Context: an optimization exercise on an open-source flow, tuned for small area, a short achievable clock period and few clock cycles per item. The choices shown serve that exercise and are no tape-out recipe. Where RTL was checked, it was by simulation tests only, not by an equivalence proof against the original. Not every run is shown, and edits may drop behaviour that the tests do not exercise. No functional check of the RTL was part of runs 2, 3 and 5.

run_1/clock_map.png
Bar = 50 um.
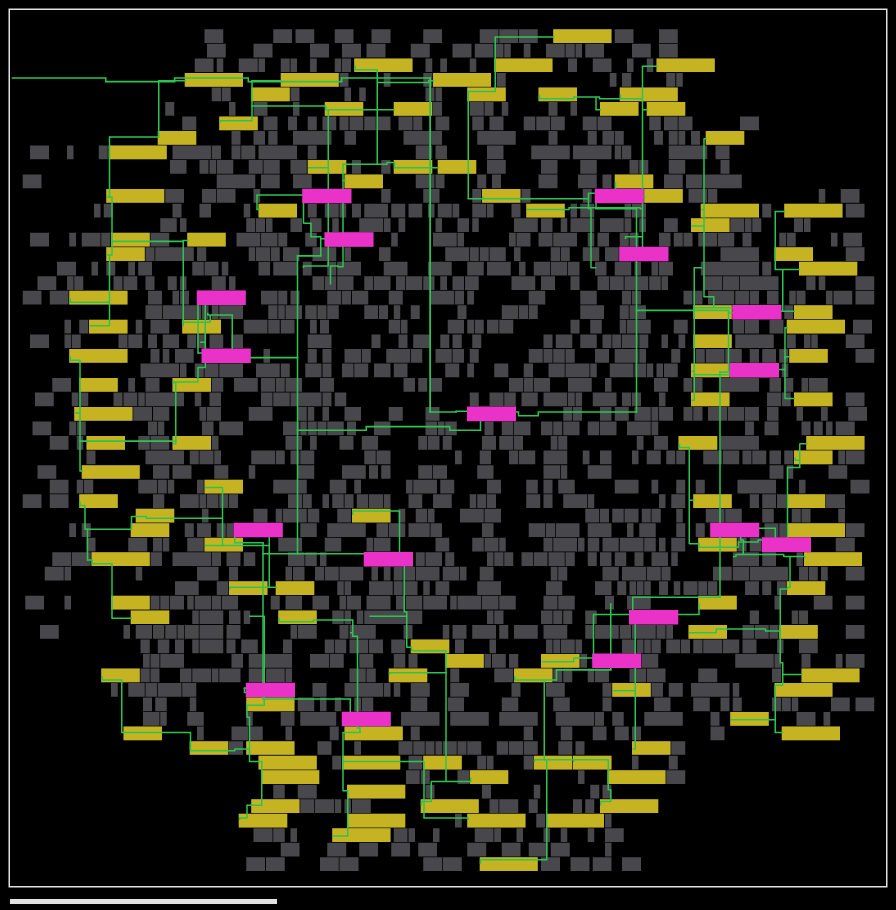
run_1/port_nets.png
Bar = 50 um.
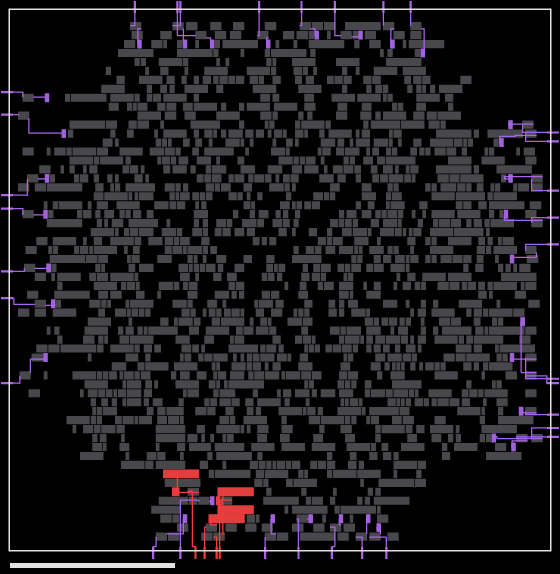
run_1/final_clocks.png
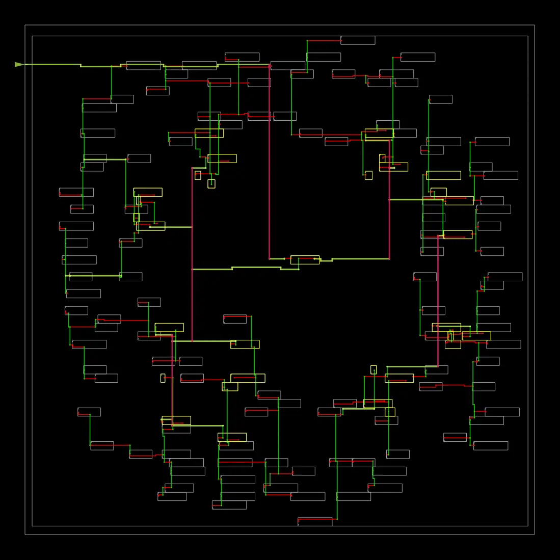
==> design/flow/design.v <==
module add32 (
    input  wire [31:0] a,
    input  wire [31:0] b,
    input  wire        cin,
    output wire [31:0] s,
    output wire        cout
);
  wire [32:0] c;
  assign c[0] = cin;
  genvar i;
  generate
    for (i = 0; i < 32; i = i + 1) begin : g_bit
      assign s[i]   = a[i] ^ b[i] ^ c[i];
      assign c[i+1] = (a[i] & b[i]) | (c[i] & (a[i] ^ b[i]));
    end
  endgenerate
  assign cout = c[32];
endmodule
module carry32 (
    input  wire [31:0] a,
    input  wire [31:0] b,
    output wire        cout
);
  wire [32:0] c;
  assign c[0] = 1'b0;
  genvar i;
  generate
    for (i = 0; i < 32; i = i + 1) begin : g_bit
      assign c[i+1] = (a[i] & b[i]) | (c[i] & (a[i] | b[i]));
    end
  endgenerate
  assign cout = c[32];
endmodule
module sneva_alu (
    input  wire        clk,
    input  wire        rst_n,        
    input  wire        in_valid,
    output wire        in_ready,
    input  wire [3:0]  in_op,
    input  wire [31:0] in_a,
    input  wire [31:0] in_b,
    output reg         out_valid,
    output wire [31:0] out_result,
    output reg         out_carry
);
  reg        rdy;         
  reg        s_valid;     
  reg        busy;        
  reg        div2;        
  reg [3:0]  op;
  reg [31:0] x;           
  reg [32:0] y;           
  reg        yb;          
  reg [5:0]  cnt;         
  reg [31:0] z;           
  assign in_ready   = rdy;
  assign out_result = z;
  wire op_mul = (op == 4'd2);
  wire op_div = (op == 4'd3);
  wire active = s_valid | busy;
  wire bm1 = y[0] ^ yb;
  wire bm2 = (y[1] & ~y[0] & ~yb) | (~y[1] & y[0] & yb);
  reg sel_y, sel_x1, sel_x2, inv, cin;
  always @(*) begin
    sel_y = 1'b0; sel_x1 = 1'b0; sel_x2 = 1'b0; inv = 1'b0; cin = 1'b0;
    case (op)
      4'd0:  begin sel_y = 1'b1; end
      4'd2:  begin sel_x1 = bm1; sel_x2 = bm2; inv = y[1]; cin = y[1]; end
      4'd4:  begin sel_x1 = 1'b1; end
      4'd6:  begin sel_x1 = 1'b1; cin = x[31]; end
      default: begin sel_y = 1'b1; inv = 1'b1; cin = 1'b1; end   
    endcase
  end
  wire [31:0] a_in = op_mul ? (s_valid ? 32'd0 : z) : x;
  wire [31:0] b_in = (({32{sel_y}} & y[31:0]) | ({32{sel_x1}} & x) |
                      ({32{sel_x2}} & {x[30:0], 1'b0})) ^ {32{inv}};
  wire [31:0] sum;
  wire        cout;
  add32 u_add (.a(a_in), .b(b_in), .cin(cin), .s(sum), .cout(cout));
  wire cy;
  carry32 u_cy (.a(x), .b(y[31:0]), .cout(cy));
  wire mul_term  = (y[31:1] == 31'd0) | (x[29:0] == 30'd0);   
  wire mul_term2 = (y[31:3] == 29'd0) | (x[27:0] == 28'd0);   
  wire ge        = cout & ~y[32];                             
  wire go        = ge & ~cnt[5];                              
  wire cnt_is1   = (cnt == 6'd1);
  wire mulact = active & op_mul;
  wire divact = active & op_div;
  wire done_mul = mulact & mul_term;
  wire done_div = divact & (div2 ? cnt_is1 : (~go & (cnt == 6'd0)));
  wire done = (s_valid & ~op_mul & ~op_div) | done_mul | done_div;
  wire final_next = (mulact & ~mul_term & mul_term2) |
                    (divact & ~div2 & ~go & cnt_is1) |
                    (divact & div2 & (cnt == 6'd2));
  reg [31:0] logic_r;
  always @(*) begin
    case (op[2:0])
      3'd0: logic_r = x & y[31:0];
      3'd1: logic_r = x | y[31:0];
      3'd2: logic_r = x ^ y[31:0];
      3'd3: logic_r = ~(x | y[31:0]);
      3'd4: logic_r = ~(x & y[31:0]);
      default: logic_r = ~(x ^ y[31:0]);
    endcase
  end
  reg [31:0] z_next;
  always @(*) begin
    case (op)
      4'd3:  z_next = div2 ? {z[30:0], ge} : 32'd0;
      4'd5:  z_next = {1'b0, x[31:1]};
      4'd7:  z_next = {x[0], x[31:1]};
      4'd8, 4'd9, 4'd10, 4'd11, 4'd12, 4'd13: z_next = logic_r;
      4'd14: z_next = {31'd0, ~cout};
      4'd15: z_next = {31'd0, x == y[31:0]};
      default: z_next = sum;   
    endcase
  end
  always @(posedge clk or negedge rst_n) begin
    if (!rst_n) begin
      rdy       <= 1'b1;
      s_valid   <= 1'b0;
      busy      <= 1'b0;
      div2      <= 1'b0;
      out_valid <= 1'b0;
    end else begin
      s_valid   <= in_valid & rdy;
      busy      <= (mulact | divact) & ~done;
      div2      <= divact & ~done & (div2 | ~go);
      out_valid <= done;
      if (rdy) rdy <= ~(in_valid & (in_op[3:1] == 3'b001));
      else     rdy <= done | final_next;
    end
  end
  always @(posedge clk) begin
    op <= rdy ? in_op : op;
    if (rdy) begin
      x   <= in_a;
      y   <= {1'b0, in_b};
      yb  <= 1'b0;
      cnt <= 6'd0;
    end else if (op[0]) begin   
      if (div2 & ge) x <= sum;
      y   <= (~div2 & go) ? {y[31:0], 1'b0} : {1'b0, y[32:1]};
      cnt <= (~div2 & go) ? cnt + 6'd1 : (div2 ? cnt - 6'd1 : cnt);
    end else begin              
      x  <= {x[29:0], 2'b00};
      y  <= {2'b00, y[32:2]};
      yb <= y[1];
    end
    z <= z_next;
    if (s_valid) out_carry <= cy;
  end
endmodule
==> design/flow/run.sh <==
#!/bin/bash
# synth_recipe.tcl (not shown) runs the flow's synth.tcl, then flattens the netlist and writes it again
# the make line also repeats each setting of config.mk as NAME=value (left out here)
make -C /OpenROAD-flow-scripts/flow DESIGN_CONFIG=/design/flow/config.mk WORK_HOME=/design/flow/orfs CLKGATE_MAP_FILE= SYNTH_SCRIPT=/design/flow/synth_recipe.tcl finish
==> design/flow/config.mk <==
export PLATFORM = sky130hd
export DESIGN_NAME = sneva_alu
export DESIGN_NICKNAME = sneva_alu
export VERILOG_FILES = /design/flow/design.v
export SDC_FILE = /design/flow/constraint.sdc
export NUM_CORES = 4
export LEC_CHECK = 0
export CAP_MARGIN = 20
export CORE_MARGIN = 2
export CORE_UTILIZATION = 40
export SLEW_MARGIN = 20
==> design/flow/constraint.sdc <==
create_clock -name core_clock -period 85.0 [get_ports {clk}]
set_input_delay 17.0000 -clock core_clock [delete_from_list [all_inputs] [get_ports {clk}]]
set_output_delay 17.0000 -clock core_clock [all_outputs]
set_load 0.01 [all_outputs]
==> impl_metrics.yaml, run 1 <==
sta:
  timing.setup.tns_ns: 0
  rsz0062_at_grt: "false"
  timing.hold.ws_ns: 0.5261
  final-setup-viol-count: 0
  drv_slew: 0
  layout_setup_ws_ns: 65.89
  period_minus_slack_ns: 19.11
  relSlewSlack_pct: 34.30
  min_period_over_period_pct: 22.49
  worst_pin_slew_ns: 0.9831
  hold_viol_final: 0
  max_freq_mhz: 52.32
floorplanning:
  tap_cells: 330
  start_util_pct: 40.68
  die_h_um: 164.0
  row_count: 58
  floorplan.core_area_um2: 25180
  fp.dieW_um: 164.0
  dieArea_um2: 26900
grt:
  grtUsageMet3_pct: 3.333
  overflow: 0
  grt_pass1_vias: 9398
  grt.met1_usage_pct: 34.19
  grt_max_degree: 120
  grt_pass1_wl_mm: 52.10
  met2_usage_pct: 39.76
  grtUsageTotal_pct: 24.79
  busiest_layer: "met2"
  antenna_found_initial: 0
critical_path:
  r2r_cells: 41
  r2r_start: "op[0]$_DFFE_PP_"
  cp_slowest_stage_delay_ns: 1.02
  critPathLaunchType: "register"
  cp.depth: 1
  cp_cell_sequence: "clkdlybuf4s50_1"
  worstSetupEndpoint: "in_ready"
  rrSetupSlack_ns: 67.09
  arrival_ns: 2.11
  rr_endpoint: "x[13]$_DFFE_PP_"
  crit_required_ns: 68.00
  cp_top_family: "flip-flops"
  worstPathMaxFanout: 79
  critPathBufInv: 1
  critPathSlowestCell: "dfstp_4"
  crit_type: "register to output port"
  critPathCaptureType: "output port"
  crit_path_start: "rdy$_DFF_PN1_"
synth:
  netlist.area_leader.share_pct: 14.07
  synth_top_family_by_area: "compound AO/OA/AOI/OAI gates"
  syn_area_um2: 10240
  synth-compound-area-share_pct: 28.67
  netlist.top_cell.by_area: "dfxtp_1"
  async_flop_share_pct: 4.386
  ys_ff_latch: 114
  synth_area_leaders: "dfxtp_1 14%, edfxtp_1 11%, ha_1 8.4%"
  syn_area_per_cell_um2: 8.040
  syn_nets: 1446
  synth_xor_area_share_pct: 5.985
  synth_ff_type: "dfxtp_1"
  synthCells: 1274
  yosysSeqAreaShare_pct: 26.15
  synth-edff-count: 37
  synth_cell_types: 52
  yosys-mux-area-fraction_pct: 0.3909
  synth_fa_ha_area_share_pct: 14.68
  yosysWarnings: 1
  synthSimpleGateAreaFrac_pct: 16.31
final_layout:
  layout_commonest_cell: "o21ai_0"
  area.sequential_um2: 2683
  multi_input_area_share_pct: 56.72
  insertedDiodeCount: 0
  finalNonFillerCells: 1652
  bufAreaShareNonClock_pct: 10.05
  largest_cell_class: "multi-input gates"
  utilization_pct: 47.61
  drive_above_1_share_pct: 4.992
  final-clk-cell-share_pct: 4.843
  multi_input_cells: 969
  final_cell_mix: "162 x o21ai_0, 137 x nand2_1, 108 x a21oi_1"
  n_all_inverters: 82
  syn2layout_area_growth_pct: 17.03
  fillerInstances: 2493
  buffers: 125
  multiInputGateArea_um2: 6799
  seq_share_pct: 22.38
  finalInstanceArea_um2: 11990
  nets: 1481
clocking:
  cts_hold_buf: 0
  cts_tree: "done"
  clockBufferDepth: 2
  cts_resized: 0
  postCtsSetupRepairBufs: 0
  cts_root_buffer: "clkbuf_16"
  cts_max_level: 4
  clk_pin_slew_ns: 0.06
place:
  dp_cells: 1620
  placed_area_um2: 11400
  dp_slack_ns: 66.30
  dp_hpwl_mm: 21.73
  routabilityCongestion: 0.8834
route:
  highest-signal-layer: "met4"
  route.met2.wl_mm: 15.34
  drtIter0Drc: 1048
  route.met3.wl_mm: 2.067
  wl_mm: 32.91
  post_drt_wl_per_cell_um: 19.92
  drtPass1Iterations: 9
  vias: 9887
  detail-route-antenna-nets: 0
  drc: 0
  wl_met1_mm: 14.86
  viasPerCell: 5.985
status:
  status: "finished clean"
hold_path:
  worstHoldStart: "cnt[5]$_SDFFE_PP0P_"
  hold_class: "register to register"
  worstHoldPathCells: 2
  min_to: "cnt[5]$_SDFFE_PP0P_"
flow_run:
  maxCapViolations: 0
Testbench counts for the RTL of run 1, summed over its fixed seeds: cycles 77,895, items 32,000.
Notes on clock_map.png above:
Key: clock wires = green [length 2030 um]; cells driving clock nets = magenta [count 17]; flip-flops = yellow [count 114]
Position of the flops: widely spread.
clock latency at the later pin of the worst-skew pair: 0.44 ns
worst clock skew: 0.01035 ns

Notes on port_nets.png above:
Key: `in_a` = purple [bits 32, direction input, end cells 32, buffers 32, wire 460 um]; `in_op` = red [bits 4, direction input, end cells 6, buffers 4, wire 85.1 um]
Ports: 106
input/output buffers: 105

Notes on final_clocks.png above:
clock sink count: 114
FF+latch count: 114
CTS Buf Count: 17
clk_buf instances: 22

run 1: tightest hold or removal path, delay by kind of cell, from the launching register on:
kind / cells / cell delay, ns
AO/OA/AOI/OAI: 2 / 0.14
flip-flops: 1 / 0.33
run 1: cell usage after synthesis, drive strengths merged, types with 2 or more instances:
| library cell | number |
|---|---|
| a222oi | 31 |
| mux2i | 4 |
| clkbuf | 53 |
| o21bai | 5 |
| nor4 | 25 |
| dfrtp | 4 |
| a22oi | 31 |
| a21oi | 108 |
| a21o | 3 |
| fa | 32 |
| dfxtp | 72 |
| nand2 | 137 |
| o21a | 3 |
| nand2b | 10 |
| nor3b | 33 |
| nor3 | 19 |
| o211ai | 32 |
| ha | 69 |
| o22a | 2 |
| edfxtp | 37 |
| o21ai | 172 |
| nor2 | 29 |
| nand4 | 5 |
| and2 | 2 |
| buf | 56 |
| a2111oi | 2 |
| nor2b | 34 |
| xnor2 | 7 |
| nand3 | 4 |
| a31oi | 7 |
| inv | 82 |
| and3 | 28 |
| a211oi | 33 |
| xor2 | 63 |
| a221oi | 33 |
run 1: state kept, by name, indices dropped and copies added (netlist names), 4 cells and up:
register	count
cnt	6
op	4
x	32
y	33
z	32
==> run 2, diff against run 1 <==
--- a/design/flow/design.v
+++ b/design/flow/design.v
@@ -46,2 +46,3 @@
   reg        rdy;         
+  reg        rdy_n;       
   reg        s_valid;     
@@ -55,3 +56,3 @@
   reg [31:0] z;           
-  assign in_ready   = rdy;
+  assign in_ready   = ~rdy_n;
   assign out_result = z;
@@ -94,13 +95,20 @@
                     (divact & div2 & (cnt == 6'd2));
-  reg [31:0] logic_r;
+  reg [3:0] tt;   
   always @(*) begin
     case (op[2:0])
-      3'd0: logic_r = x & y[31:0];
-      3'd1: logic_r = x | y[31:0];
-      3'd2: logic_r = x ^ y[31:0];
-      3'd3: logic_r = ~(x | y[31:0]);
-      3'd4: logic_r = ~(x & y[31:0]);
-      default: logic_r = ~(x ^ y[31:0]);
+      3'd0: tt = 4'b1000;   
+      3'd1: tt = 4'b1110;   
+      3'd2: tt = 4'b0110;   
+      3'd3: tt = 4'b0001;   
+      3'd4: tt = 4'b0111;   
+      default: tt = 4'b1001;   
     endcase
   end
+  wire [31:0] logic_r;
+  genvar gi;
+  generate
+    for (gi = 0; gi < 32; gi = gi + 1) begin : g_logic
+      assign logic_r[gi] = x[gi] ? (y[gi] ? tt[3] : tt[2]) : (y[gi] ? tt[1] : tt[0]);
+    end
+  endgenerate
   reg [31:0] z_next;
@@ -113,3 +121,3 @@
       4'd14: z_next = {31'd0, ~cout};
-      4'd15: z_next = {31'd0, x == y[31:0]};
+      4'd15: z_next = {31'd0, sum == 32'd0};   
       default: z_next = sum;   
@@ -117,2 +125,3 @@
   end
+  wire rdy_next = rdy ? ~(in_valid & (in_op[3:1] == 3'b001)) : (done | final_next);
   always @(posedge clk or negedge rst_n) begin
@@ -120,2 +129,3 @@
       rdy       <= 1'b1;
+      rdy_n     <= 1'b0;
       s_valid   <= 1'b0;
@@ -129,4 +139,4 @@
       out_valid <= done;
-      if (rdy) rdy <= ~(in_valid & (in_op[3:1] == 3'b001));
-      else     rdy <= done | final_next;
+      rdy       <= rdy_next;
+      rdy_n     <= ~rdy_next;
     end
--- a/design/flow/config.mk
+++ b/design/flow/config.mk
@@ -10,2 +10,5 @@
 export CORE_UTILIZATION = 40
+export CTS_BUF_LIST = sky130_fd_sc_hd__clkbuf_8
+export CTS_CLUSTER_DIAMETER = 100
+export CTS_CLUSTER_SIZE = 30
 export SLEW_MARGIN = 20
run_2/port_nets.png
Bar = 50 um.
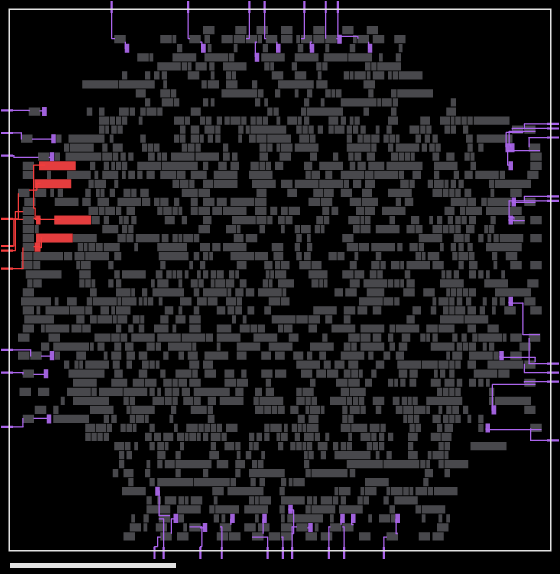
Key: `in_a` = purple [bits 32, direction input, end cells 32, buffers 32, wire 468 um]; `in_op` = red [bits 4, direction input, end cells 6, buffers 4, wire 86.3 um]

==> impl_metrics.yaml, run 2 <==
synth:
  yosysWarnings: 1
  synth_common_cells: "202 x o21ai_1, 174 x nand2_1, 143 x clkbuf_1"
  synthCells: 1337
  async_flop_share_pct: 5.217
  syn_area_per_cell_um2: 7.513
  syn_area_um2: 10040
  synth_area_leaders: "dfxtp_1 14%, edfxtp_1 11%, o21ai_1 10%"
  synth_ff_type: "dfxtp_1"
  synth.most_common_cell: "o21ai_1"
  yosysSeqAreaShare_pct: 26.92
  netlist.top_cell.by_area: "dfxtp_1"
  syn_nets: 1445
  netlist.area_leader.share_pct: 14.35
clocking:
  cts_tree: "done"
  clkLatencyLatePin_ns: 0.47
  cts_max_level: 4
  clk_pin_slew_ns: 0.08
  cts_root_buffer: "clkbuf_8"
  clockBufferDepth: 2
  cts_hold_buf: 0
  numClockSinks: 115
  cts_resized: 0
  postCtsSetupRepairBufs: 0
  cts_buffers: 17
grt:
  grt_pass1_wl_mm: 53.57
  grtUsageTotal_pct: 25.59
  grt_pass1_vias: 9470
  grt_max_degree: 239
  overflow: 0
  antenna_found_initial: 0
critical_path:
  cp_top_family: "buffers and inverters"
  rrSetupSlack_ns: 67.07
  r2r_cells: 48
  critPathCaptureType: "output port"
  critPathBufInv: 1
  arrival_ns: 1.47
  worstSetupEndpoint: "out_result[0]"
  critPathSlowestCell: "clkdlybuf4s50_1"
  r2r_start: "op[0]$_DFFE_PP_"
  crit_required_ns: 68.00
  cp.depth: 1
  cp_slowest_stage_delay_ns: 0.57
  crit_type: "register to output port"
  rr_endpoint: "cnt[4]$_SDFFE_PP0P_"
  critPathLaunchType: "register"
  crit_path_start: "z[0]$_DFF_P_"
  worstPathMaxFanout: 3
  cp_cell_sequence: "clkdlybuf4s50_1"
final_layout:
  utilization_pct: 46.85
  multiInputGateArea_um2: 6670
  insertedDiodeCount: 0
  seq_share_pct: 23.63
  top_register: "y"
  largest_register_ffs: 33
  finalInstanceArea_um2: 11460
  syn2layout_area_growth_pct: 14.09
  multi_input_area_share_pct: 58.21
  finalNonFillerCells: 1645
  layout_commonest_cell: "o21ai_1"
  design.seq.count: 115
  final_cell_mix: "202 x o21ai_1, 174 x nand2_1, 128 x a21oi_1"
  nClkBuffers: 20
  bufAreaShareNonClock_pct: 10.39
  n_all_inverters: 13
  final-clk-cell-share_pct: 3.810
  largest_cell_class: "multi-input gates"
  drive_above_1_share_pct: 4.693
  nets: 1416
  multi_input_cells: 1040
  area.sequential_um2: 2708
  buffers: 121
place:
  dp_slack_ns: 66.89
  dp_hpwl_mm: 21.64
  placed_area_um2: 11010
  dp_cells: 1612
  routabilityCongestion: 0.9002
  port_buffers: 105
route:
  wl_mm: 33.51
  detail-route-antenna-nets: 0
  vias: 10274
  viasPerCell: 6.246
  drc: 0
sta:
  timing.setup.tns_ns: 0
  final-setup-viol-count: 0
  period_minus_slack_ns: 18.47
  rsz0062_at_grt: "false"
  max_freq_mhz: 54.13
  skew_ns: 0.009625
  timing.hold.ws_ns: 0.5509
  worst_pin_slew_ns: 1.009
  relSlewSlack_pct: 32.72
  min_period_over_period_pct: 21.73
  drv_slew: 0
floorplanning:
  start_util_pct: 41.06
  floorplan.core_area_um2: 24460
  fp.dieW_um: 162.5
  row_count: 57
  die_h_um: 162.5
  tap_cells: 324
  io_pins: 106
status:
  status: "finished clean"
hold_path:
  worstHoldPathCells: 2
  hold_class: "register to register"
  min_to: "cnt[4]$_SDFFE_PP0P_"
flow_run:
  maxCapViolations: 0
run_2/clock_map.png
Bar = 50 um.
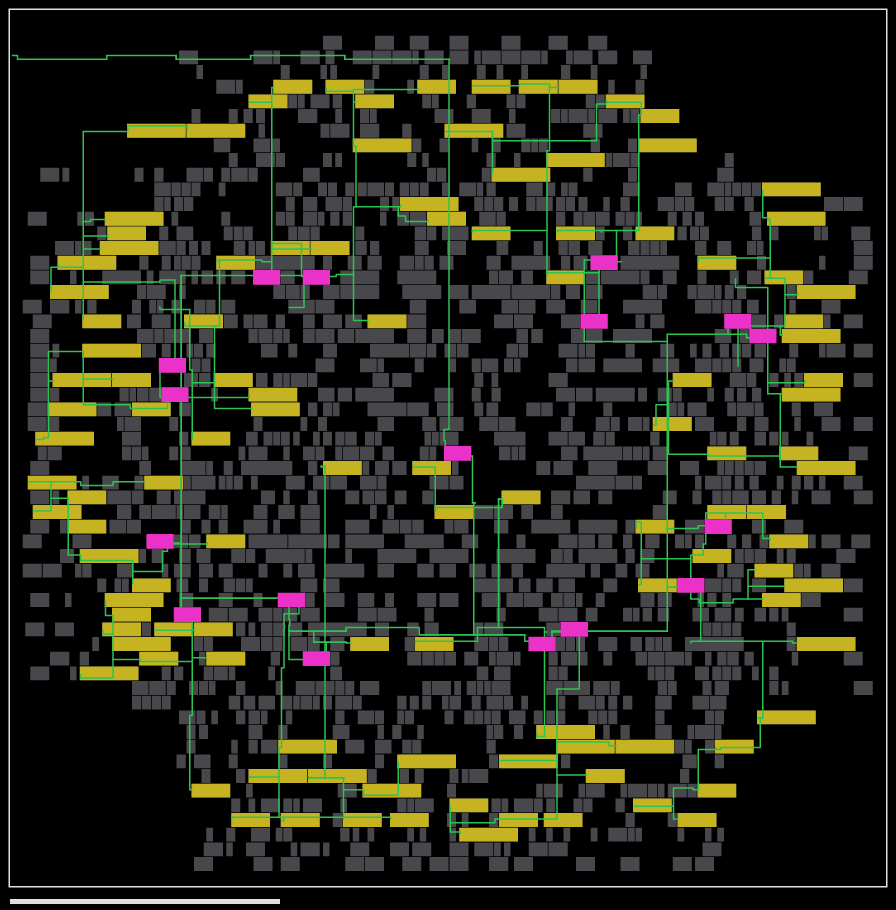
Key: cells driving clock nets = magenta [count 17]; clock wires = green [length 2050 um]; flip-flops = yellow [count 115]
Position of the flops: widely spread. There are 18 routed clock nets.

-- run 2: metal layers --
layer / wire [um] / up-vias / track usage (%)
met5: 0 / - / 0
met2: 15130 / 458 / 39.57
met4: 755 / 0 / 8.648
met3: 2678 / 56 / 3.947
met1: 14950 / 4897 / 36.52
li1: - / 4863 / -
-- run 2: logic make-up after synthesis --
| group | Yosys count | share of synthesized area, % |
|---|---|---|
| muxes | 33 | 3.289 |
| adders and majority gates | 44 | 7.698 |
| and+or+nand+nor | 386 | 18.78 |
| AOI/OAI and AO/OA | 507 | 30.23 |
| buffers and inverters | 182 | 6.975 |
| DFF | 115 | 26.92 |
| xor gates and xnor gates | 70 | 6.104 |
==> run 3, diff against run 2 <==
==> design/flow/flow/run.sh (new file) <==
#!/bin/bash
# Standard layout, with the port buffers made from the smallest plain buffer.
set -e
export BUFFER_PORTS_ARGS="-buffer_cell sky130_fd_sc_hd__buf_1"
bash standard.sh > standard.log 2>&1
==> design/flow/standard.sh (new file) <==
#!/bin/bash
# synth_recipe.tcl (not shown) runs the flow's synth.tcl, then flattens the netlist and writes it again
# the make line also repeats each setting of config.mk as NAME=value (left out here)
make -C /OpenROAD-flow-scripts/flow DESIGN_CONFIG=/design/flow/config.mk WORK_HOME=/design/flow/orfs CLKGATE_MAP_FILE= SYNTH_SCRIPT=/design/flow/synth_recipe.tcl "${@:-finish}"
removed: design/flow/run.sh
run_3/clock_map.png
Bar = 50 um.
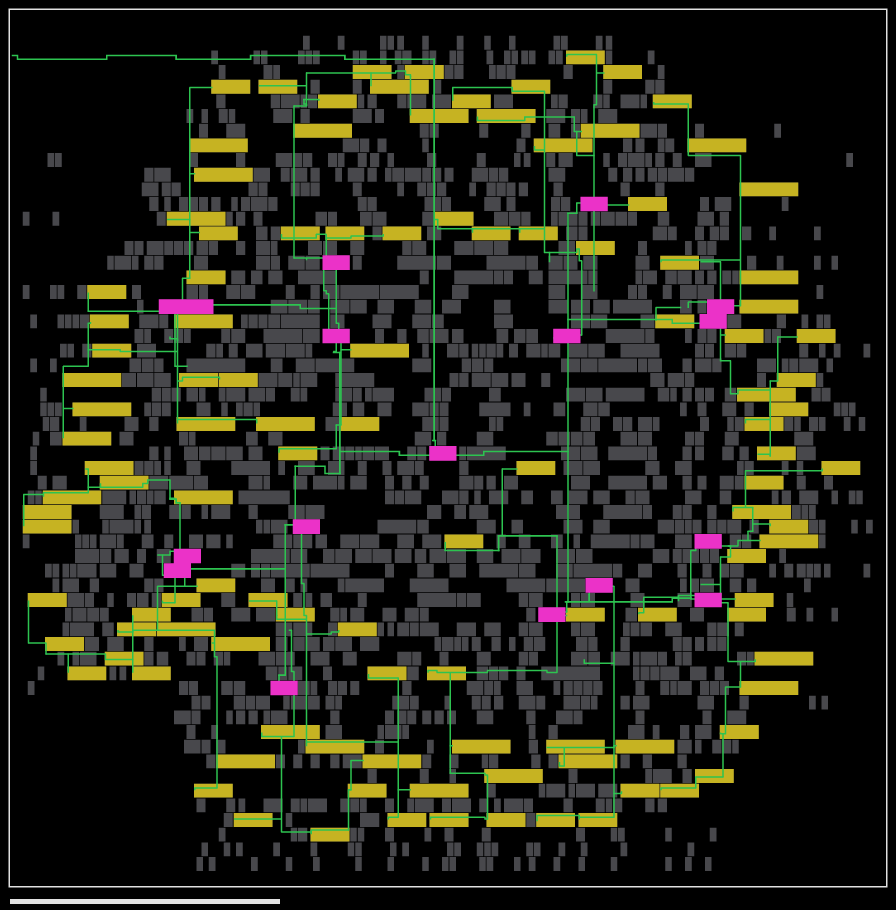
Key: cells driving clock nets = magenta [count 17]; flip-flops = yellow [count 115]; clock wires = green [length 1990 um]
Position of the flops: widely spread.
worst clock skew: 0.01599 ns
clock latency at the later pin of the worst-skew pair: 0.47 ns

==> impl_metrics.yaml, run 3 <==
synth:
  syn_area_per_cell_um2: 7.513
  syn_nets: 1445
  netlist.top_cell.by_area: "dfxtp_1"
  synthCells: 1337
  syn_area_um2: 10040
  synth_ff_type: "dfxtp_1"
  synth_area_leaders: "dfxtp_1 14%, edfxtp_1 11%, o21ai_1 10%"
  synth_common_cells: "202 x o21ai_1, 174 x nand2_1, 143 x clkbuf_1"
  synth-edff-count: 37
  yosysWarnings: 1
  yosysSeqAreaShare_pct: 26.92
  synth.most_common_cell: "o21ai_1"
  synth_cell_types: 61
  netlist.area_leader.share_pct: 14.35
  async_flop_share_pct: 5.217
  ys_ff_latch: 115
grt:
  met2_usage_pct: 38.86
  grtUsageTotal_pct: 24.32
  grtUsageMet3_pct: 4.456
  antenna_found_initial: 0
  grt_pass1_wl_mm: 50.98
  grt_max_degree: 221
  grt_pass1_vias: 8974
  busiest_layer: "met2"
  grt.met1_usage_pct: 33.91
  overflow: 0
final_layout:
  largest_register_ffs: 33
  final_cell_mix: "202 x o21ai_1, 174 x nand2_1, 128 x a21oi_1"
  nets: 1416
  layout_commonest_cell: "o21ai_1"
  finalInstanceArea_um2: 10750
  multiInputGateArea_um2: 6670
  top_regs: "y: 33 flops, x: 32 flops, z: 32 flops"
  area.sequential_um2: 2708
  drive_above_1_share_pct: 4.921
  top_register: "y"
  syn2layout_area_growth_pct: 7.038
  insertedDiodeCount: 0
  fillerInstances: 2500
critical_path:
  critPathCaptureType: "register"
  r2r_cells: 45
  crit_path_start: "op[1]$_DFFE_PP_"
  critPathLaunchType: "register"
  crit_required_ns: 85.14
  worstPathMaxFanout: 59
  cp_slowest_stage_delay_ns: 0.67
  cp_top_family: "adder cells"
  rr_endpoint: "x[11]$_DFFE_PP_"
  crit_type: "register to register"
  crit_path_frequent_cell: "fa_1"
  critPathBufInv: 7
  r2r_start: "op[1]$_DFFE_PP_"
  worstSetupEndpoint: "x[11]$_DFFE_PP_"
  arrival_ns: 18.60
  rrSetupSlack_ns: 66.54
  critPathSlowestCell: "a21o_1"
  cp.depth: 45
sta:
  layout_setup_ws_ns: 66.54
  relSlewSlack_pct: 26.83
  max_freq_mhz: 54.17
  min_period_over_period_pct: 21.72
  hold_viol_final: 0
  drv_slew: 0
  timing.setup.tns_ns: 0
  period_minus_slack_ns: 18.46
  worst_pin_slew_ns: 1.095
  final-setup-viol-count: 0
  rsz0062_at_grt: "false"
floorplanning:
  start_util_pct: 41.06
  fp.dieW_um: 162.5
  floorplan.core_area_um2: 24460
  io_pins: 106
  row_count: 57
  die_h_um: 162.5
  dieArea_um2: 26390
route:
  route.met3.wl_mm: 2.460
  drc: 0
  drtIter0Drc: 1312
  wl_met1_mm: 14.55
  drtPass1Iterations: 9
  wl_mm: 32.31
  highest-signal-layer: "met4"
  viasPerCell: 6.168
  post_drt_wl_per_cell_um: 19.64
  detail-route-antenna-nets: 0
  route.met2.wl_mm: 14.85
  vias: 10146
place:
  placed_area_um2: 10360
  port_buffers: 105
  dp_slack_ns: 66.49
  dp_hpwl_mm: 21.03
  routabilityCongestion: 0.8401
hold_path:
  min_to: "cnt[4]$_SDFFE_PP0P_"
  worstHoldPathCells: 2
  hold_class: "register to register"
  worstHoldStart: "cnt[4]$_SDFFE_PP0P_"
clocking:
  clk_pin_slew_ns: 0.08
  clockBufferDepth: 2
  cts_buffers: 17
  postCtsSetupRepairBufs: 0
  cts_max_level: 4
  cts_resized: 0
  cts_tree: "done"
  cts_root_buffer: "clkbuf_8"
  cts_hold_buf: 0
status:
  status: "finished clean"
flow_run:
  maxCapViolations: 0
run_3/final_clocks.png
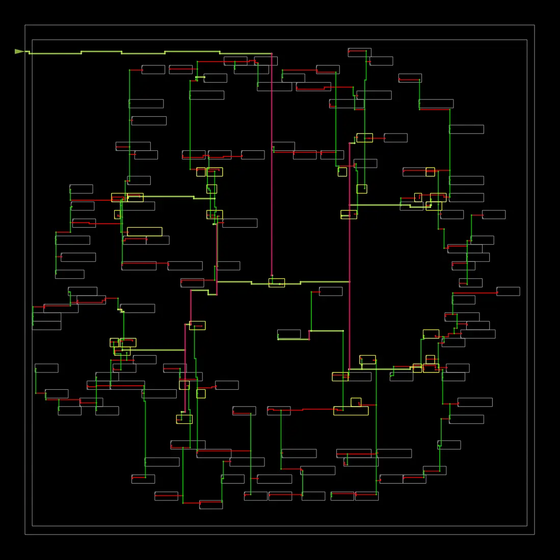
clk_buf instances: 17
FF+latch count: 115
clock sink count: 115

## run 3: cell type report
cell class,count,area share [%]
timing repair buffer,121,4.899
tap,324,3.770
multi-input combinational,1040,62.04
sequential,115,25.18
inverter,13,0.4539
clock buffer,17,2.176
clock inverter,15,1.478
## run 3: metrics by stage
stage | utilization [%] | hold slack, ns | instances
final | 43.95 | 0.5534 | 1645
after global routing | 43.95 | 0.5889 | 1645
after CTS | 43.95 | 0.5619 | 1645
after detailed placement | 42.34 | 0.5373 | 1613
after global placement | 42.34 | 0.5194 | 1613
after floorplan | - | 0.4489 | 1337
## run 3: cell families after synthesis
| group | after synthesis | synth area share [%] |
|---|---|---|
| AOI/OAI and AO/OA | 507 | 30.23 |
| adders and majority gates | 44 | 7.698 |
| xor gates and xnor gates | 70 | 6.104 |
| muxes | 33 | 3.289 |
| buffers and inverters | 182 | 6.975 |
| and+or+nand+nor | 386 | 18.78 |
| DFF | 115 | 26.92 |
==> run 4, diff against run 3 <==
--- a/design/flow/design.v
+++ b/design/flow/design.v
@@ -53,3 +53,2 @@
   reg [32:0] y;           
-  reg        yb;          
   reg [5:0]  cnt;         
@@ -61,18 +60,13 @@
   wire active = s_valid | busy;
-  wire bm1 = y[0] ^ yb;
-  wire bm2 = (y[1] & ~y[0] & ~yb) | (~y[1] & y[0] & yb);
-  reg sel_y, sel_x1, sel_x2, inv, cin;
-  always @(*) begin
-    sel_y = 1'b0; sel_x1 = 1'b0; sel_x2 = 1'b0; inv = 1'b0; cin = 1'b0;
-    case (op)
-      4'd0:  begin sel_y = 1'b1; end
-      4'd2:  begin sel_x1 = bm1; sel_x2 = bm2; inv = y[1]; cin = y[1]; end
-      4'd4:  begin sel_x1 = 1'b1; end
-      4'd6:  begin sel_x1 = 1'b1; cin = x[31]; end
-      default: begin sel_y = 1'b1; inv = 1'b1; cin = 1'b1; end   
-    endcase
-  end
-  wire [31:0] a_in = op_mul ? (s_valid ? 32'd0 : z) : x;
-  wire [31:0] b_in = (({32{sel_y}} & y[31:0]) | ({32{sel_x1}} & x) |
-                      ({32{sel_x2}} & {x[30:0], 1'b0})) ^ {32{inv}};
+  reg c_ax;     
+  reg c_az;     
+  reg c_y;      
+  reg c_x1;     
+  reg c_x2;     
+  reg c_inv;    
+  reg c_rot;    
+  wire [31:0] a_in = ({32{c_ax}} & x) | ({32{c_az}} & z);
+  wire [31:0] b_in = (({32{c_y}} & y[31:0]) | ({32{c_x1}} & x) |
+                      ({32{c_x2}} & {x[30:0], 1'b0})) ^ {32{c_inv}};
+  wire        cin  = c_inv | (c_rot & x[31]);
   wire [31:0] sum;
@@ -125,2 +119,9 @@
   end
+  wire nb_y1 = rdy ? in_b[1] : y[3];
+  wire nb_y0 = rdy ? in_b[0] : y[2];
+  wire nb_yb = rdy ? 1'b0    : y[1];
+  wire nb_m1 = nb_y0 ^ nb_yb;
+  wire nb_m2 = (nb_y1 & ~nb_y0 & ~nb_yb) | (~nb_y1 & nb_y0 & nb_yb);
+  wire in_mul = (in_op == 4'd2);
+  wire in_sh  = (in_op == 4'd4) | (in_op == 4'd6);
   wire rdy_next = rdy ? ~(in_valid & (in_op[3:1] == 3'b001)) : (done | final_next);
@@ -148,3 +149,2 @@
       y   <= {1'b0, in_b};
-      yb  <= 1'b0;
       cnt <= 6'd0;
@@ -157,5 +157,17 @@
       y  <= {2'b00, y[32:2]};
-      yb <= y[1];
     end
     z <= z_next;
+    if (rdy) begin
+      c_ax  <= ~in_mul;
+      c_y   <= ~in_mul & ~in_sh;
+      c_x1  <= in_sh | (in_mul & nb_m1);
+      c_x2  <= in_mul & nb_m2;
+      c_inv <= (in_mul & nb_y1) | ~(in_mul | in_sh | (in_op == 4'd0));
+      c_rot <= (in_op == 4'd6);
+    end else if (op_mul) begin
+      c_x1  <= nb_m1;
+      c_x2  <= nb_m2;
+      c_inv <= nb_y1;
+    end
+    c_az <= mulact & ~done;
     if (s_valid) out_carry <= cy;
--- a/design/flow/config.mk
+++ b/design/flow/config.mk
@@ -7,2 +7,3 @@
 export LEC_CHECK = 0
+export ABC_AREA = 1
 export CAP_MARGIN = 20
run_4/gate_families.png
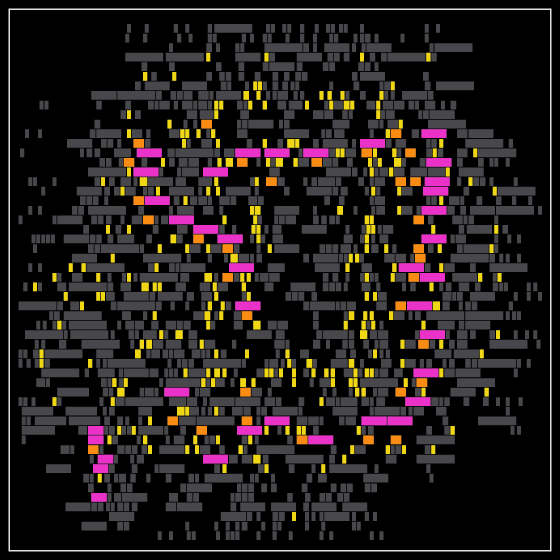
Key: NAND gates = yellow [cells 241]; XOR/XNOR gates = orange [cells 33]; adder and majority cells = magenta [cells 37]

==> impl_metrics.yaml, run 4 <==
synth:
  synthCells: 1247
  syn_area_um2: 8939
  yosysWarnings: 1
  netlist.area_leader.share_pct: 16.13
  synth_area_leaders: "dfxtp_1 16%, edfxtp_1 14%, a21oi_1 11%"
  syn_nets: 1355
  synth_ff_type: "dfxtp_1"
  ys_ff_latch: 121
  synth_cell_types: 41
  yosysSeqAreaShare_pct: 32.26
  synth-edff-count: 43
  synth_common_cells: "213 x nand2_1, 194 x a21oi_1, 146 x nor2_1"
  async_flop_share_pct: 4.959
  synth.most_common_cell: "nand2_1"
  syn_area_per_cell_um2: 7.168
  netlist.top_cell.by_area: "dfxtp_1"
hold_path:
  min_to: "cnt[5]$_SDFFE_PP0P_"
  worstHoldPathCells: 2
  worstHoldStart: "cnt[5]$_SDFFE_PP0P_"
  hold_class: "register to register"
clocking:
  cts_root_buffer: "clkbuf_8"
  clockBufferDepth: 2
  clk_pin_slew_ns: 0.08
  numClockSinks: 121
  cts_resized: 0
  cts_hold_buf: 0
  cts_max_level: 4
  cts_tree: "done"
  postCtsSetupRepairBufs: 0
  cts_buffers: 17
  clkLatencyLatePin_ns: 0.47
status:
  status: "finished clean"
sta:
  relSlewSlack_pct: 27.98
  timing.hold.ws_ns: 0.4948
  final-setup-viol-count: 0
  layout_setup_ws_ns: 66.92
  timing.setup.tns_ns: 0
  skew_ns: 0.01295
  min_period_over_period_pct: 21.27
  period_minus_slack_ns: 18.08
  max_freq_mhz: 55.32
  rsz0062_at_grt: "false"
  hold_viol_final: 0
  drv_slew: 0
  worst_pin_slew_ns: 1.074
route:
  drtPass1Iterations: 6
  viasPerCell: 5.877
  drtIter0Drc: 916
  drc: 0
  detail-route-antenna-nets: 0
  vias: 9432
  wl_mm: 30.89
  post_drt_wl_per_cell_um: 19.25
final_layout:
  syn2layout_area_growth_pct: 12.43
  final_cell_mix: "213 x nand2_1, 193 x a21oi_1, 143 x nor2_1"
  largest_register_ffs: 33
  insertedDiodeCount: 0
  drive_above_1_share_pct: 5.358
  top_regs: "y: 33 flops, x: 32 flops, z: 32 flops"
  fillerInstances: 2355
  top_register: "y"
  layout_commonest_cell: "nand2_1"
  finalInstanceArea_um2: 10050
  nets: 1420
critical_path:
  crit_type: "register to output port"
  critPathBufInv: 1
  critPathSlowestCell: "dfxtp_1"
  critPathCaptureType: "output port"
  worstSetupEndpoint: "out_result[3]"
  rr_endpoint: "y[1]$_DFF_P_"
  cp_top_family: "flip-flops"
  r2r_cells: 46
  crit_path_start: "z[3]$_DFF_P_"
  crit_required_ns: 68.00
  critPathLaunchType: "register"
  cp_slowest_stage_delay_ns: 0.44
  worstPathMaxFanout: 3
  rrSetupSlack_ns: 67.34
  cp.depth: 1
  r2r_start: "c_x1$_DFFE_PP_"
  arrival_ns: 1.08
  cp_cell_sequence: "buf_1"
floorplanning:
  row_count: 54
  io_pins: 106
  start_util_pct: 40.83
  floorplan.core_area_um2: 21890
grt:
  grt.met1_usage_pct: 36.71
  overflow: 0
  met2_usage_pct: 40.76
  grt_max_degree: 87
  grtUsageMet3_pct: 5.472
  grtUsageTotal_pct: 26.15
  busiest_layer: "met2"
  antenna_found_initial: 0
  grt_pass1_wl_mm: 49.36
  grt_pass1_vias: 8947
place:
  dp_cells: 1573
  placed_area_um2: 9573
  routabilityCongestion: 0.8700
  dp_slack_ns: 66.97
  port_buffers: 105
  dp_hpwl_mm: 20.92
flow_run:
  maxCapViolations: 0
Testbench counts for the RTL of run 4, summed over its fixed seeds: cycles 77,895, items 32,000.
run_4/final_all.png
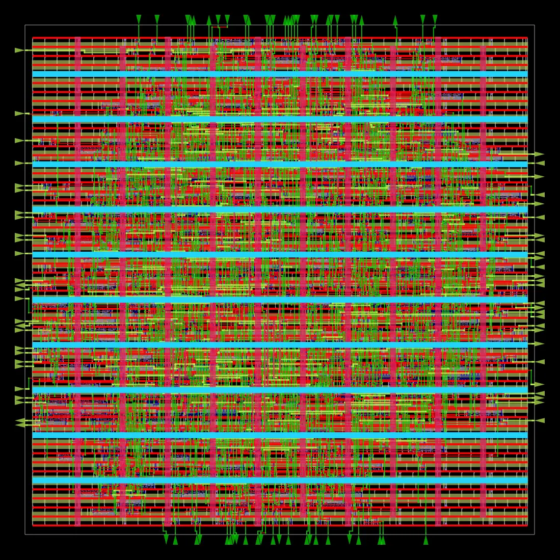
chip width: 153.5 um
final core utilization: 45.91%
final std cells w/o fill: 1605
DIE AREA: 23560 um2

-- run 4: metal layers --
metal	vias up	routed length [um]
met5	-	0
met4	0	534
met3	53	2606
met1	4489	13770
li1	4457	-
met2	433	13980
-- run 4: final cells by class --
cell class	count	area, um2	area share [%]
Clock inverter	14	229.0	2.278
Timing Repair Buffer	122	541.8	5.391
Clock buffer	18	247.7	2.465
Sequential cell	121	2884	28.70
Multi-Input combinational cell	896	5219	51.93
Tap cell	280	350.3	3.486
Inverter	154	578.1	5.752
-- run 4: cells by family (layout without fill, tap and decap cells) --
family | count (synthesis) | after routing | synth area share [%]
adder cells (fa/ha/maj) | 37 | 37 | 7.867
AND/OR/NAND/NOR | 416 | 416 | 18.94
flip-flops | 121 | 121 | 32.26
AO/OA/AOI/OAI | 410 | 410 | 28.04
buffers and inverters | 230 | 308 | 9.658
XOR/XNOR | 33 | 33 | 3.234
==> run 5, diff against run 4 <==
--- a/design/flow/design.v
+++ b/design/flow/design.v
@@ -60,13 +60,22 @@
   wire active = s_valid | busy;
-  reg c_ax;     
-  reg c_az;     
-  reg c_y;      
-  reg c_x1;     
-  reg c_x2;     
-  reg c_inv;    
-  reg c_rot;    
+  reg       c_ax;    
+  reg       c_az;    
+  reg [3:0] c_t;     
+  reg       c_x2;    
+  reg       c_cin;   
+  reg       c_rot;   
   wire [31:0] a_in = ({32{c_ax}} & x) | ({32{c_az}} & z);
-  wire [31:0] b_in = (({32{c_y}} & y[31:0]) | ({32{c_x1}} & x) |
-                      ({32{c_x2}} & {x[30:0], 1'b0})) ^ {32{c_inv}};
-  wire        cin  = c_inv | (c_rot & x[31]);
+  wire [31:0] b_in;
+  genvar gi;
+  generate
+    for (gi = 0; gi < 32; gi = gi + 1) begin : g_bin
+      wire lut = x[gi] ? (y[gi] ? c_t[3] : c_t[2]) : (y[gi] ? c_t[1] : c_t[0]);
+      if (gi == 0) begin : g0
+        assign b_in[gi] = lut;
+      end else begin : gn
+        assign b_in[gi] = lut ^ (c_x2 & x[gi-1]);
+      end
+    end
+  endgenerate
+  wire        cin  = c_cin | (c_rot & x[31]);
   wire [31:0] sum;
@@ -89,20 +98,2 @@
                     (divact & div2 & (cnt == 6'd2));
-  reg [3:0] tt;   
-  always @(*) begin
-    case (op[2:0])
-      3'd0: tt = 4'b1000;   
-      3'd1: tt = 4'b1110;   
-      3'd2: tt = 4'b0110;   
-      3'd3: tt = 4'b0001;   
-      3'd4: tt = 4'b0111;   
-      default: tt = 4'b1001;   
-    endcase
-  end
-  wire [31:0] logic_r;
-  genvar gi;
-  generate
-    for (gi = 0; gi < 32; gi = gi + 1) begin : g_logic
-      assign logic_r[gi] = x[gi] ? (y[gi] ? tt[3] : tt[2]) : (y[gi] ? tt[1] : tt[0]);
-    end
-  endgenerate
   reg [31:0] z_next;
@@ -113,3 +104,2 @@
       4'd7:  z_next = {x[0], x[31:1]};
-      4'd8, 4'd9, 4'd10, 4'd11, 4'd12, 4'd13: z_next = logic_r;
       4'd14: z_next = {31'd0, ~cout};
@@ -160,12 +150,22 @@
     if (rdy) begin
-      c_ax  <= ~in_mul;
-      c_y   <= ~in_mul & ~in_sh;
-      c_x1  <= in_sh | (in_mul & nb_m1);
+      c_ax  <= ~in_mul & ~in_op[3] | (in_op[3:1] == 3'b111);   
       c_x2  <= in_mul & nb_m2;
-      c_inv <= (in_mul & nb_y1) | ~(in_mul | in_sh | (in_op == 4'd0));
+      c_cin <= (in_mul & nb_y1) | ~(in_mul | in_sh | (in_op == 4'd0) | (in_op[3] & ~(in_op[3:1] == 3'b111)));
       c_rot <= (in_op == 4'd6);
+      case (in_op)
+        4'd0, 4'd5, 4'd7: c_t <= 4'b1010;                
+        4'd2:  c_t <= {{2{nb_m1 ^ nb_y1}}, {2{nb_y1}}};   
+        4'd4, 4'd6: c_t <= 4'b1100;                      
+        4'd8:  c_t <= 4'b1000;                           
+        4'd9:  c_t <= 4'b1110;                           
+        4'd10: c_t <= 4'b0110;                           
+        4'd11: c_t <= 4'b0001;                           
+        4'd12: c_t <= 4'b0111;                           
+        4'd13: c_t <= 4'b1001;                           
+        default: c_t <= 4'b0101;                         
+      endcase
     end else if (op_mul) begin
-      c_x1  <= nb_m1;
+      c_t   <= {{2{nb_m1 ^ nb_y1}}, {2{nb_y1}}};
       c_x2  <= nb_m2;
-      c_inv <= nb_y1;
+      c_cin <= nb_y1;
     end
run_5/final_all.png
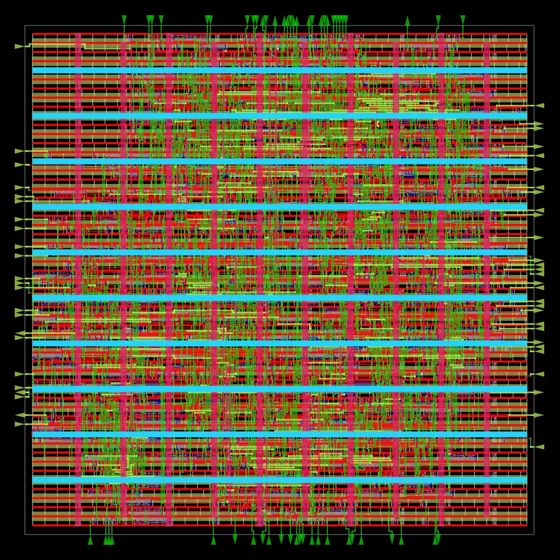
final core utilization: 45.30%
wirelength, routed: 29.11 mm

==> impl_metrics.yaml, run 5 <==
floorplanning:
  io_pins: 106
  row_count: 54
  tap_cells: 280
  floorplan.core_area_um2: 21690
  die_h_um: 152.1
  fp.dieW_um: 152.1
  dieArea_um2: 23140
  start_util_pct: 40.46
sta:
  worst_pin_slew_ns: 1.069
  drv_slew: 0
  relSlewSlack_pct: 28.76
  rsz0062_at_grt: "false"
  max_freq_mhz: 54.63
  final-setup-viol-count: 0
  timing.setup.tns_ns: 0
  timing.hold.ws_ns: 0.5102
  hold_viol_final: 0
  layout_setup_ws_ns: 66.69
  min_period_over_period_pct: 21.54
  skew_ns: 0.01082
  period_minus_slack_ns: 18.31
critical_path:
  r2r_cells: 48
  critPathSlowestCell: "o32ai_1"
  cp.depth: 10
  critPathBufInv: 2
  cp_slowest_stage_delay_ns: 0.34
  critPathCaptureType: "register"
  cp_top_family: "simple AND/OR/NAND/NOR gates"
  rr_endpoint: "cnt[4]$_SDFFE_PP0P_"
  r2r_start: "c_ax$_DFFE_PP_"
  cp_cell_sequence: "buf_1 -> nand2_1 -> nand2_1 -> and3_1 -> or2_2 -> xor2_1 -> nand2_1 -> o21ai_0 -> o32ai_1 -> inv_1"
  worstPathMaxFanout: 4
  crit_path_frequent_cell: "nand2_1"
  arrival_ns: 18.52
  crit_type: "input pin to register"
  crit_required_ns: 85.21
  worstSetupEndpoint: "c_t[2]$_DFFE_PP_"
  critPathLaunchType: "input pin"
  rrSetupSlack_ns: 67.43
  crit_path_start: "in_b[1]"
clocking:
  cts_root_buffer: "clkbuf_8"
  cts_max_level: 4
  clk_pin_slew_ns: 0.09
  numClockSinks: 123
  cts_resized: 0
  postCtsSetupRepairBufs: 0
  cts_buffers: 17
  clkLatencyLatePin_ns: 0.46
  clockBufferDepth: 2
  cts_tree: "done"
  cts_hold_buf: 0
synth:
  synth_cell_types: 40
  synth-edff-count: 45
  yosysWarnings: 1
  netlist.top_cell.by_area: "dfxtp_1"
  syn_nets: 1351
  synth_top_family_by_area: "compound AO/OA/AOI/OAI gates"
  netlist.area_leader.share_pct: 16.42
  synthSimpleGateAreaFrac_pct: 21.20
  yosysSeqAreaShare_pct: 33.55
  synth.most_common_cell: "nand2_1"
  syn_area_per_cell_um2: 7.060
  synth_area_leaders: "dfxtp_1 16%, edfxtp_1 15%, nand2_1 9.4%"
  synth_common_cells: "220 x nand2_1, 156 x a21oi_1, 156 x nor2_1"
  yosys-mux-area-fraction_pct: 0
  synth_fa_ha_area_share_pct: 8.013
  syn_area_um2: 8776
  ys_ff_latch: 123
  synthCells: 1243
  async_flop_share_pct: 4.878
  synth_xor_area_share_pct: 3.393
  synth_ff_type: "dfxtp_1"
  synth-compound-area-share_pct: 25.61
final_layout:
  final-clk-cell-share_pct: 4.482
  fillerInstances: 2283
  bufAreaShareNonClock_pct: 5.234
  n_all_inverters: 119
  drive_above_1_share_pct: 5.132
  largest_register_ffs: 33
  buffers: 120
  area.sequential_um2: 2944
  finalInstanceArea_um2: 9826
  final_cell_mix: "220 x nand2_1, 156 x a21oi_1, 153 x nor2_1"
  insertedDiodeCount: 0
  seq_share_pct: 29.96
  finalNonFillerCells: 1605
  multiInputGateArea_um2: 5116
  design.seq.count: 123
  multi_input_cells: 931
  nClkBuffers: 18
  top_register: "y"
  largest_cell_class: "multi-input gates"
  syn2layout_area_growth_pct: 11.96
  nets: 1420
  top_regs: "y: 33 flops, x: 32 flops, z: 32 flops"
grt:
  grt_max_degree: 92
  grt_pass1_wl_mm: 46.68
  overflow: 0
  antenna_found_initial: 0
  grt_pass1_vias: 8586
  grtUsageTotal_pct: 25.14
place:
  port_buffers: 105
  dp_hpwl_mm: 19.72
  placed_area_um2: 9370
  dp_slack_ns: 66.28
  routabilityCongestion: 0.8621
  dp_cells: 1572
status:
  status: "finished clean"
flow_run:
  maxCapViolations: 0
route:
  drc: 0
  drtPass1Iterations: 5
  detail-route-antenna-nets: 0
  drtIter0Drc: 904
  post_drt_wl_per_cell_um: 18.14
  vias: 9147
  viasPerCell: 5.699
hold_path:
  worstHoldPathCells: 1
  min_to: "cnt[0]$_SDFFE_PP0P_"
  worstHoldStart: "cnt[0]$_SDFFE_PP0P_"
  hold_class: "register to register"
run_5/gate_families.png
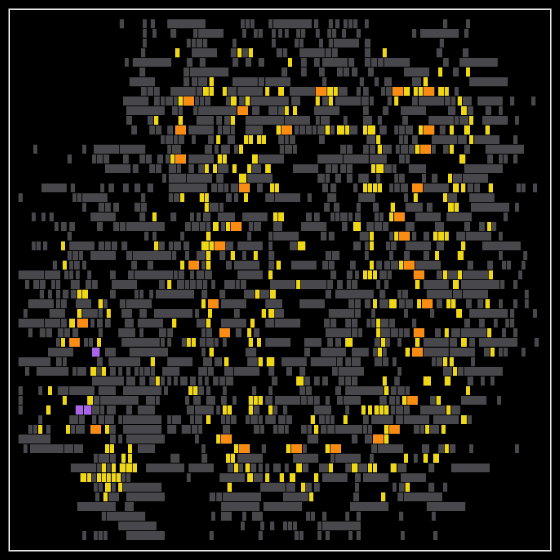
Key: AND and OR gates = purple [cells 3]; NAND gates = yellow [cells 270, where widely spread]; XOR/XNOR gates = orange [cells 34]
commonest non-fill, non-tap cell in the layout: nand2_1
fraction of area in multi-input gates: 52.07%

==> run 5: cell types whose count changed in the layout (fill, tap and decap cells not counted), sizes merged, moves of 31 or more <==
cell    before  now
o21ai       78  144
a221oi      53    0
o22ai        2   44
o221ai      32    1
inv        151  119
a21oi      195  157
==> run 5: layer usage <==
layer | up-vias | wire, um | GRT usage (%)
met5 | - | 0 | 0
met4 | 0 | 799 | 9.257
met2 | 403 | 13140 | 39.47
li1 | 4383 | - | -
met3 | 58 | 2196 | 4.877
met1 | 4303 | 12970 | 34.56
==> run 5: worst reg2reg max path, delay by kind of cell, from the launching register on <==
| family | cells | cell delay (ns) |
|---|---|---|
| and+or+nand+nor | 5 | 0.63 |
| AOI/OAI and AO/OA | 3 | 0.53 |
| adders and majority gates | 32 | 14.34 |
| DFF | 1 | 0.37 |
| buffers and inverters | 8 | 1.67 |
==> run 6, diff against run 5 <==
--- a/design/flow/design.v
+++ b/design/flow/design.v
@@ -109,5 +109,5 @@
   end
-  wire nb_y1 = rdy ? in_b[1] : y[3];
-  wire nb_y0 = rdy ? in_b[0] : y[2];
-  wire nb_yb = rdy ? 1'b0    : y[1];
+  wire nb_y1 = y[3];
+  wire nb_y0 = y[2];
+  wire nb_yb = y[1];
   wire nb_m1 = nb_y0 ^ nb_yb;
@@ -151,4 +151,4 @@
       c_ax  <= ~in_mul & ~in_op[3] | (in_op[3:1] == 3'b111);   
-      c_x2  <= in_mul & nb_m2;
-      c_cin <= (in_mul & nb_y1) | ~(in_mul | in_sh | (in_op == 4'd0) | (in_op[3] & ~(in_op[3:1] == 3'b111)));
+      c_x2  <= in_mul & in_b[1] & ~in_b[0];
+      c_cin <= (in_mul & in_b[1]) | ~(in_mul | in_sh | (in_op == 4'd0) | (in_op[3] & ~(in_op[3:1] == 3'b111)));
       c_rot <= (in_op == 4'd6);
@@ -156,3 +156,3 @@
         4'd0, 4'd5, 4'd7: c_t <= 4'b1010;                
-        4'd2:  c_t <= {{2{nb_m1 ^ nb_y1}}, {2{nb_y1}}};   
+        4'd2:  c_t <= {{2{in_b[0] ^ in_b[1]}}, {2{in_b[1]}}};   
         4'd4, 4'd6: c_t <= 4'b1100;                      
run_6/gate_families.png
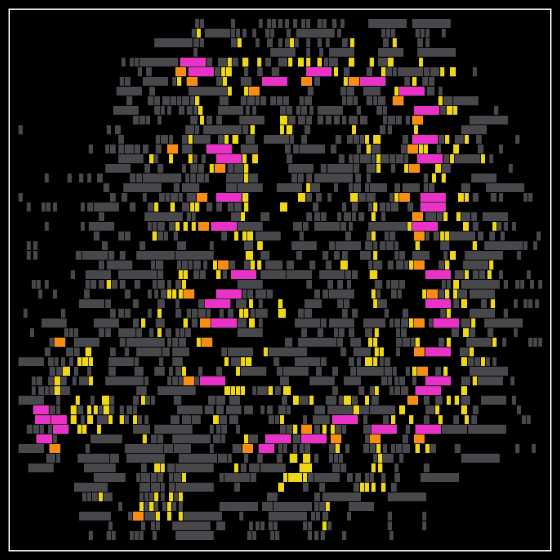
Key: XOR/XNOR gates = orange [cells 35]; NAND gates = yellow [cells 254]; adder and majority cells = magenta [cells 38, where widely spread]
final std cells w/o fill: 1586
fraction of area in multi-input gates: 52.66%

==> impl_metrics.yaml, run 6 <==
synth:
  async_flop_share_pct: 4.878
  netlist.area_leader.share_pct: 16.45
  yosysWarnings: 1
  synth-edff-count: 45
  syn_nets: 1333
  synth_common_cells: "195 x nand2_1, 157 x nor2_1, 156 x a21oi_1"
  ys_ff_latch: 123
  synth_ff_type: "dfxtp_1"
  syn_area_um2: 8765
  synth_area_leaders: "dfxtp_1 16%, edfxtp_1 15%, a21oi_1 8.9%"
  netlist.top_cell.by_area: "dfxtp_1"
  synth.most_common_cell: "nand2_1"
  syn_area_per_cell_um2: 7.161
  yosysSeqAreaShare_pct: 33.59
  synthCells: 1224
sta:
  hold_viol_final: 0
  min_period_over_period_pct: 21.26
  max_freq_mhz: 55.33
  rsz0062_at_grt: "false"
  final-setup-viol-count: 0
  period_minus_slack_ns: 18.07
  worst_pin_slew_ns: 1.160
  drv_slew: 0
  relSlewSlack_pct: 22.64
critical_path:
  cp_top_family: "flip-flops"
  critPathLaunchType: "register"
  r2r_cells: 47
  crit_type: "register to output port"
  cp_cell_sequence: "buf_1"
  arrival_ns: 1.07
  worstPathMaxFanout: 3
  cp.depth: 1
  crit_path_start: "z[27]$_DFF_P_"
  critPathSlowestCell: "dfxtp_1"
clocking:
  cts_resized: 0
  cts_root_buffer: "clkbuf_8"
  cts_max_level: 4
  clk_pin_slew_ns: 0.08
  numClockSinks: 123
  cts_hold_buf: 0
  clkLatencyLatePin_ns: 0.46
  cts_buffers: 17
  postCtsSetupRepairBufs: 0
  clockBufferDepth: 2
final_layout:
  layout_commonest_cell: "nand2_1"
  top_regs: "y: 33 flops, x: 32 flops, z: 32 flops"
  largest_register_ffs: 33
  area.sequential_um2: 2944
  nets: 1402
  fillerInstances: 2271
  insertedDiodeCount: 0
  final_cell_mix: "195 x nand2_1, 156 x a21oi_1, 155 x nor2_1"
  drive_above_1_share_pct: 5.360
grt:
  grt_pass1_wl_mm: 46.05
  grt_pass1_vias: 8423
hold_path:
  worstHoldStart: "s_valid$_DFF_PN0_"
  worstHoldPathCells: 0
  hold_class: "register to register"
route:
  detail-route-antenna-nets: 0
  viasPerCell: 5.717
  drc: 0
  wl_mm: 28.62
  drtIter0Drc: 981
  drtPass1Iterations: 5
place:
  port_buffers: 105
  placed_area_um2: 9370
  dp_cells: 1554
  dp_slack_ns: 66.77
flow_run:
  maxCapViolations: 0
status:
  status: "finished clean"
floorplanning:
  start_util_pct: 40.41
  floorplan.core_area_um2: 21690
  fp.dieW_um: 152.0
Testbench counts for the RTL of run 6, summed over its fixed seeds: cycles 77,895, items 32,000.
run_6/final_all.png
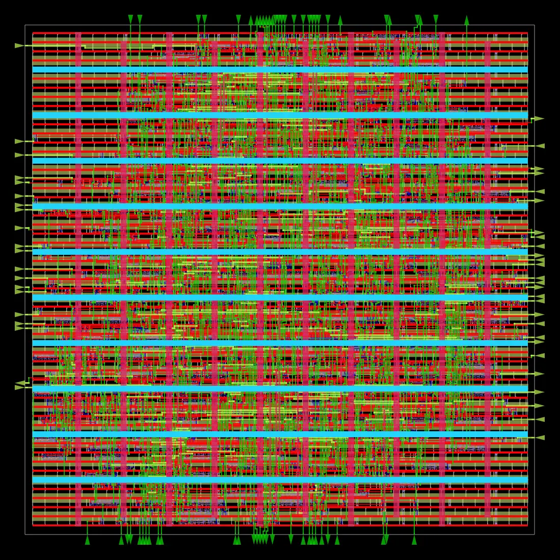
Design Area, Final: 9731 um2
Die Height: 152.0 um
DIE AREA: 23110 um2
final core utilization: 44.87%
row count: 54

==> run 6: cell count changes after synthesis, sizes merged, moves of 4 or more <==
cell    change
nand3       +4
nand2      -22
o211ai      -4
inv         -6
==> run 6: per-layer routing <==
metal	track usage, %	wire length, um	share of wire, %	vias up
li1	-	-	-	4365
met1	34.66	12830	45	4260
met2	38.18	13000	45	399
met3	5.020	2167	7.6	43
met4	8.144	627	2.2	0
met5	0	0	0	-
==> run 6: per-stage QoR <==
step                      hold slack [ns]
after floorplan                    0.4559
after global placement             0.4793
after detailed placement           0.5039
after CTS                          0.5242
after global routing               0.5377
final                              0.5174
==> run 6: area by class of cell <==
cell class | count | share of cell area (%)
multi-input combinational | 917 | 52.66
sequential | 123 | 30.26
timing repair buffer | 121 | 5.285
inverter | 113 | 4.500
tap | 280 | 3.600
clock buffer | 17 | 2.405
clock inverter | 15 | 1.299
==> run 6: logic make-up after synthesis <==
group | count (synthesis) | synth area share, %
and+or+nand+nor | 436 | 20.54
AOI/OAI and AO/OA | 408 | 26.12
buffers and inverters | 184 | 8.080
xor gates and xnor gates | 35 | 3.497
adders and majority gates | 38 | 8.166
DFF | 123 | 33.59
==> run 7, diff against run 6 <==
--- a/design/flow/config.mk
+++ b/design/flow/config.mk
@@ -8,3 +8,3 @@
 export ABC_AREA = 1
-export CAP_MARGIN = 20
+export CAP_MARGIN = 5
 export CORE_MARGIN = 2
@@ -14,2 +14,3 @@
 export CTS_CLUSTER_SIZE = 30
-export SLEW_MARGIN = 20
+export GPL_TIMING_DRIVEN = 0
+export SLEW_MARGIN = 5
run_7/final_clocks.png
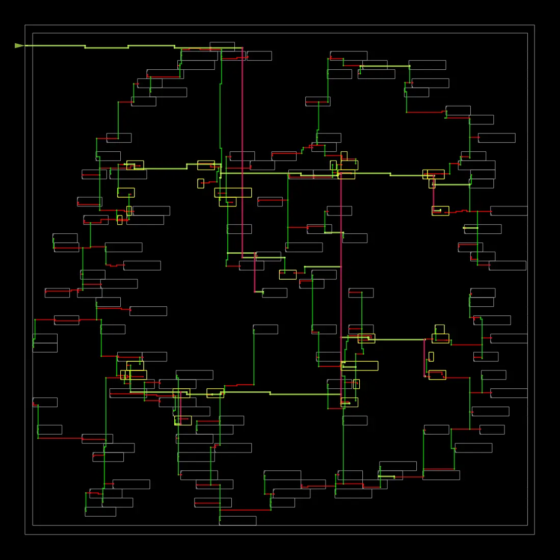
clk_buf instances: 18
FF+latch count: 123

==> impl_metrics.yaml, run 7 <==
clocking:
  clkLatencyLatePin_ns: 0.47
  cts_buffers: 17
  clk_pin_slew_ns: 0.07
  clockBufferDepth: 2
  cts_tree: "done"
  cts_hold_buf: 0
grt:
  met2_usage_pct: 45.43
  grtUsageMet3_pct: 6.418
  grt_max_degree: 18
  busiest_layer: "met2"
  grt.met1_usage_pct: 39.33
  antenna_found_initial: 0
synth:
  synth_fa_ha_area_share_pct: 8.166
  synth-compound-area-share_pct: 26.12
  synth_top_family_by_area: "compound AO/OA/AOI/OAI gates"
  synthCells: 1224
  synth_area_leaders: "dfxtp_1 16%, edfxtp_1 15%, a21oi_1 8.9%"
  synth_xor_area_share_pct: 3.498
  syn_area_per_cell_um2: 7.161
  netlist.top_cell.by_area: "dfxtp_1"
  async_flop_share_pct: 4.878
  netlist.area_leader.share_pct: 16.45
  ys_ff_latch: 123
  yosysWarnings: 1
  syn_nets: 1333
  synth_common_cells: "195 x nand2_1, 157 x nor2_1, 156 x a21oi_1"
  synthSimpleGateAreaFrac_pct: 20.54
  synth_ff_type: "dfxtp_1"
  yosysSeqAreaShare_pct: 33.59
final_layout:
  insertedDiodeCount: 0
  utilization_pct: 45.68
  finalNonFillerCells: 1642
  layout_commonest_cell: "nand2_1"
  fillerInstances: 2351
  finalInstanceArea_um2: 9908
route:
  post_drt_wl_per_cell_um: 21.09
  route.met2.wl_mm: 15.50
  wl_met1_mm: 14.69
  highest-signal-layer: "met4"
  vias: 9606
  wl_mm: 34.63
  drc: 0
  drtIter0Drc: 1068
  detail-route-antenna-nets: 0
critical_path:
  cp_cell_sequence: "buf_1"
  r2r_cells: 49
  critPathBufInv: 1
  cp.depth: 1
  arrival_ns: 1.10
  critPathSlowestCell: "dfxtp_1"
  critPathLaunchType: "register"
sta:
  drv_slew: 0
  final-setup-viol-count: 0
  layout_setup_ws_ns: 66.90
  max_freq_mhz: 55.26
  rsz0062_at_grt: "false"
  hold_viol_final: 0
  timing.setup.tns_ns: 0
  timing.hold.ws_ns: 0.4990
  worst_pin_slew_ns: 0.9991
hold_path:
  hold_class: "register to register"
floorplanning:
  row_count: 54
  dieArea_um2: 23110
  die_h_um: 152.0
  io_pins: 106
status:
  status: "finished clean"
place:
  port_buffers: 105
  dp_cells: 1610
  dp_slack_ns: 66.75
run_7/clock_map.png
Bar = 50 um.
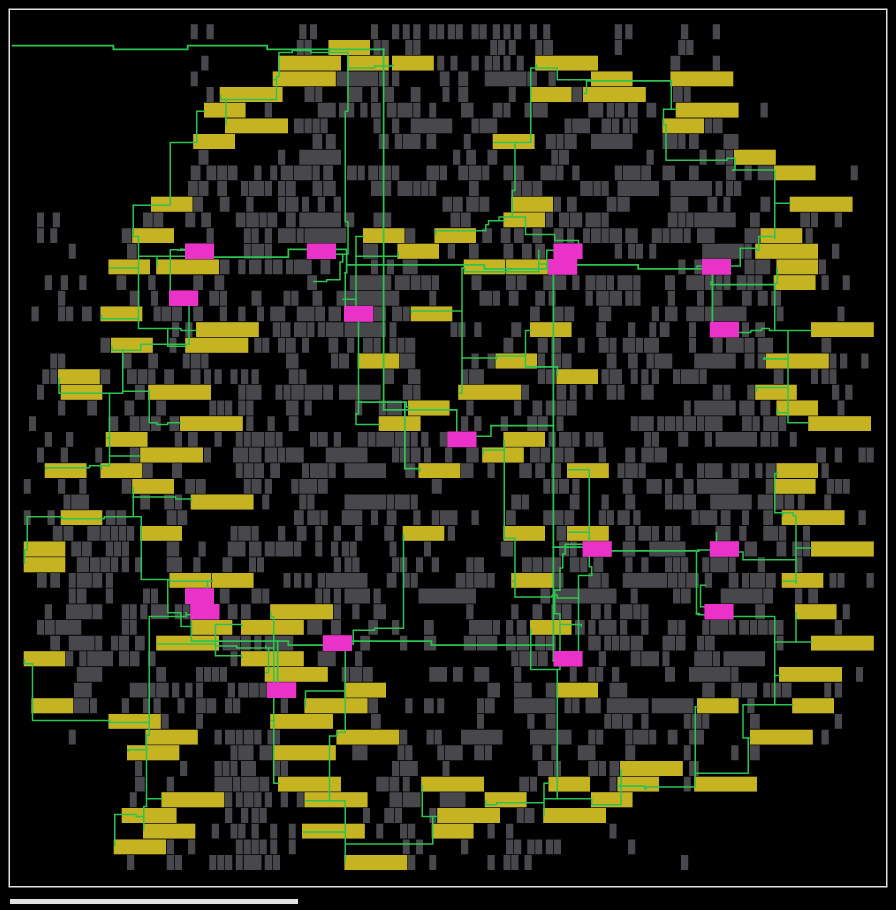
Key: flip-flops = yellow [count 123]; cells driving clock nets = magenta [count 17]; clock wires = green [length 1930 um]
There are 18 routed clock nets. Position of the flops: widely spread.
worst clock skew: 0.01387 ns

## run 7: cell counts after synthesis
Identical to the previous run, type by type.
## run 7: final cells by class
class                   instances  area [um2]  area share (%)
repair buffers                106       421.7           4.256
multi-input cells             917        5121           51.69
flip-flops and latches        123        2944           29.71
well taps                     280       350.3           3.536
clock buffers                  18       247.7           2.500
clock inverters                14       115.1           1.162
inverters                     113       437.9           4.420
plain buffers                  71       270.3           2.728
## run 7: final timing paths
kind	slack [ns]	start	end
max in group asynchronous	68.33	rst_n	rdy$_DFF_PN1_
worst min-delay path	0.50	cnt[2]$_SDFFE_PP0P_	cnt[2]$_SDFFE_PP0P_
worst max-delay path	66.90	z[29]$_DFF_P_	out_result[29]
min in group asynchronous	16.39	rst_n	rdy_n$_DFF_PN0_
worst min register to register	0.50	cnt[2]$_SDFFE_PP0P_	cnt[2]$_SDFFE_PP0P_
worst max register to register	67.01	c_ax$_DFFE_PP_	y[24]$_DFF_P_
## run 7: logic make-up (layout without fill, tap and decap cells)
logic type	count (synthesis)	in the layout
simple gates	436	436
compound gates	408	408
buf+inv	184	322
flops	123	123
fa+ha+maj	38	38
xor+xnor	35	35
==> run 8, diff against run 7 <==
==> design/flow/config.mk (replaced) <==
export PLATFORM = sky130hd
export DESIGN_NAME = sneva_alu
export DESIGN_NICKNAME = sneva_alu
export VERILOG_FILES = /design/flow/design.v
export SDC_FILE = /design/flow/constraint.sdc
export NUM_CORES = 4
export LEC_CHECK = 0
export ABC_AREA = 1
export CAP_MARGIN = 20
export CORE_MARGIN = 2
export CORE_UTILIZATION = 40
export CTS_BUF_LIST = sky130_fd_sc_hd__clkbuf_4 sky130_fd_sc_hd__clkbuf_8
export CTS_CLUSTER_DIAMETER = 500
export CTS_CLUSTER_SIZE = 100
export SLEW_MARGIN = 20
run_8/final_clocks.png
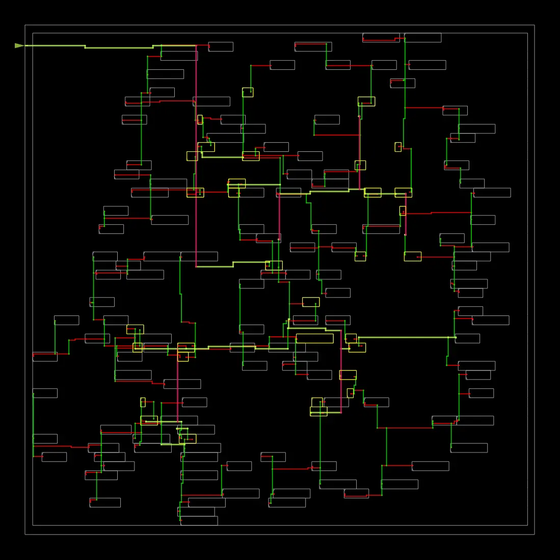
clock latency at the later pin of the worst-skew pair: 0.46 ns
worst clock skew: 0.01518 ns
clock sink count: 123

==> impl_metrics.yaml, run 8 <==
status:
  status: "finished clean"
hold_path:
  min_to: "out_carry$_DFFE_PP_"
  hold_class: "register to register"
  worstHoldStart: "s_valid$_DFF_PN0_"
  worstHoldPathCells: 0
final_layout:
  insertedDiodeCount: 0
  finalInstanceArea_um2: 9734
  drive_above_1_share_pct: 5.436
  syn2layout_area_growth_pct: 11.06
  multiInputGateArea_um2: 5124
  final_cell_mix: "195 x nand2_1, 156 x a21oi_1, 155 x nor2_1"
  nets: 1402
  area.sequential_um2: 2944
  top_regs: "y: 33 flops, x: 32 flops, z: 32 flops"
  layout_commonest_cell: "nand2_1"
  largest_register_ffs: 33
  fillerInstances: 2271
  utilization_pct: 44.88
  top_register: "y"
sta:
  relSlewSlack_pct: 23.28
  worst_pin_slew_ns: 1.151
  period_minus_slack_ns: 18.06
  rsz0062_at_grt: "false"
  timing.setup.tns_ns: 0
  max_freq_mhz: 55.36
  drv_slew: 0
  min_period_over_period_pct: 21.25
  hold_viol_final: 0
  final-setup-viol-count: 0
critical_path:
  cp_slowest_stage_delay_ns: 0.44
  rr_endpoint: "y[19]$_DFF_P_"
  arrival_ns: 1.06
  rrSetupSlack_ns: 67.53
  cp.depth: 1
  critPathCaptureType: "output port"
  critPathSlowestCell: "dfxtp_1"
  crit_required_ns: 68.00
  critPathBufInv: 1
  r2r_start: "c_ax$_DFFE_PP_"
  cp_top_family: "flip-flops"
  cp_cell_sequence: "buf_1"
  worstSetupEndpoint: "out_result[27]"
  worstPathMaxFanout: 3
  crit_path_start: "z[27]$_DFF_P_"
  r2r_cells: 47
  crit_type: "register to output port"
  critPathLaunchType: "register"
synth:
  yosysSeqAreaShare_pct: 33.59
  synth-compound-area-share_pct: 26.12
  synthCells: 1224
  synth_cell_types: 46
  synth-edff-count: 45
  yosys-mux-area-fraction_pct: 0
  synth_area_leaders: "dfxtp_1 16%, edfxtp_1 15%, a21oi_1 8.9%"
  async_flop_share_pct: 4.878
  syn_area_per_cell_um2: 7.161
  synth_top_family_by_area: "compound AO/OA/AOI/OAI gates"
  yosysWarnings: 1
  synth_ff_type: "dfxtp_1"
  synthSimpleGateAreaFrac_pct: 20.54
  synth_fa_ha_area_share_pct: 8.166
  synth_xor_area_share_pct: 3.498
  netlist.area_leader.share_pct: 16.45
  synth.most_common_cell: "nand2_1"
  syn_nets: 1333
  netlist.top_cell.by_area: "dfxtp_1"
  ys_ff_latch: 123
  syn_area_um2: 8765
  synth_common_cells: "195 x nand2_1, 157 x nor2_1, 156 x a21oi_1"
place:
  routabilityCongestion: 0.8613
  dp_hpwl_mm: 19.71
  placed_area_um2: 9370
  port_buffers: 105
route:
  route.met3.wl_mm: 2.145
  wl_met1_mm: 12.86
  drtIter0Drc: 981
  highest-signal-layer: "met4"
  post_drt_wl_per_cell_um: 18.04
  viasPerCell: 5.716
  vias: 9066
  detail-route-antenna-nets: 0
  drtPass1Iterations: 6
  drc: 0
  route.met2.wl_mm: 13.00
  wl_mm: 28.62
clocking:
  clockBufferDepth: 2
  cts_tree: "done"
  clk_pin_slew_ns: 0.08
  cts_max_level: 4
  cts_hold_buf: 0
  postCtsSetupRepairBufs: 0
  cts_buffers: 17
  cts_resized: 0
  cts_root_buffer: "clkbuf_8"
floorplanning:
  dieArea_um2: 23110
  die_h_um: 152.0
  row_count: 54
  floorplan.core_area_um2: 21690
  fp.dieW_um: 152.0
  io_pins: 106
  start_util_pct: 40.41
grt:
  met2_usage_pct: 38.18
  antenna_found_initial: 0
  grt_pass1_vias: 8423
  grtUsageTotal_pct: 24.69
  grt_max_degree: 89
  overflow: 0
  grt.met1_usage_pct: 34.66
  busiest_layer: "met2"
  grt_pass1_wl_mm: 46.05
  grtUsageMet3_pct: 5.020
flow_run:
  maxCapViolations: 0
run_8/port_nets.png
Bar = 50 um.
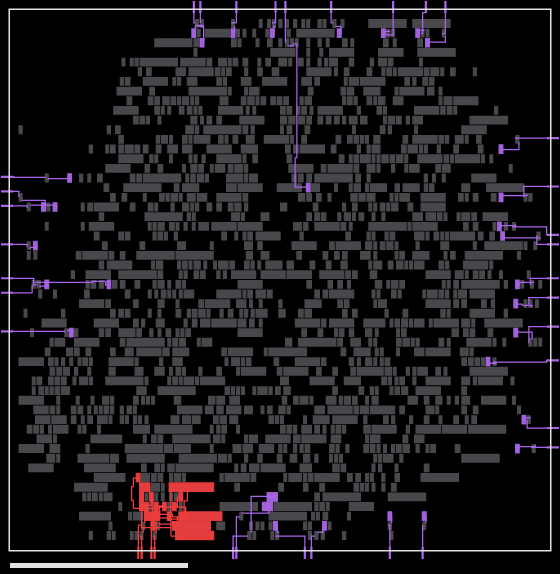
Key: `in_op` = red [bits 4, direction input, end cells 20, buffers 4, wire 168 um]; `in_a` = purple [bits 32, direction input, end cells 32, buffers 32, wire 465 um]

## run 8: changes by cell type in the layout (fill, tap and decap cells not counted), moves of 2 or more
cell,previous run,this run
buf_4,1,16
nor2_1,157,155
clkinv_2,5,3
clkbuf_1,65,0
inv_1,105,98
buf_1,110,105
inv_6,0,3
nor2_2,0,2
inv_2,11,13
clkinv_4,0,5
## run 8: final cells by class
cell class / instances / area share, %
repair buffers: 121 / 5.283
inverters: 113 / 4.499
well taps: 280 / 3.599
clock buffers: 18 / 2.481
clock inverters: 14 / 1.260
multi-input cells: 917 / 52.63
flip-flops and latches: 123 / 30.24
## run 8: metrics by stage
step | std cells | worst slack, ns | hold slack (ns)
4_1_cts | 1586 | 66.92 | 0.5242
2_1_floorplan | 1224 | 67.14 | 0.4559
5_1_grt | 1586 | 66.80 | 0.5377
6_report | 1586 | 66.94 | 0.5172
3_5_place_dp | 1554 | 66.77 | 0.5039
3_3_place_gp | 1554 | 66.83 | 0.4793
==> run 9, diff against run 8 <==
==> design/flow/flow/run.sh (replaced) <==
#!/bin/bash
# Standard layout, with two changes: the port buffers are the smallest plain
# buffer, and synthesis maps with an ABC area script (flow/abc_area.script)
# that leaves out ABC's buffering and gate upsizing.
set -e
rm -rf scripts_abc
cp -r "$FLOW_HOME/scripts" scripts_abc
cp flow/abc_area.script scripts_abc/abc_area.script
export SCRIPTS_DIR="$PWD/scripts_abc"
export BUFFER_PORTS_ARGS="-buffer_cell sky130_fd_sc_hd__buf_1"
bash standard.sh > standard.log 2>&1
==> design/flow/flow/abc_area.script (new file) <==
strash
dc2
dch -f
&get -n
&nf -R 1000
&put
topo
--- a/design/flow/config.mk
+++ b/design/flow/config.mk
@@ -11,5 +11,5 @@
 export CORE_UTILIZATION = 40
-export CTS_BUF_LIST = sky130_fd_sc_hd__clkbuf_4 sky130_fd_sc_hd__clkbuf_8
-export CTS_CLUSTER_DIAMETER = 500
-export CTS_CLUSTER_SIZE = 100
+export CTS_BUF_LIST = sky130_fd_sc_hd__clkbuf_8
+export CTS_CLUSTER_DIAMETER = 100
+export CTS_CLUSTER_SIZE = 30
 export SLEW_MARGIN = 20
run_9/port_nets.png
Bar = 50 um.
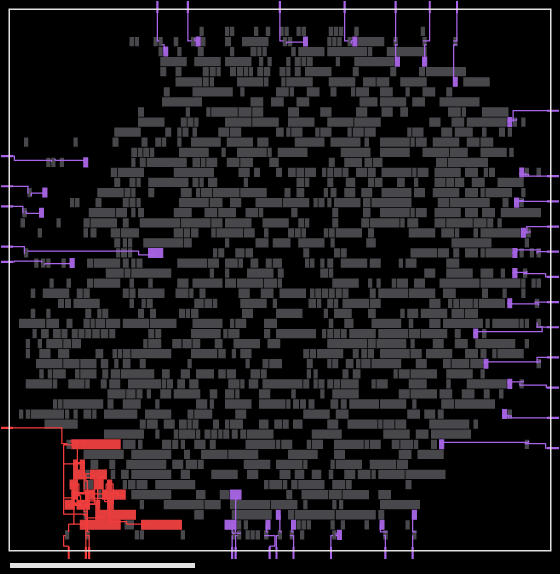
Key: `in_a` = purple [bits 32, direction input, end cells 32, buffers 32, wire 452 um]; `in_op` = red [bits 4, direction input, end cells 24, buffers 4, wire 242 um]

==> impl_metrics.yaml, run 9 <==
route:
  route.met3.wl_mm: 1.601
  viasPerCell: 5.919
  wl_mm: 24.00
  route.met2.wl_mm: 11.35
  highest-signal-layer: "met4"
  drtPass1Iterations: 8
  drtIter0Drc: 791
  drc: 0
  wl_met1_mm: 10.63
  vias: 7352
  detail-route-antenna-nets: 0
  post_drt_wl_per_cell_um: 19.32
synth:
  synthCells: 828
  ys_ff_latch: 123
  syn_nets: 937
  async_flop_share_pct: 4.878
  yosysWarnings: 1
  yosys-mux-area-fraction_pct: 12.82
  syn_area_per_cell_um2: 9.724
  synth_common_cells: "162 x nand2_1, 77 x o21ai_0, 76 x a21oi_1"
  syn_area_um2: 8051
  synth_area_leaders: "dfxtp_1 18%, edfxtp_1 17%, mux4_2 9.0%"
  synth-compound-area-share_pct: 22.64
  yosysSeqAreaShare_pct: 36.57
  synth_ff_type: "dfxtp_1"
  synth_cell_types: 50
  synthSimpleGateAreaFrac_pct: 13.29
  synth_xor_area_share_pct: 3.699
  synth.most_common_cell: "nand2_1"
  synth_fa_ha_area_share_pct: 8.889
  netlist.top_cell.by_area: "dfxtp_1"
  netlist.area_leader.share_pct: 17.90
  synth_top_family_by_area: "compound AO/OA/AOI/OAI gates"
floorplanning:
  fp.dieW_um: 145.9
  die_h_um: 145.9
  io_pins: 106
  dieArea_um2: 21280
  floorplan.core_area_um2: 19590
  row_count: 51
place:
  port_buffers: 105
  routabilityCongestion: 0.8644
  dp_hpwl_mm: 16.37
  dp_slack_ns: 66.58
  dp_cells: 1210
  placed_area_um2: 8884
critical_path:
  r2r_start: "c_t[3]$_DFFE_PP_"
  rrSetupSlack_ns: 67.57
  cp_cell_sequence: "buf_1"
  critPathSlowestCell: "dfxtp_1"
  critPathLaunchType: "register"
  crit_type: "register to output port"
  crit_path_start: "z[30]$_DFF_P_"
  crit_required_ns: 68.00
  worstPathMaxFanout: 3
  rr_endpoint: "x[5]$_DFFE_PP_"
  worstSetupEndpoint: "out_result[30]"
  r2r_cells: 41
  arrival_ns: 1.07
  critPathBufInv: 1
hold_path:
  worstHoldPathCells: 1
  worstHoldStart: "cnt[4]$_SDFFE_PP0P_"
  hold_class: "register to register"
  min_to: "cnt[4]$_SDFFE_PP0P_"
grt:
  grtUsageTotal_pct: 22.70
  grt_max_degree: 89
  antenna_found_initial: 0
  overflow: 0
  grt_pass1_wl_mm: 38.56
sta:
  period_minus_slack_ns: 18.07
  skew_ns: 0.01643
  timing.hold.ws_ns: 0.5096
  layout_setup_ws_ns: 66.93
  drv_slew: 0
  worst_pin_slew_ns: 1.040
  timing.setup.tns_ns: 0
  relSlewSlack_pct: 30.66
  max_freq_mhz: 55.35
  final-setup-viol-count: 0
  hold_viol_final: 0
  min_period_over_period_pct: 21.25
  rsz0062_at_grt: "false"
clocking:
  clockBufferDepth: 2
  cts_buffers: 17
  numClockSinks: 123
  cts_resized: 0
  cts_max_level: 4
  clk_pin_slew_ns: 0.08
  cts_tree: "done"
  cts_root_buffer: "clkbuf_8"
  clkLatencyLatePin_ns: 0.46
  postCtsSetupRepairBufs: 0
  cts_hold_buf: 0
final_layout:
  layout_commonest_cell: "nand2_1"
  drive_above_1_share_pct: 8.393
  finalInstanceArea_um2: 9343
  utilization_pct: 47.69
  syn2layout_area_growth_pct: 16.04
  finalNonFillerCells: 1242
  insertedDiodeCount: 0
  top_regs: "y: 33 flops, x: 32 flops, z: 32 flops"
status:
  status: "finished clean"
flow_run:
  maxCapViolations: 0
run_9/clock_map.png
Bar = 50 um.
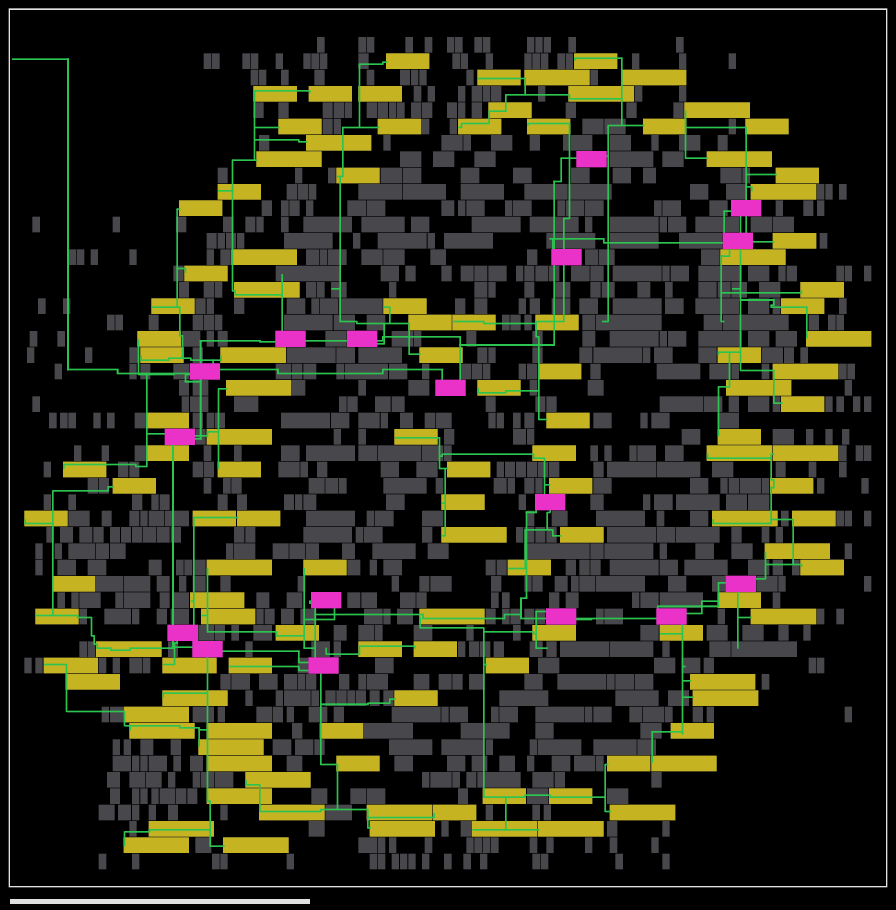
Key: flip-flops = yellow [count 123]; clock wires = green [length 1810 um]; cells driving clock nets = magenta [count 17]
There are 18 routed clock nets.

## run 9: routing by layer
| metal | vias to the layer above | global-route usage [%] |
|---|---|---|
| met5 | - | 0 |
| li1 | 3492 | - |
| met4 | 0 | 6.471 |
| met1 | 3552 | 31.16 |
| met3 | 34 | 4.577 |
| met2 | 274 | 36.51 |
## run 9: layout make-up
class / instances / area [um2]
Fill cell: 1905 / 10250
Sequential cell: 123 / 2948
Multi-Input combinational cell: 660 / 4954
Clock buffer: 17 / 234.0
Inverter: 45 / 168.9
Clock inverter: 15 / 222.7
Timing Repair Buffer: 117 / 484.2
Tap cell: 265 / 331.6
==> run 10, diff against run 9 <==
==> design/flow/flow/abc_area.script (replaced) <==
strash
&get -n
&st
&syn2
&dch
&nf -R 1000
&put
topo
--- a/design/flow/config.mk
+++ b/design/flow/config.mk
@@ -10,3 +10,3 @@
 export CORE_MARGIN = 2
-export CORE_UTILIZATION = 40
+export CORE_UTILIZATION = 65
 export CTS_BUF_LIST = sky130_fd_sc_hd__clkbuf_8
run_10/registers.png
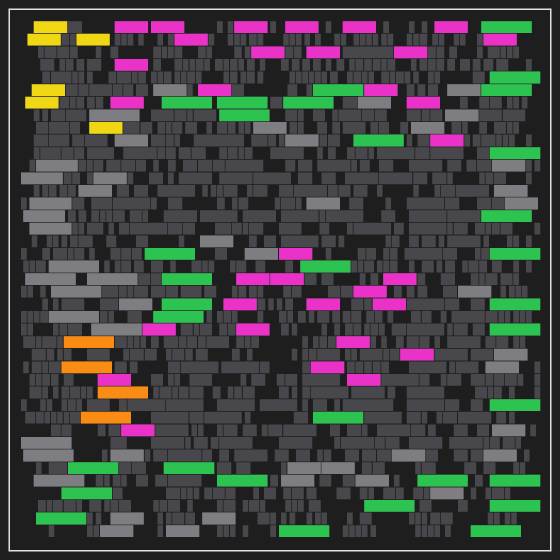
Key: `c_t` = orange [flops 4]; `y` = magenta [flops 33]; `cnt` = yellow [flops 6, where top left]; `x` = green [flops 32, where widely spread]
final core utilization: 75.12%
Seq/total area: 31.35%

==> impl_metrics.yaml, run 10 <==
critical_path:
  cp.depth: 1
  critPathCaptureType: "output port"
  worstPathMaxFanout: 3
  crit_required_ns: 68.00
  critPathSlowestCell: "dfxtp_1"
  critPathBufInv: 1
  arrival_ns: 1.06
  crit_type: "register to output port"
  cp_cell_sequence: "buf_1"
  critPathLaunchType: "register"
  crit_path_start: "z[0]$_DFF_P_"
  r2r_start: "c_t[0]$_DFFE_PP_"
  cp_top_family: "flip-flops"
place:
  dp_slack_ns: 66.78
  routabilityCongestion: 0.9021
  placed_area_um2: 8970
  dp_hpwl_mm: 15.91
floorplanning:
  dieArea_um2: 13590
  row_count: 41
  fp.dieW_um: 116.6
  start_util_pct: 65.80
clocking:
  postCtsSetupRepairBufs: 0
  cts_max_level: 4
  cts_hold_buf: 0
  cts_resized: 0
  cts_buffers: 17
  cts_tree: "done"
  cts_root_buffer: "clkbuf_8"
grt:
  grtUsageTotal_pct: 35.74
  grt_pass1_wl_mm: 37.81
  busiest_layer: "met2"
  overflow: 0
  grt.met1_usage_pct: 46.83
  met2_usage_pct: 59.19
synth:
  synth.most_common_cell: "nand2_1"
  syn_nets: 1006
  synth_cell_types: 49
  synth-edff-count: 45
  synth_xor_area_share_pct: 3.934
  syn_area_um2: 8237
  yosys-mux-area-fraction_pct: 9.114
  async_flop_share_pct: 4.878
  yosysSeqAreaShare_pct: 35.74
  synth_common_cells: "170 x nand2_1, 88 x nor2_1, 84 x o21ai_0"
  synth_ff_type: "dfxtp_1"
  yosysWarnings: 1
  synth_top_family_by_area: "compound AO/OA/AOI/OAI gates"
  synth_fa_ha_area_share_pct: 8.811
final_layout:
  layout_commonest_cell: "nand2_1"
  syn2layout_area_growth_pct: 14.16
  top_register: "y"
  insertedDiodeCount: 0
  nets: 1143
  fillerInstances: 969
  finalInstanceArea_um2: 9403
  finalNonFillerCells: 1219
  top_regs: "y: 33 flops, x: 32 flops, z: 32 flops"
route:
  wl_mm: 23.86
  highest-signal-layer: "met4"
  route.met2.wl_mm: 11.81
  post_drt_wl_per_cell_um: 19.57
  wl_met1_mm: 9.382
  drtIter0Drc: 893
  vias: 8150
sta:
  max_freq_mhz: 55.38
  final-setup-viol-count: 0
  timing.hold.ws_ns: 0.5300
  hold_viol_final: 0
  period_minus_slack_ns: 18.06
  layout_setup_ws_ns: 66.94
flow_run:
  maxCapViolations: 0
hold_path:
  worstHoldStart: "cnt[4]$_SDFFE_PP0P_"
status:
  status: "finished clean"
run_10/final_clocks.png
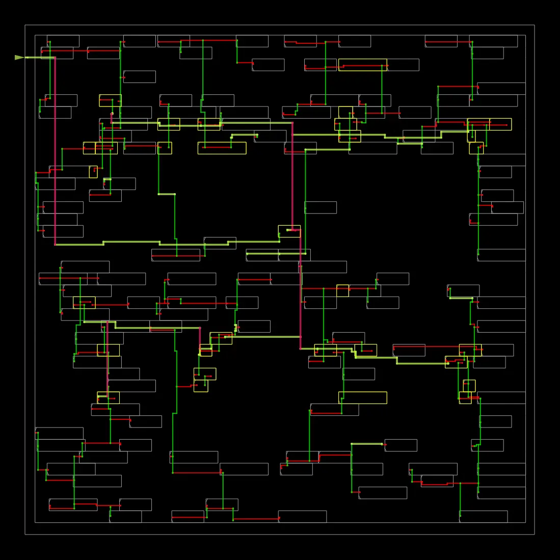
clock latency at the later pin of the worst-skew pair: 0.45 ns
worst clock skew: 0.01297 ns

## run 10: cell types whose count changed in the layout (fill, tap and decap cells not counted), moves of 4 or more
| cell | before | now |
|---|---|---|
| clkinv_1 | 44 | 14 |
| a22oi_1 | 14 | 43 |
| nor2_1 | 25 | 87 |
| nor2b_1 | 0 | 30 |
| nand2_1 | 161 | 169 |
| o21ai_0 | 77 | 83 |
| and3_1 | 5 | 1 |
| nand3_1 | 10 | 30 |
| o31ai_1 | 1 | 28 |
| a222oi_1 | 30 | 0 |
| mux2i_1 | 30 | 3 |
| a21oi_1 | 76 | 46 |
## run 10: area by class of cell
class | instances | area, um2 | area share [%]
clock buffer | 18 | 247.7 | 2.635
clock inverter | 14 | 172.7 | 1.836
inverter | 14 | 52.55 | 0.5589
multi-input combinational | 760 | 5271 | 56.06
sequential | 123 | 2948 | 31.35
tap | 172 | 215.2 | 2.289
timing repair buffer | 118 | 495.5 | 5.269
## run 10: logic make-up after synthesis
kind of cell               Yosys count
and+or+nand+nor                    374
AOI/OAI and AO/OA                  275
DFF                                123
adders and majority gates           39
xor gates and xnor gates            37
muxes                               35
buffers and inverters               14
==> run 11, diff against run 10 <==
==> design/flow/flow/abc_area.script (replaced) <==
strash
&get -n
&dch
&nf -R 1000
&put
topo
run_11/clock_map.png
Bar = 20 um.
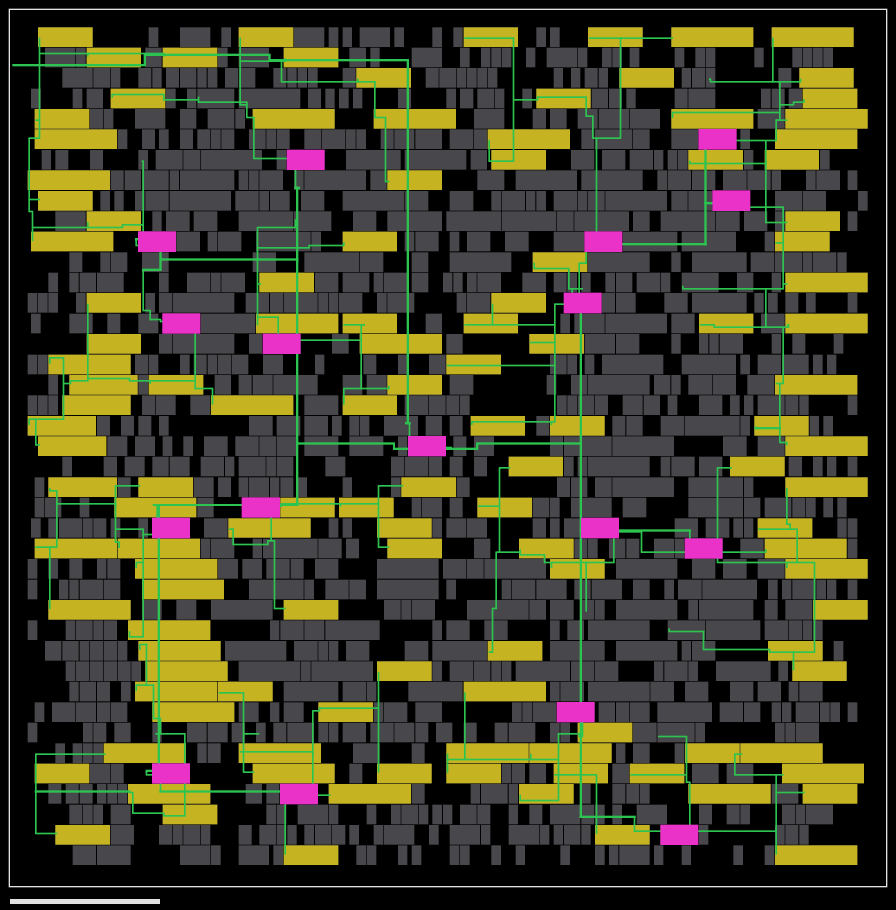
Key: cells driving clock nets = magenta [count 17]; clock wires = green [length 1630 um]; flip-flops = yellow [count 123]
Position of the flops: widely spread. There are 18 routed clock nets.

==> impl_metrics.yaml, run 11 <==
status:
  status: "finished clean"
synth:
  synth-compound-area-share_pct: 19.84
  async_flop_share_pct: 4.878
  syn_nets: 939
  synth_common_cells: "138 x nand2_1, 82 x o21ai_0, 72 x dfxtp_1"
  synth.most_common_cell: "nand2_1"
  yosysWarnings: 1
  synth_ff_type: "dfxtp_1"
  syn_area_um2: 8223
  netlist.area_leader.share_pct: 17.53
  synth-edff-count: 45
  netlist.top_cell.by_area: "dfxtp_1"
  synth_cell_types: 46
  synth_area_leaders: "dfxtp_1 18%, edfxtp_1 16%, mux4_2 8.8%"
  yosysSeqAreaShare_pct: 35.80
  synthCells: 830
  synth_top_family_by_area: "compound AO/OA/AOI/OAI gates"
  syn_area_per_cell_um2: 9.907
  synth_xor_area_share_pct: 3.834
clocking:
  clockBufferDepth: 2
  cts_max_level: 4
  cts_hold_buf: 0
  cts_tree: "done"
  clk_pin_slew_ns: 0.07
  clkLatencyLatePin_ns: 0.45
  cts_resized: 0
  cts_root_buffer: "clkbuf_8"
floorplanning:
  fp.dieW_um: 116.5
  io_pins: 106
  die_h_um: 116.5
  dieArea_um2: 13570
  start_util_pct: 65.96
critical_path:
  critPathCaptureType: "output port"
  crit_required_ns: 68.00
  r2r_cells: 46
  critPathBufInv: 1
  r2r_start: "c_t[2]$_DFFE_PP_"
  worstPathMaxFanout: 3
  crit_type: "register to output port"
  arrival_ns: 1.04
  critPathLaunchType: "register"
  critPathSlowestCell: "dfxtp_1"
  cp_slowest_stage_delay_ns: 0.41
hold_path:
  worstHoldStart: "s_valid$_DFF_PN0_"
  worstHoldPathCells: 0
  hold_class: "register to register"
  min_to: "out_carry$_DFFE_PP_"
final_layout:
  syn2layout_area_growth_pct: 13.01
  final_cell_mix: "138 x nand2_1, 105 x buf_1, 82 x o21ai_0"
  top_register: "y"
  top_regs: "y: 33 flops, x: 32 flops, z: 32 flops"
  drive_above_1_share_pct: 7.347
  layout_commonest_cell: "nand2_1"
grt:
  grt_pass1_vias: 7257
  antenna_found_initial: 0
  grtUsageTotal_pct: 35.61
  overflow: 0
route:
  viasPerCell: 6.782
  detail-route-antenna-nets: 0
  post_drt_wl_per_cell_um: 20.39
  vias: 7813
  drtIter0Drc: 879
  drc: 0
  drtPass1Iterations: 6
  wl_mm: 23.49
sta:
  hold_viol_final: 0
  worst_pin_slew_ns: 1.058
  timing.setup.tns_ns: 0
  max_freq_mhz: 55.43
  relSlewSlack_pct: 29.49
place:
  port_buffers: 105
run_11/port_nets.png
Bar = 20 um.
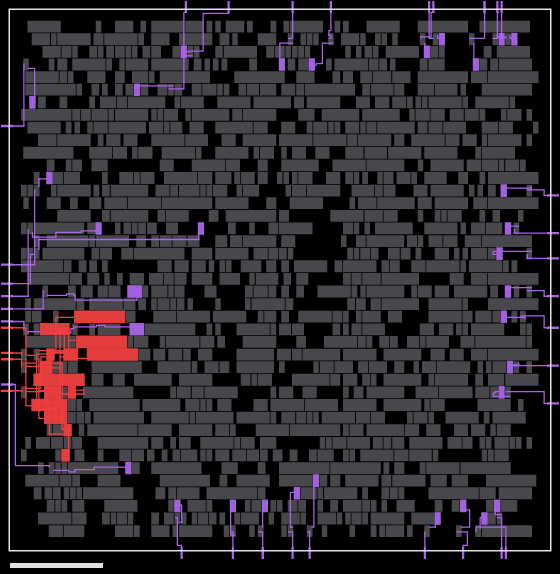
Key: `in_a` = purple [bits 32, direction input, end cells 32, buffers 32, wire 576 um]; `in_op` = red [bits 4, direction input, end cells 24, buffers 4, wire 229 um]

run 11: metrics by stage:
step           worst slack (ns)  hold WS (ns)  area, um2  utilization (%)
3_5_place_dp              66.67        0.5122       8941            71.73
6_report                  66.96        0.5461       9293            74.55
4_1_cts                   66.95        0.5367       9293            74.55
3_3_place_gp              66.76        0.5133       8941            71.73
2_1_floorplan             67.13        0.4832       8223                -
5_1_grt                   66.44        0.5616       9293            74.55
run 11: layout make-up:
class,count,area (um2),area share [%]
clock buffers,23,316.6,3.406
repair buffers,118,491.7,5.292
flip-flops and latches,123,2948,31.72
well taps,172,215.2,2.316
clock inverters,9,35.03,0.3770
multi-input cells,667,5136,55.27
inverters,40,150.1,1.616
run 11: routing by layer:
metal | track usage (%) | up-vias | routed length (um) | part of all wire (%)
met3 | 7.577 | 61 | 2367 | 10
met1 | 47.68 | 3738 | 9419 | 40
met4 | 14.68 | 0 | 600 | 2.6
li1 | - | 3472 | - | -
met5 | 0 | - | 0 | 0
met2 | 56.82 | 542 | 11100 | 47
==> run 12, diff against run 11 <==
==> design/flow/flow/abc_area.script (replaced) <==
strash
dc2
dch -f
&get -n
&nf -R 1000
&put
topo
run_12/final_clocks.png
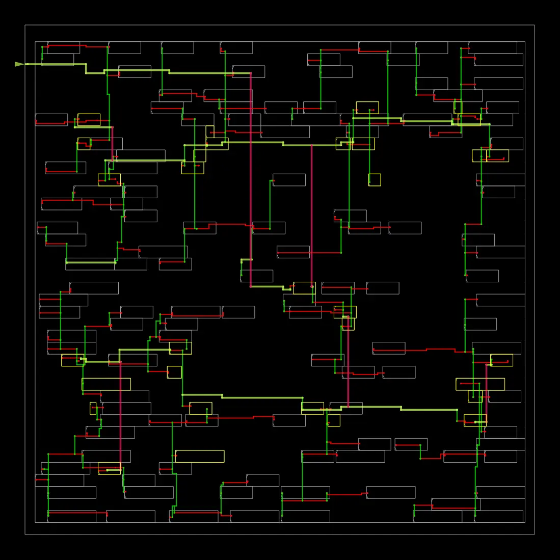
worst clock skew: 0.01077 ns
clk_buf instances: 17
clock latency at the later pin of the worst-skew pair: 0.46 ns

==> impl_metrics.yaml, run 12 <==
sta:
  drv_slew: 0
  worst_pin_slew_ns: 0.8366
  final-setup-viol-count: 0
  hold_viol_final: 0
  timing.setup.tns_ns: 0
  period_minus_slack_ns: 18.05
  timing.hold.ws_ns: 0.5067
  relSlewSlack_pct: 43.92
  layout_setup_ws_ns: 66.95
  max_freq_mhz: 55.41
  min_period_over_period_pct: 21.23
  rsz0062_at_grt: "false"
critical_path:
  cp_slowest_stage_delay_ns: 0.40
  critPathBufInv: 1
  critPathCaptureType: "output port"
  rrSetupSlack_ns: 67.70
  cp_cell_sequence: "buf_1"
  arrival_ns: 1.05
  r2r_cells: 42
  cp_top_family: "flip-flops"
  critPathSlowestCell: "dfxtp_1"
  crit_type: "register to output port"
  cp.depth: 1
  critPathLaunchType: "register"
  worstPathMaxFanout: 3
  crit_required_ns: 68.00
final_layout:
  insertedDiodeCount: 0
  multi_input_area_share_pct: 53.91
  multiInputGateArea_um2: 4955
  nets: 1075
  design.seq.count: 123
  layout_commonest_cell: "nand2_1"
  syn2layout_area_growth_pct: 14.16
  seq_share_pct: 32.07
  bufAreaShareNonClock_pct: 5.432
  largest_register_ffs: 33
  top_regs: "y: 33 flops, x: 32 flops, z: 32 flops"
  fillerInstances: 917
  final-clk-cell-share_pct: 4.465
  multi_input_cells: 660
  drive_above_1_share_pct: 8.478
  largest_cell_class: "multi-input gates"
  n_all_inverters: 45
  buffers: 119
  area.sequential_um2: 2948
  top_register: "y"
  final_cell_mix: "161 x nand2_1, 105 x buf_1, 77 x o21ai_0"
grt:
  grt.met1_usage_pct: 46.45
  grtUsageMet3_pct: 8.593
  grt_max_degree: 84
  grt_pass1_vias: 7327
  grt_pass1_wl_mm: 37.07
  grtUsageTotal_pct: 35.68
  overflow: 0
  busiest_layer: "met2"
  met2_usage_pct: 58.16
  antenna_found_initial: 0
place:
  dp_hpwl_mm: 15.11
  dp_slack_ns: 66.59
  routabilityCongestion: 0.8901
  port_buffers: 105
synth:
  yosysSeqAreaShare_pct: 36.57
  ys_ff_latch: 123
  async_flop_share_pct: 4.878
  syn_area_um2: 8051
  synth_top_family_by_area: "compound AO/OA/AOI/OAI gates"
  synthCells: 828
  synth.most_common_cell: "nand2_1"
  netlist.top_cell.by_area: "dfxtp_1"
  synth_cell_types: 50
  syn_area_per_cell_um2: 9.724
  synth_ff_type: "dfxtp_1"
  synth-edff-count: 45
  yosys-mux-area-fraction_pct: 12.82
  synth_common_cells: "162 x nand2_1, 77 x o21ai_0, 76 x a21oi_1"
  synthSimpleGateAreaFrac_pct: 13.29
  synth-compound-area-share_pct: 22.64
  synth_fa_ha_area_share_pct: 8.889
  yosysWarnings: 1
  synth_xor_area_share_pct: 3.699
  netlist.area_leader.share_pct: 17.90
  syn_nets: 937
  synth_area_leaders: "dfxtp_1 18%, edfxtp_1 17%, mux4_2 9.0%"
clocking:
  postCtsSetupRepairBufs: 0
  clockBufferDepth: 2
  clk_pin_slew_ns: 0.08
  cts_root_buffer: "clkbuf_8"
  cts_max_level: 4
  numClockSinks: 123
  cts_tree: "done"
  cts_buffers: 17
  cts_resized: 0
  cts_hold_buf: 0
floorplanning:
  dieArea_um2: 13290
  die_h_um: 115.3
  fp.dieW_um: 115.3
  row_count: 40
  io_pins: 106
  floorplan.core_area_um2: 12060
  tap_cells: 168
  start_util_pct: 66.75
route:
  post_drt_wl_per_cell_um: 19.95
  wl_mm: 22.88
  highest-signal-layer: "met4"
  vias: 7750
  viasPerCell: 6.757
  detail-route-antenna-nets: 0
  route.met2.wl_mm: 11.14
  drc: 0
  route.met3.wl_mm: 2.023
  drtIter0Drc: 1012
  drtPass1Iterations: 6
  wl_met1_mm: 9.045
status:
  status: "finished clean"
hold_path:
  worstHoldPathCells: 0
  hold_class: "register to register"
flow_run:
  maxCapViolations: 0
run_12/gate_families.png
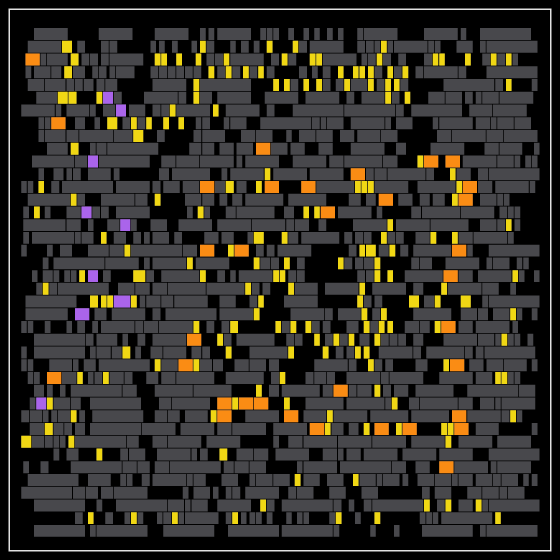
Key: NAND gates = yellow [cells 181, where widely spread]; AND and OR gates = purple [cells 9]; XOR/XNOR gates = orange [cells 34]

[run 12: cell types whose count changed after synthesis, moves of 27 or more]
cell / delta
a21oi_1: +54
a222oi_1: +30
a32oi_1: -31
mux2_1: -28
nor2_1: -27
o22ai_1: -28
[run 12: per-stage QoR]
step	utilization (%)	instances	cell area (um2)
floorplan	-	828	8051
global placement	72.77	1115	8777
detailed placement	72.78	1115	8778
CTS	76.18	1147	9189
global route	76.20	1147	9191
finish	76.20	1147	9191
[run 12: final timing paths]
path,end,start
max,out_result[0],z[0]$_DFF_P_
min,out_carry$_DFFE_PP_,s_valid$_DFF_PN0_
max reg2reg,x[18]$_DFFE_PP_,c_t[3]$_DFFE_PP_
min reg2reg,out_carry$_DFFE_PP_,s_valid$_DFF_PN0_
max in group asynchronous,rdy$_DFF_PN1_,rst_n
min in group asynchronous,busy$_DFF_PN0_,rst_n
==> run 13, diff against run 12 <==
--- a/design/flow/flow/run.sh
+++ b/design/flow/flow/run.sh
@@ -3,3 +3,4 @@
 # buffer, and synthesis maps with an ABC area script (flow/abc_area.script)
-# that leaves out ABC's buffering and gate upsizing.
+# that restructures with &deepsyn and maps for area, leaving out ABC's buffering
+# and gate upsizing.
 set -e
==> design/flow/flow/abc_area.script (replaced) <==
strash
&get -n
&deepsyn -I 4 -J 50
&put
dch -f
&get -n
&nf -R 1000
&put
topo
run_13/registers.png
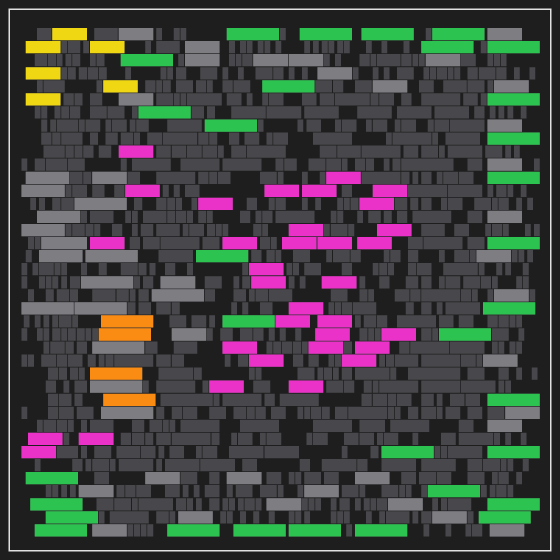
Key: `cnt` = yellow [flops 6, where top left]; `c_t` = orange [flops 4]; `x` = green [flops 32, where widely spread]; `y` = magenta [flops 33]
Another 48 sequential cells are not colored.

==> impl_metrics.yaml, run 13 <==
flow_run:
  maxCapViolations: 0
final_layout:
  top_register: "y"
  largest_register_ffs: 33
  nets: 1000
  insertedDiodeCount: 0
  syn2layout_area_growth_pct: 14.09
  utilization_pct: 76.07
  final_cell_mix: "112 x nor2_1, 105 x buf_1, 77 x nand2_1"
  finalInstanceArea_um2: 8723
  fillerInstances: 859
  top_regs: "y: 33 flops, x: 32 flops, z: 32 flops"
  drive_above_1_share_pct: 8.407
synth:
  syn_area_per_cell_um2: 10.15
  synth_xor_area_share_pct: 3.780
  synth_top_family_by_area: "compound AO/OA/AOI/OAI gates"
  syn_area_um2: 7646
  synth_common_cells: "114 x nor2_1, 77 x nand2_1, 72 x dfxtp_1"
  yosys-mux-area-fraction_pct: 9.557
  synth_cell_types: 46
  yosysWarnings: 1
  ys_ff_latch: 123
  synthSimpleGateAreaFrac_pct: 14.86
  synth.most_common_cell: "nor2_1"
  netlist.area_leader.share_pct: 18.85
  synth_ff_type: "dfxtp_1"
  netlist.top_cell.by_area: "dfxtp_1"
  yosysSeqAreaShare_pct: 38.50
  synth-edff-count: 45
grt:
  antenna_found_initial: 0
  busiest_layer: "met2"
  grtUsageTotal_pct: 37.92
  grt_pass1_vias: 7184
  overflow: 0
  grt_max_degree: 51
  grt.met1_usage_pct: 51.73
critical_path:
  cp_top_family: "compound AO/OA/AOI/OAI gates"
  crit_required_ns: 85.19
  cp_slowest_stage_delay_ns: 0.40
  critPathSlowestCell: "a41oi_1"
  cp_cell_sequence: "buf_1 -> clkinv_1 -> a41oi_1 -> o21ai_0 -> a21oi_1 -> nor2_1"
  critPathLaunchType: "input pin"
  critPathBufInv: 2
  critPathCaptureType: "register"
  worstPathMaxFanout: 7
clocking:
  cts_tree: "done"
  postCtsSetupRepairBufs: 0
  clk_pin_slew_ns: 0.08
  cts_max_level: 4
  cts_hold_buf: 0
  cts_root_buffer: "clkbuf_8"
  clockBufferDepth: 2
  numClockSinks: 123
  cts_resized: 0
  clkLatencyLatePin_ns: 0.45
place:
  dp_slack_ns: 66.55
  placed_area_um2: 8322
  port_buffers: 105
  routabilityCongestion: 0.9111
  dp_cells: 1014
  dp_hpwl_mm: 15.04
route:
  detail-route-antenna-nets: 0
  route.met2.wl_mm: 11.18
  drc: 0
  wl_mm: 23.28
  vias: 7501
  drtIter0Drc: 1314
  wl_met1_mm: 8.652
  post_drt_wl_per_cell_um: 22.23
  viasPerCell: 7.164
sta:
  rsz0062_at_grt: "false"
  max_freq_mhz: 55.21
  drv_slew: 0
  skew_ns: 0.01125
  final-setup-viol-count: 0
  min_period_over_period_pct: 21.31
  timing.setup.tns_ns: 0
  layout_setup_ws_ns: 66.89
  hold_viol_final: 0
  timing.hold.ws_ns: 0.4723
floorplanning:
  floorplan.core_area_um2: 11470
  row_count: 39
  dieArea_um2: 12650
  io_pins: 106
  fp.dieW_um: 112.5
  die_h_um: 112.5
  start_util_pct: 66.68
status:
  status: "finished clean"
hold_path:
  hold_class: "register to register"
run_13/gate_families.png
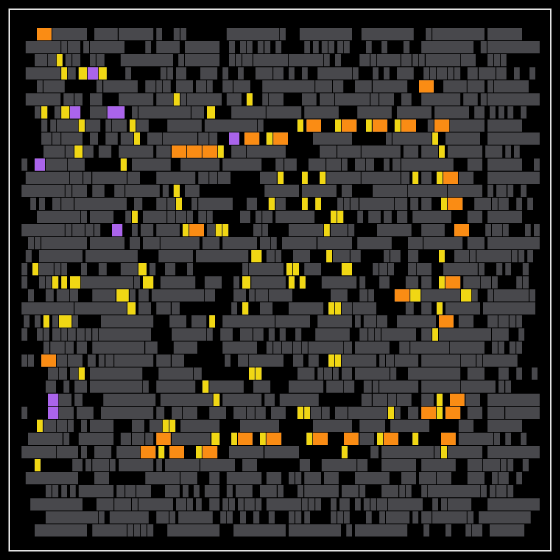
Key: NAND gates = yellow [cells 94]; AND and OR gates = purple [cells 8]; XOR/XNOR gates = orange [cells 33]
commonest non-fill, non-tap cell in the layout: nor2_1
fraction of area in multi-input gates: 51.98%
final std cells w/o fill: 1047

## run 13: final cells by class
type	instances	area (um2)	area share, %
sequential	123	2944	33.75
timing repair buffer	119	506.7	5.809
clock buffer	18	247.7	2.840
clock inverter	14	138.9	1.592
tap	143	178.9	2.051
inverter	46	172.7	1.979
multi-input combinational	584	4534	51.98
## run 13: path summary, 6_finish.rpt
| kind | startpoint | to | slack, ns | cells after the start |
|---|---|---|---|---|
| max in group asynchronous | rst_n | rdy$_DFF_PN1_ | 68.32 | 1 |
| setup reg to reg | c_t[3]$_DFFE_PP_ | y[1]$_DFF_P_ | 67.55 | 43 |
| hold reg to reg | y[32]$_SDFF_PP0_ | y[30]$_DFF_P_ | 0.47 | 2 |
| hold / removal | y[32]$_SDFF_PP0_ | y[30]$_DFF_P_ | 0.47 | 2 |
| min in group asynchronous | rst_n | div2$_DFF_PN0_ | 16.40 | 1 |
| setup / recovery | in_op[3] | c_t[1]$_DFFE_PP_ | 66.89 | 6 |

==> screenshots <==
The whole layout, all layers.
(a)
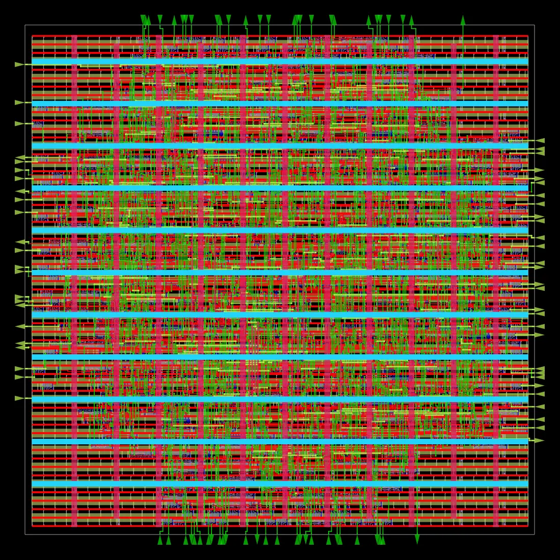
(b)
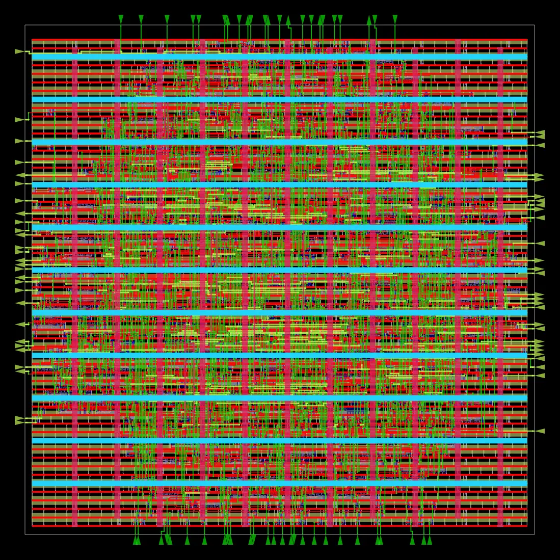
(c)
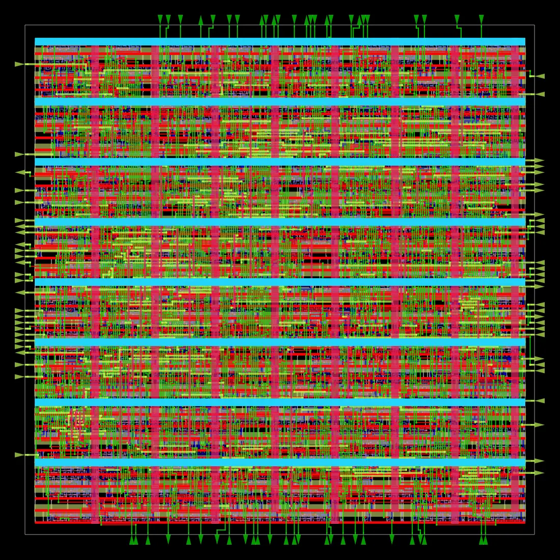
(d)
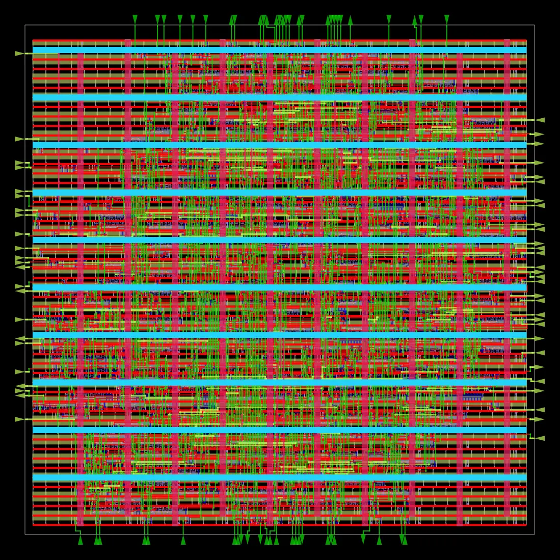
(e)
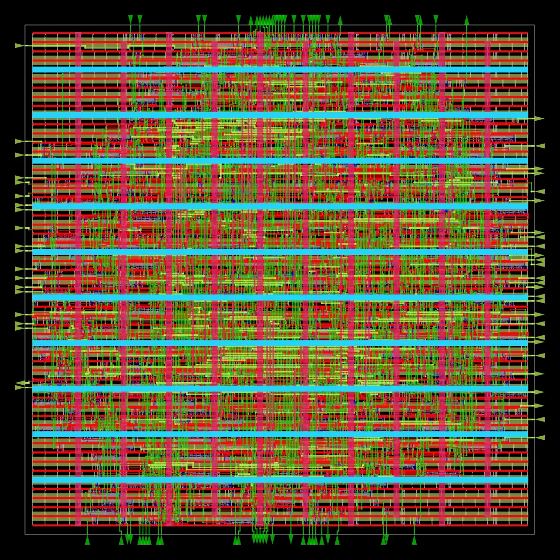
(f)
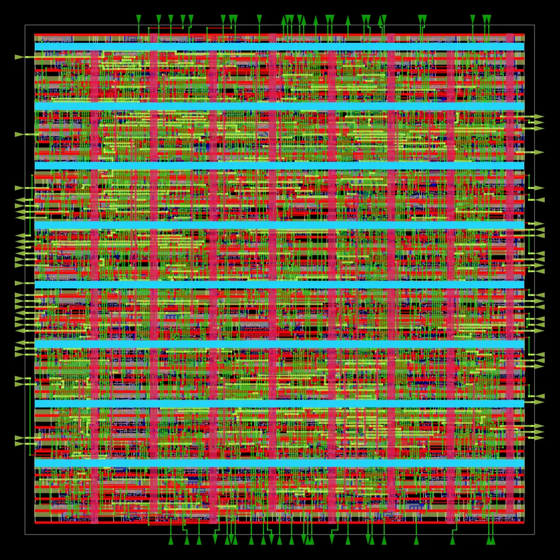
(b): run 3
(e): run 7
(c): run 12
(d): run 9
(a): run 1
(f): run 11


==> layout pictures side by side <==
Routed clock nets over the placement.
image #1
Bar = 50 um.
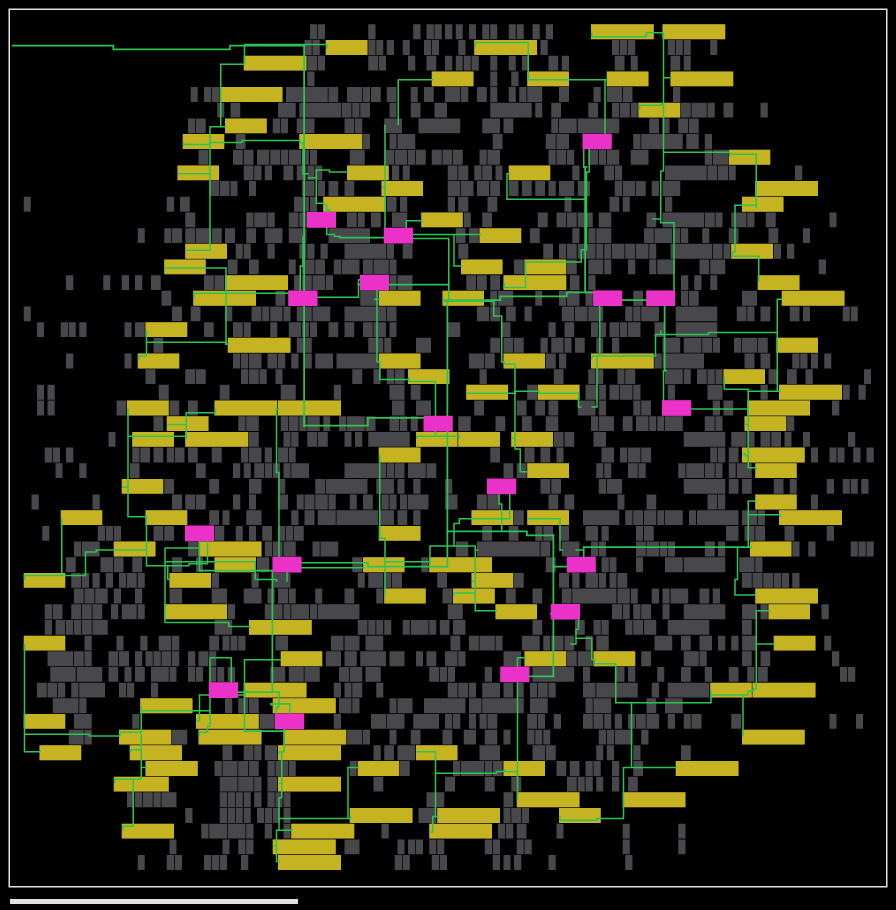
image #2
Bar = 20 um.
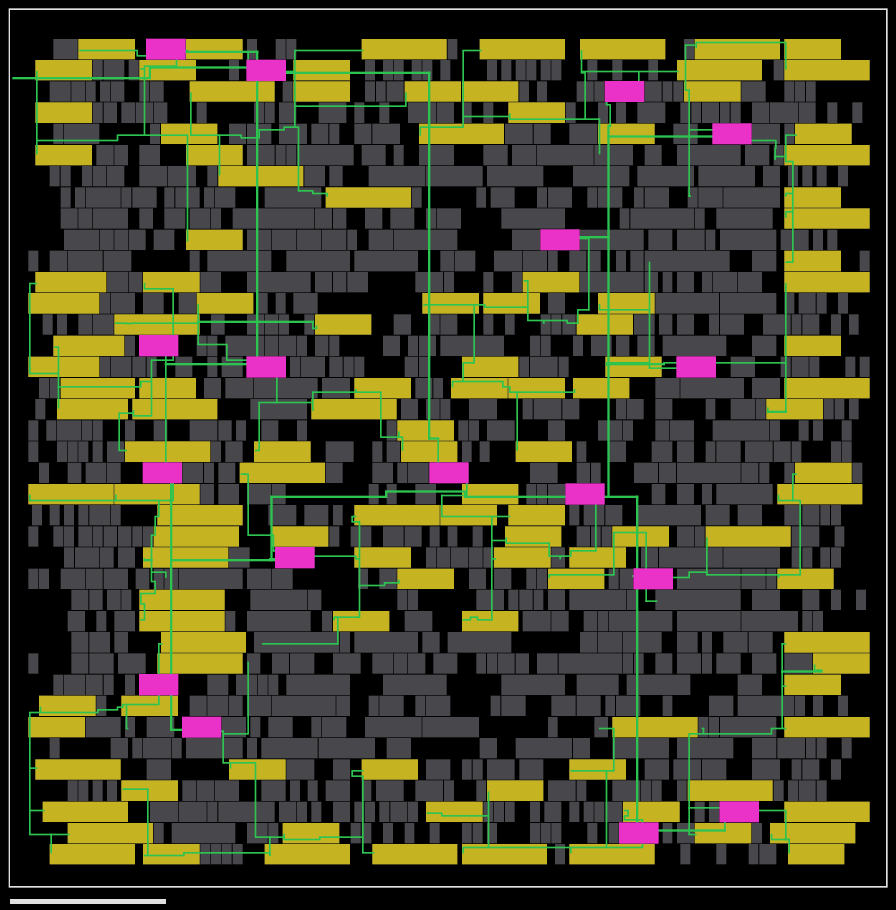
image #3
Bar = 50 um.
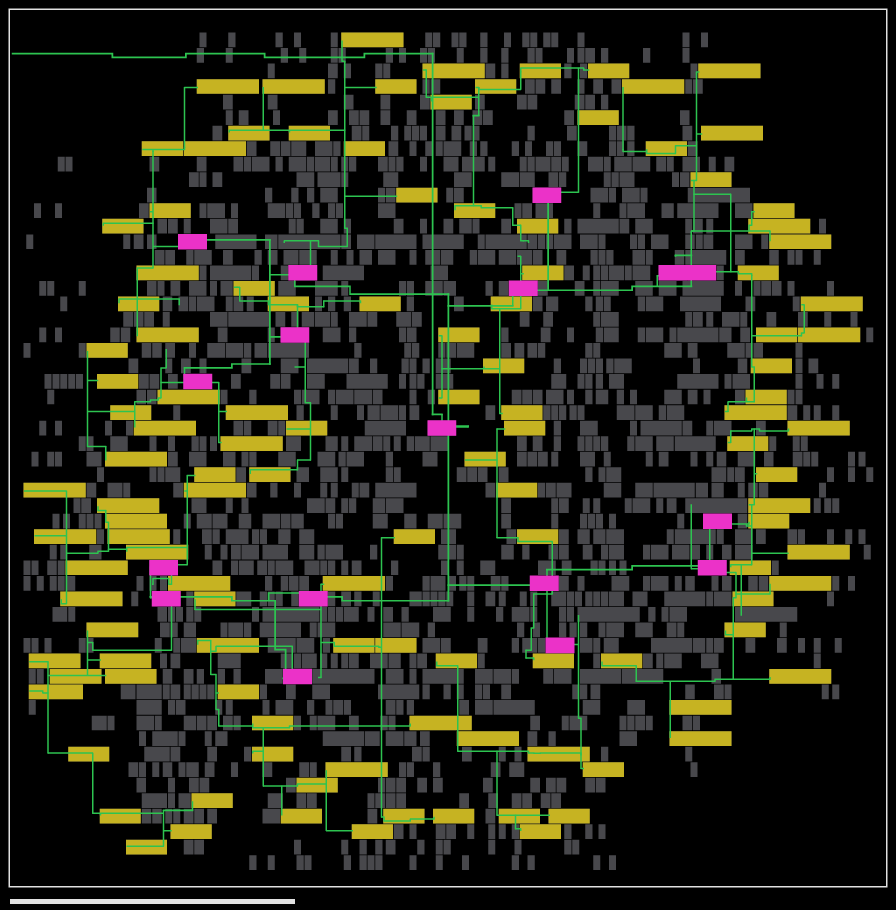
Run 13 is image #2.
Run 4 is image #3.
Run 6 is image #1.

Key to image #3:
Key: cells driving clock nets = magenta [count 17]; clock wires = green [length 1950 um]; flip-flops = yellow [count 121]
There are 18 routed clock nets. Position of the flops: widely spread.

-- what the ideal ports hide --
How much do the figures lean on ideal ports? The routed layouts below were timed once more, with nothing changed but the port constraints.
Step 1 (the two cells are an assumption about what drives the block):
set clk [get_ports {clk}]
set_driving_cell -lib_cell sky130_fd_sc_hd__clkbuf_16 $clk
set_driving_cell -lib_cell sky130_fd_sc_hd__buf_2 [delete_from_list [all_inputs] $clk]
Step 2 times the ports against the registers' clock, not the clock port: input delays grow and output delays shrink by t, the midpoint of the rising clock arrivals with the driver on.
Slacks: no drivers / after step 1 / after step 2; pairs: no drivers / after step 1.
run | t, ns | setup slack, ns | worst hold slack (ns) | latest minus earliest clock arrival (ns) | slew at the worst register clock pin (ns)
run 1 | 0.483 | 65.887 / 65.838 / 66.321 | 0.526 / 0.526 / 0.526 | 0.010 / 0.010 | 0.06 / 0.06
run 2 | 0.505 | 66.526 / 66.482 / 66.987 | 0.551 / 0.551 / 0.551 | 0.010 / 0.010 | 0.08 / 0.08
run 3 | 0.509 | 66.540 / 66.540 / 66.540 | 0.553 / 0.553 / 0.553 | 0.016 / 0.016 | 0.09 / 0.09
run 4 | 0.502 | 66.922 / 66.880 / 66.956 | 0.495 / 0.495 / 0.495 | 0.013 / 0.013 | 0.08 / 0.08
run 5 | 0.506 | 66.695 / 66.722 / 66.216 | 0.510 / 0.510 / 0.510 | 0.011 / 0.011 | 0.09 / 0.09
run 6 | 0.497 | 66.926 / 66.883 / 66.766 | 0.517 / 0.517 / 0.517 | 0.014 / 0.014 | 0.09 / 0.09
run 7 | 0.502 | 66.904 / 66.861 / 66.726 | 0.499 / 0.499 / 0.499 | 0.014 / 0.013 | 0.08 / 0.08
run 8 | 0.495 | 66.936 / 66.893 / 66.767 | 0.517 / 0.517 / 0.517 | 0.015 / 0.015 | 0.09 / 0.09
run 9 | 0.491 | 66.934 / 66.896 / 66.571 | 0.510 / 0.510 / 0.510 | 0.016 / 0.017 | 0.08 / 0.08
run 10 | 0.481 | 66.942 / 66.904 / 66.748 | 0.530 / 0.530 / 0.530 | 0.013 / 0.013 | 0.08 / 0.08
run 11 | 0.486 | 66.959 / 66.921 / 66.607 | 0.546 / 0.546 / 0.546 | 0.010 / 0.010 | 0.07 / 0.07
run 12 | 0.498 | 66.952 / 66.913 / 66.567 | 0.507 / 0.507 / 0.507 | 0.011 / 0.011 | 0.08 / 0.08
run 13 | 0.485 | 66.887 / 66.899 / 66.414 | 0.472 / 0.472 / 0.472 | 0.011 / 0.011 | 0.08 / 0.08
After both steps setup and hold are still met in every run listed. For run 5, which loses most, drivers alone change the setup slack by +0.027 ns; drivers and shift together by -0.479 ns.
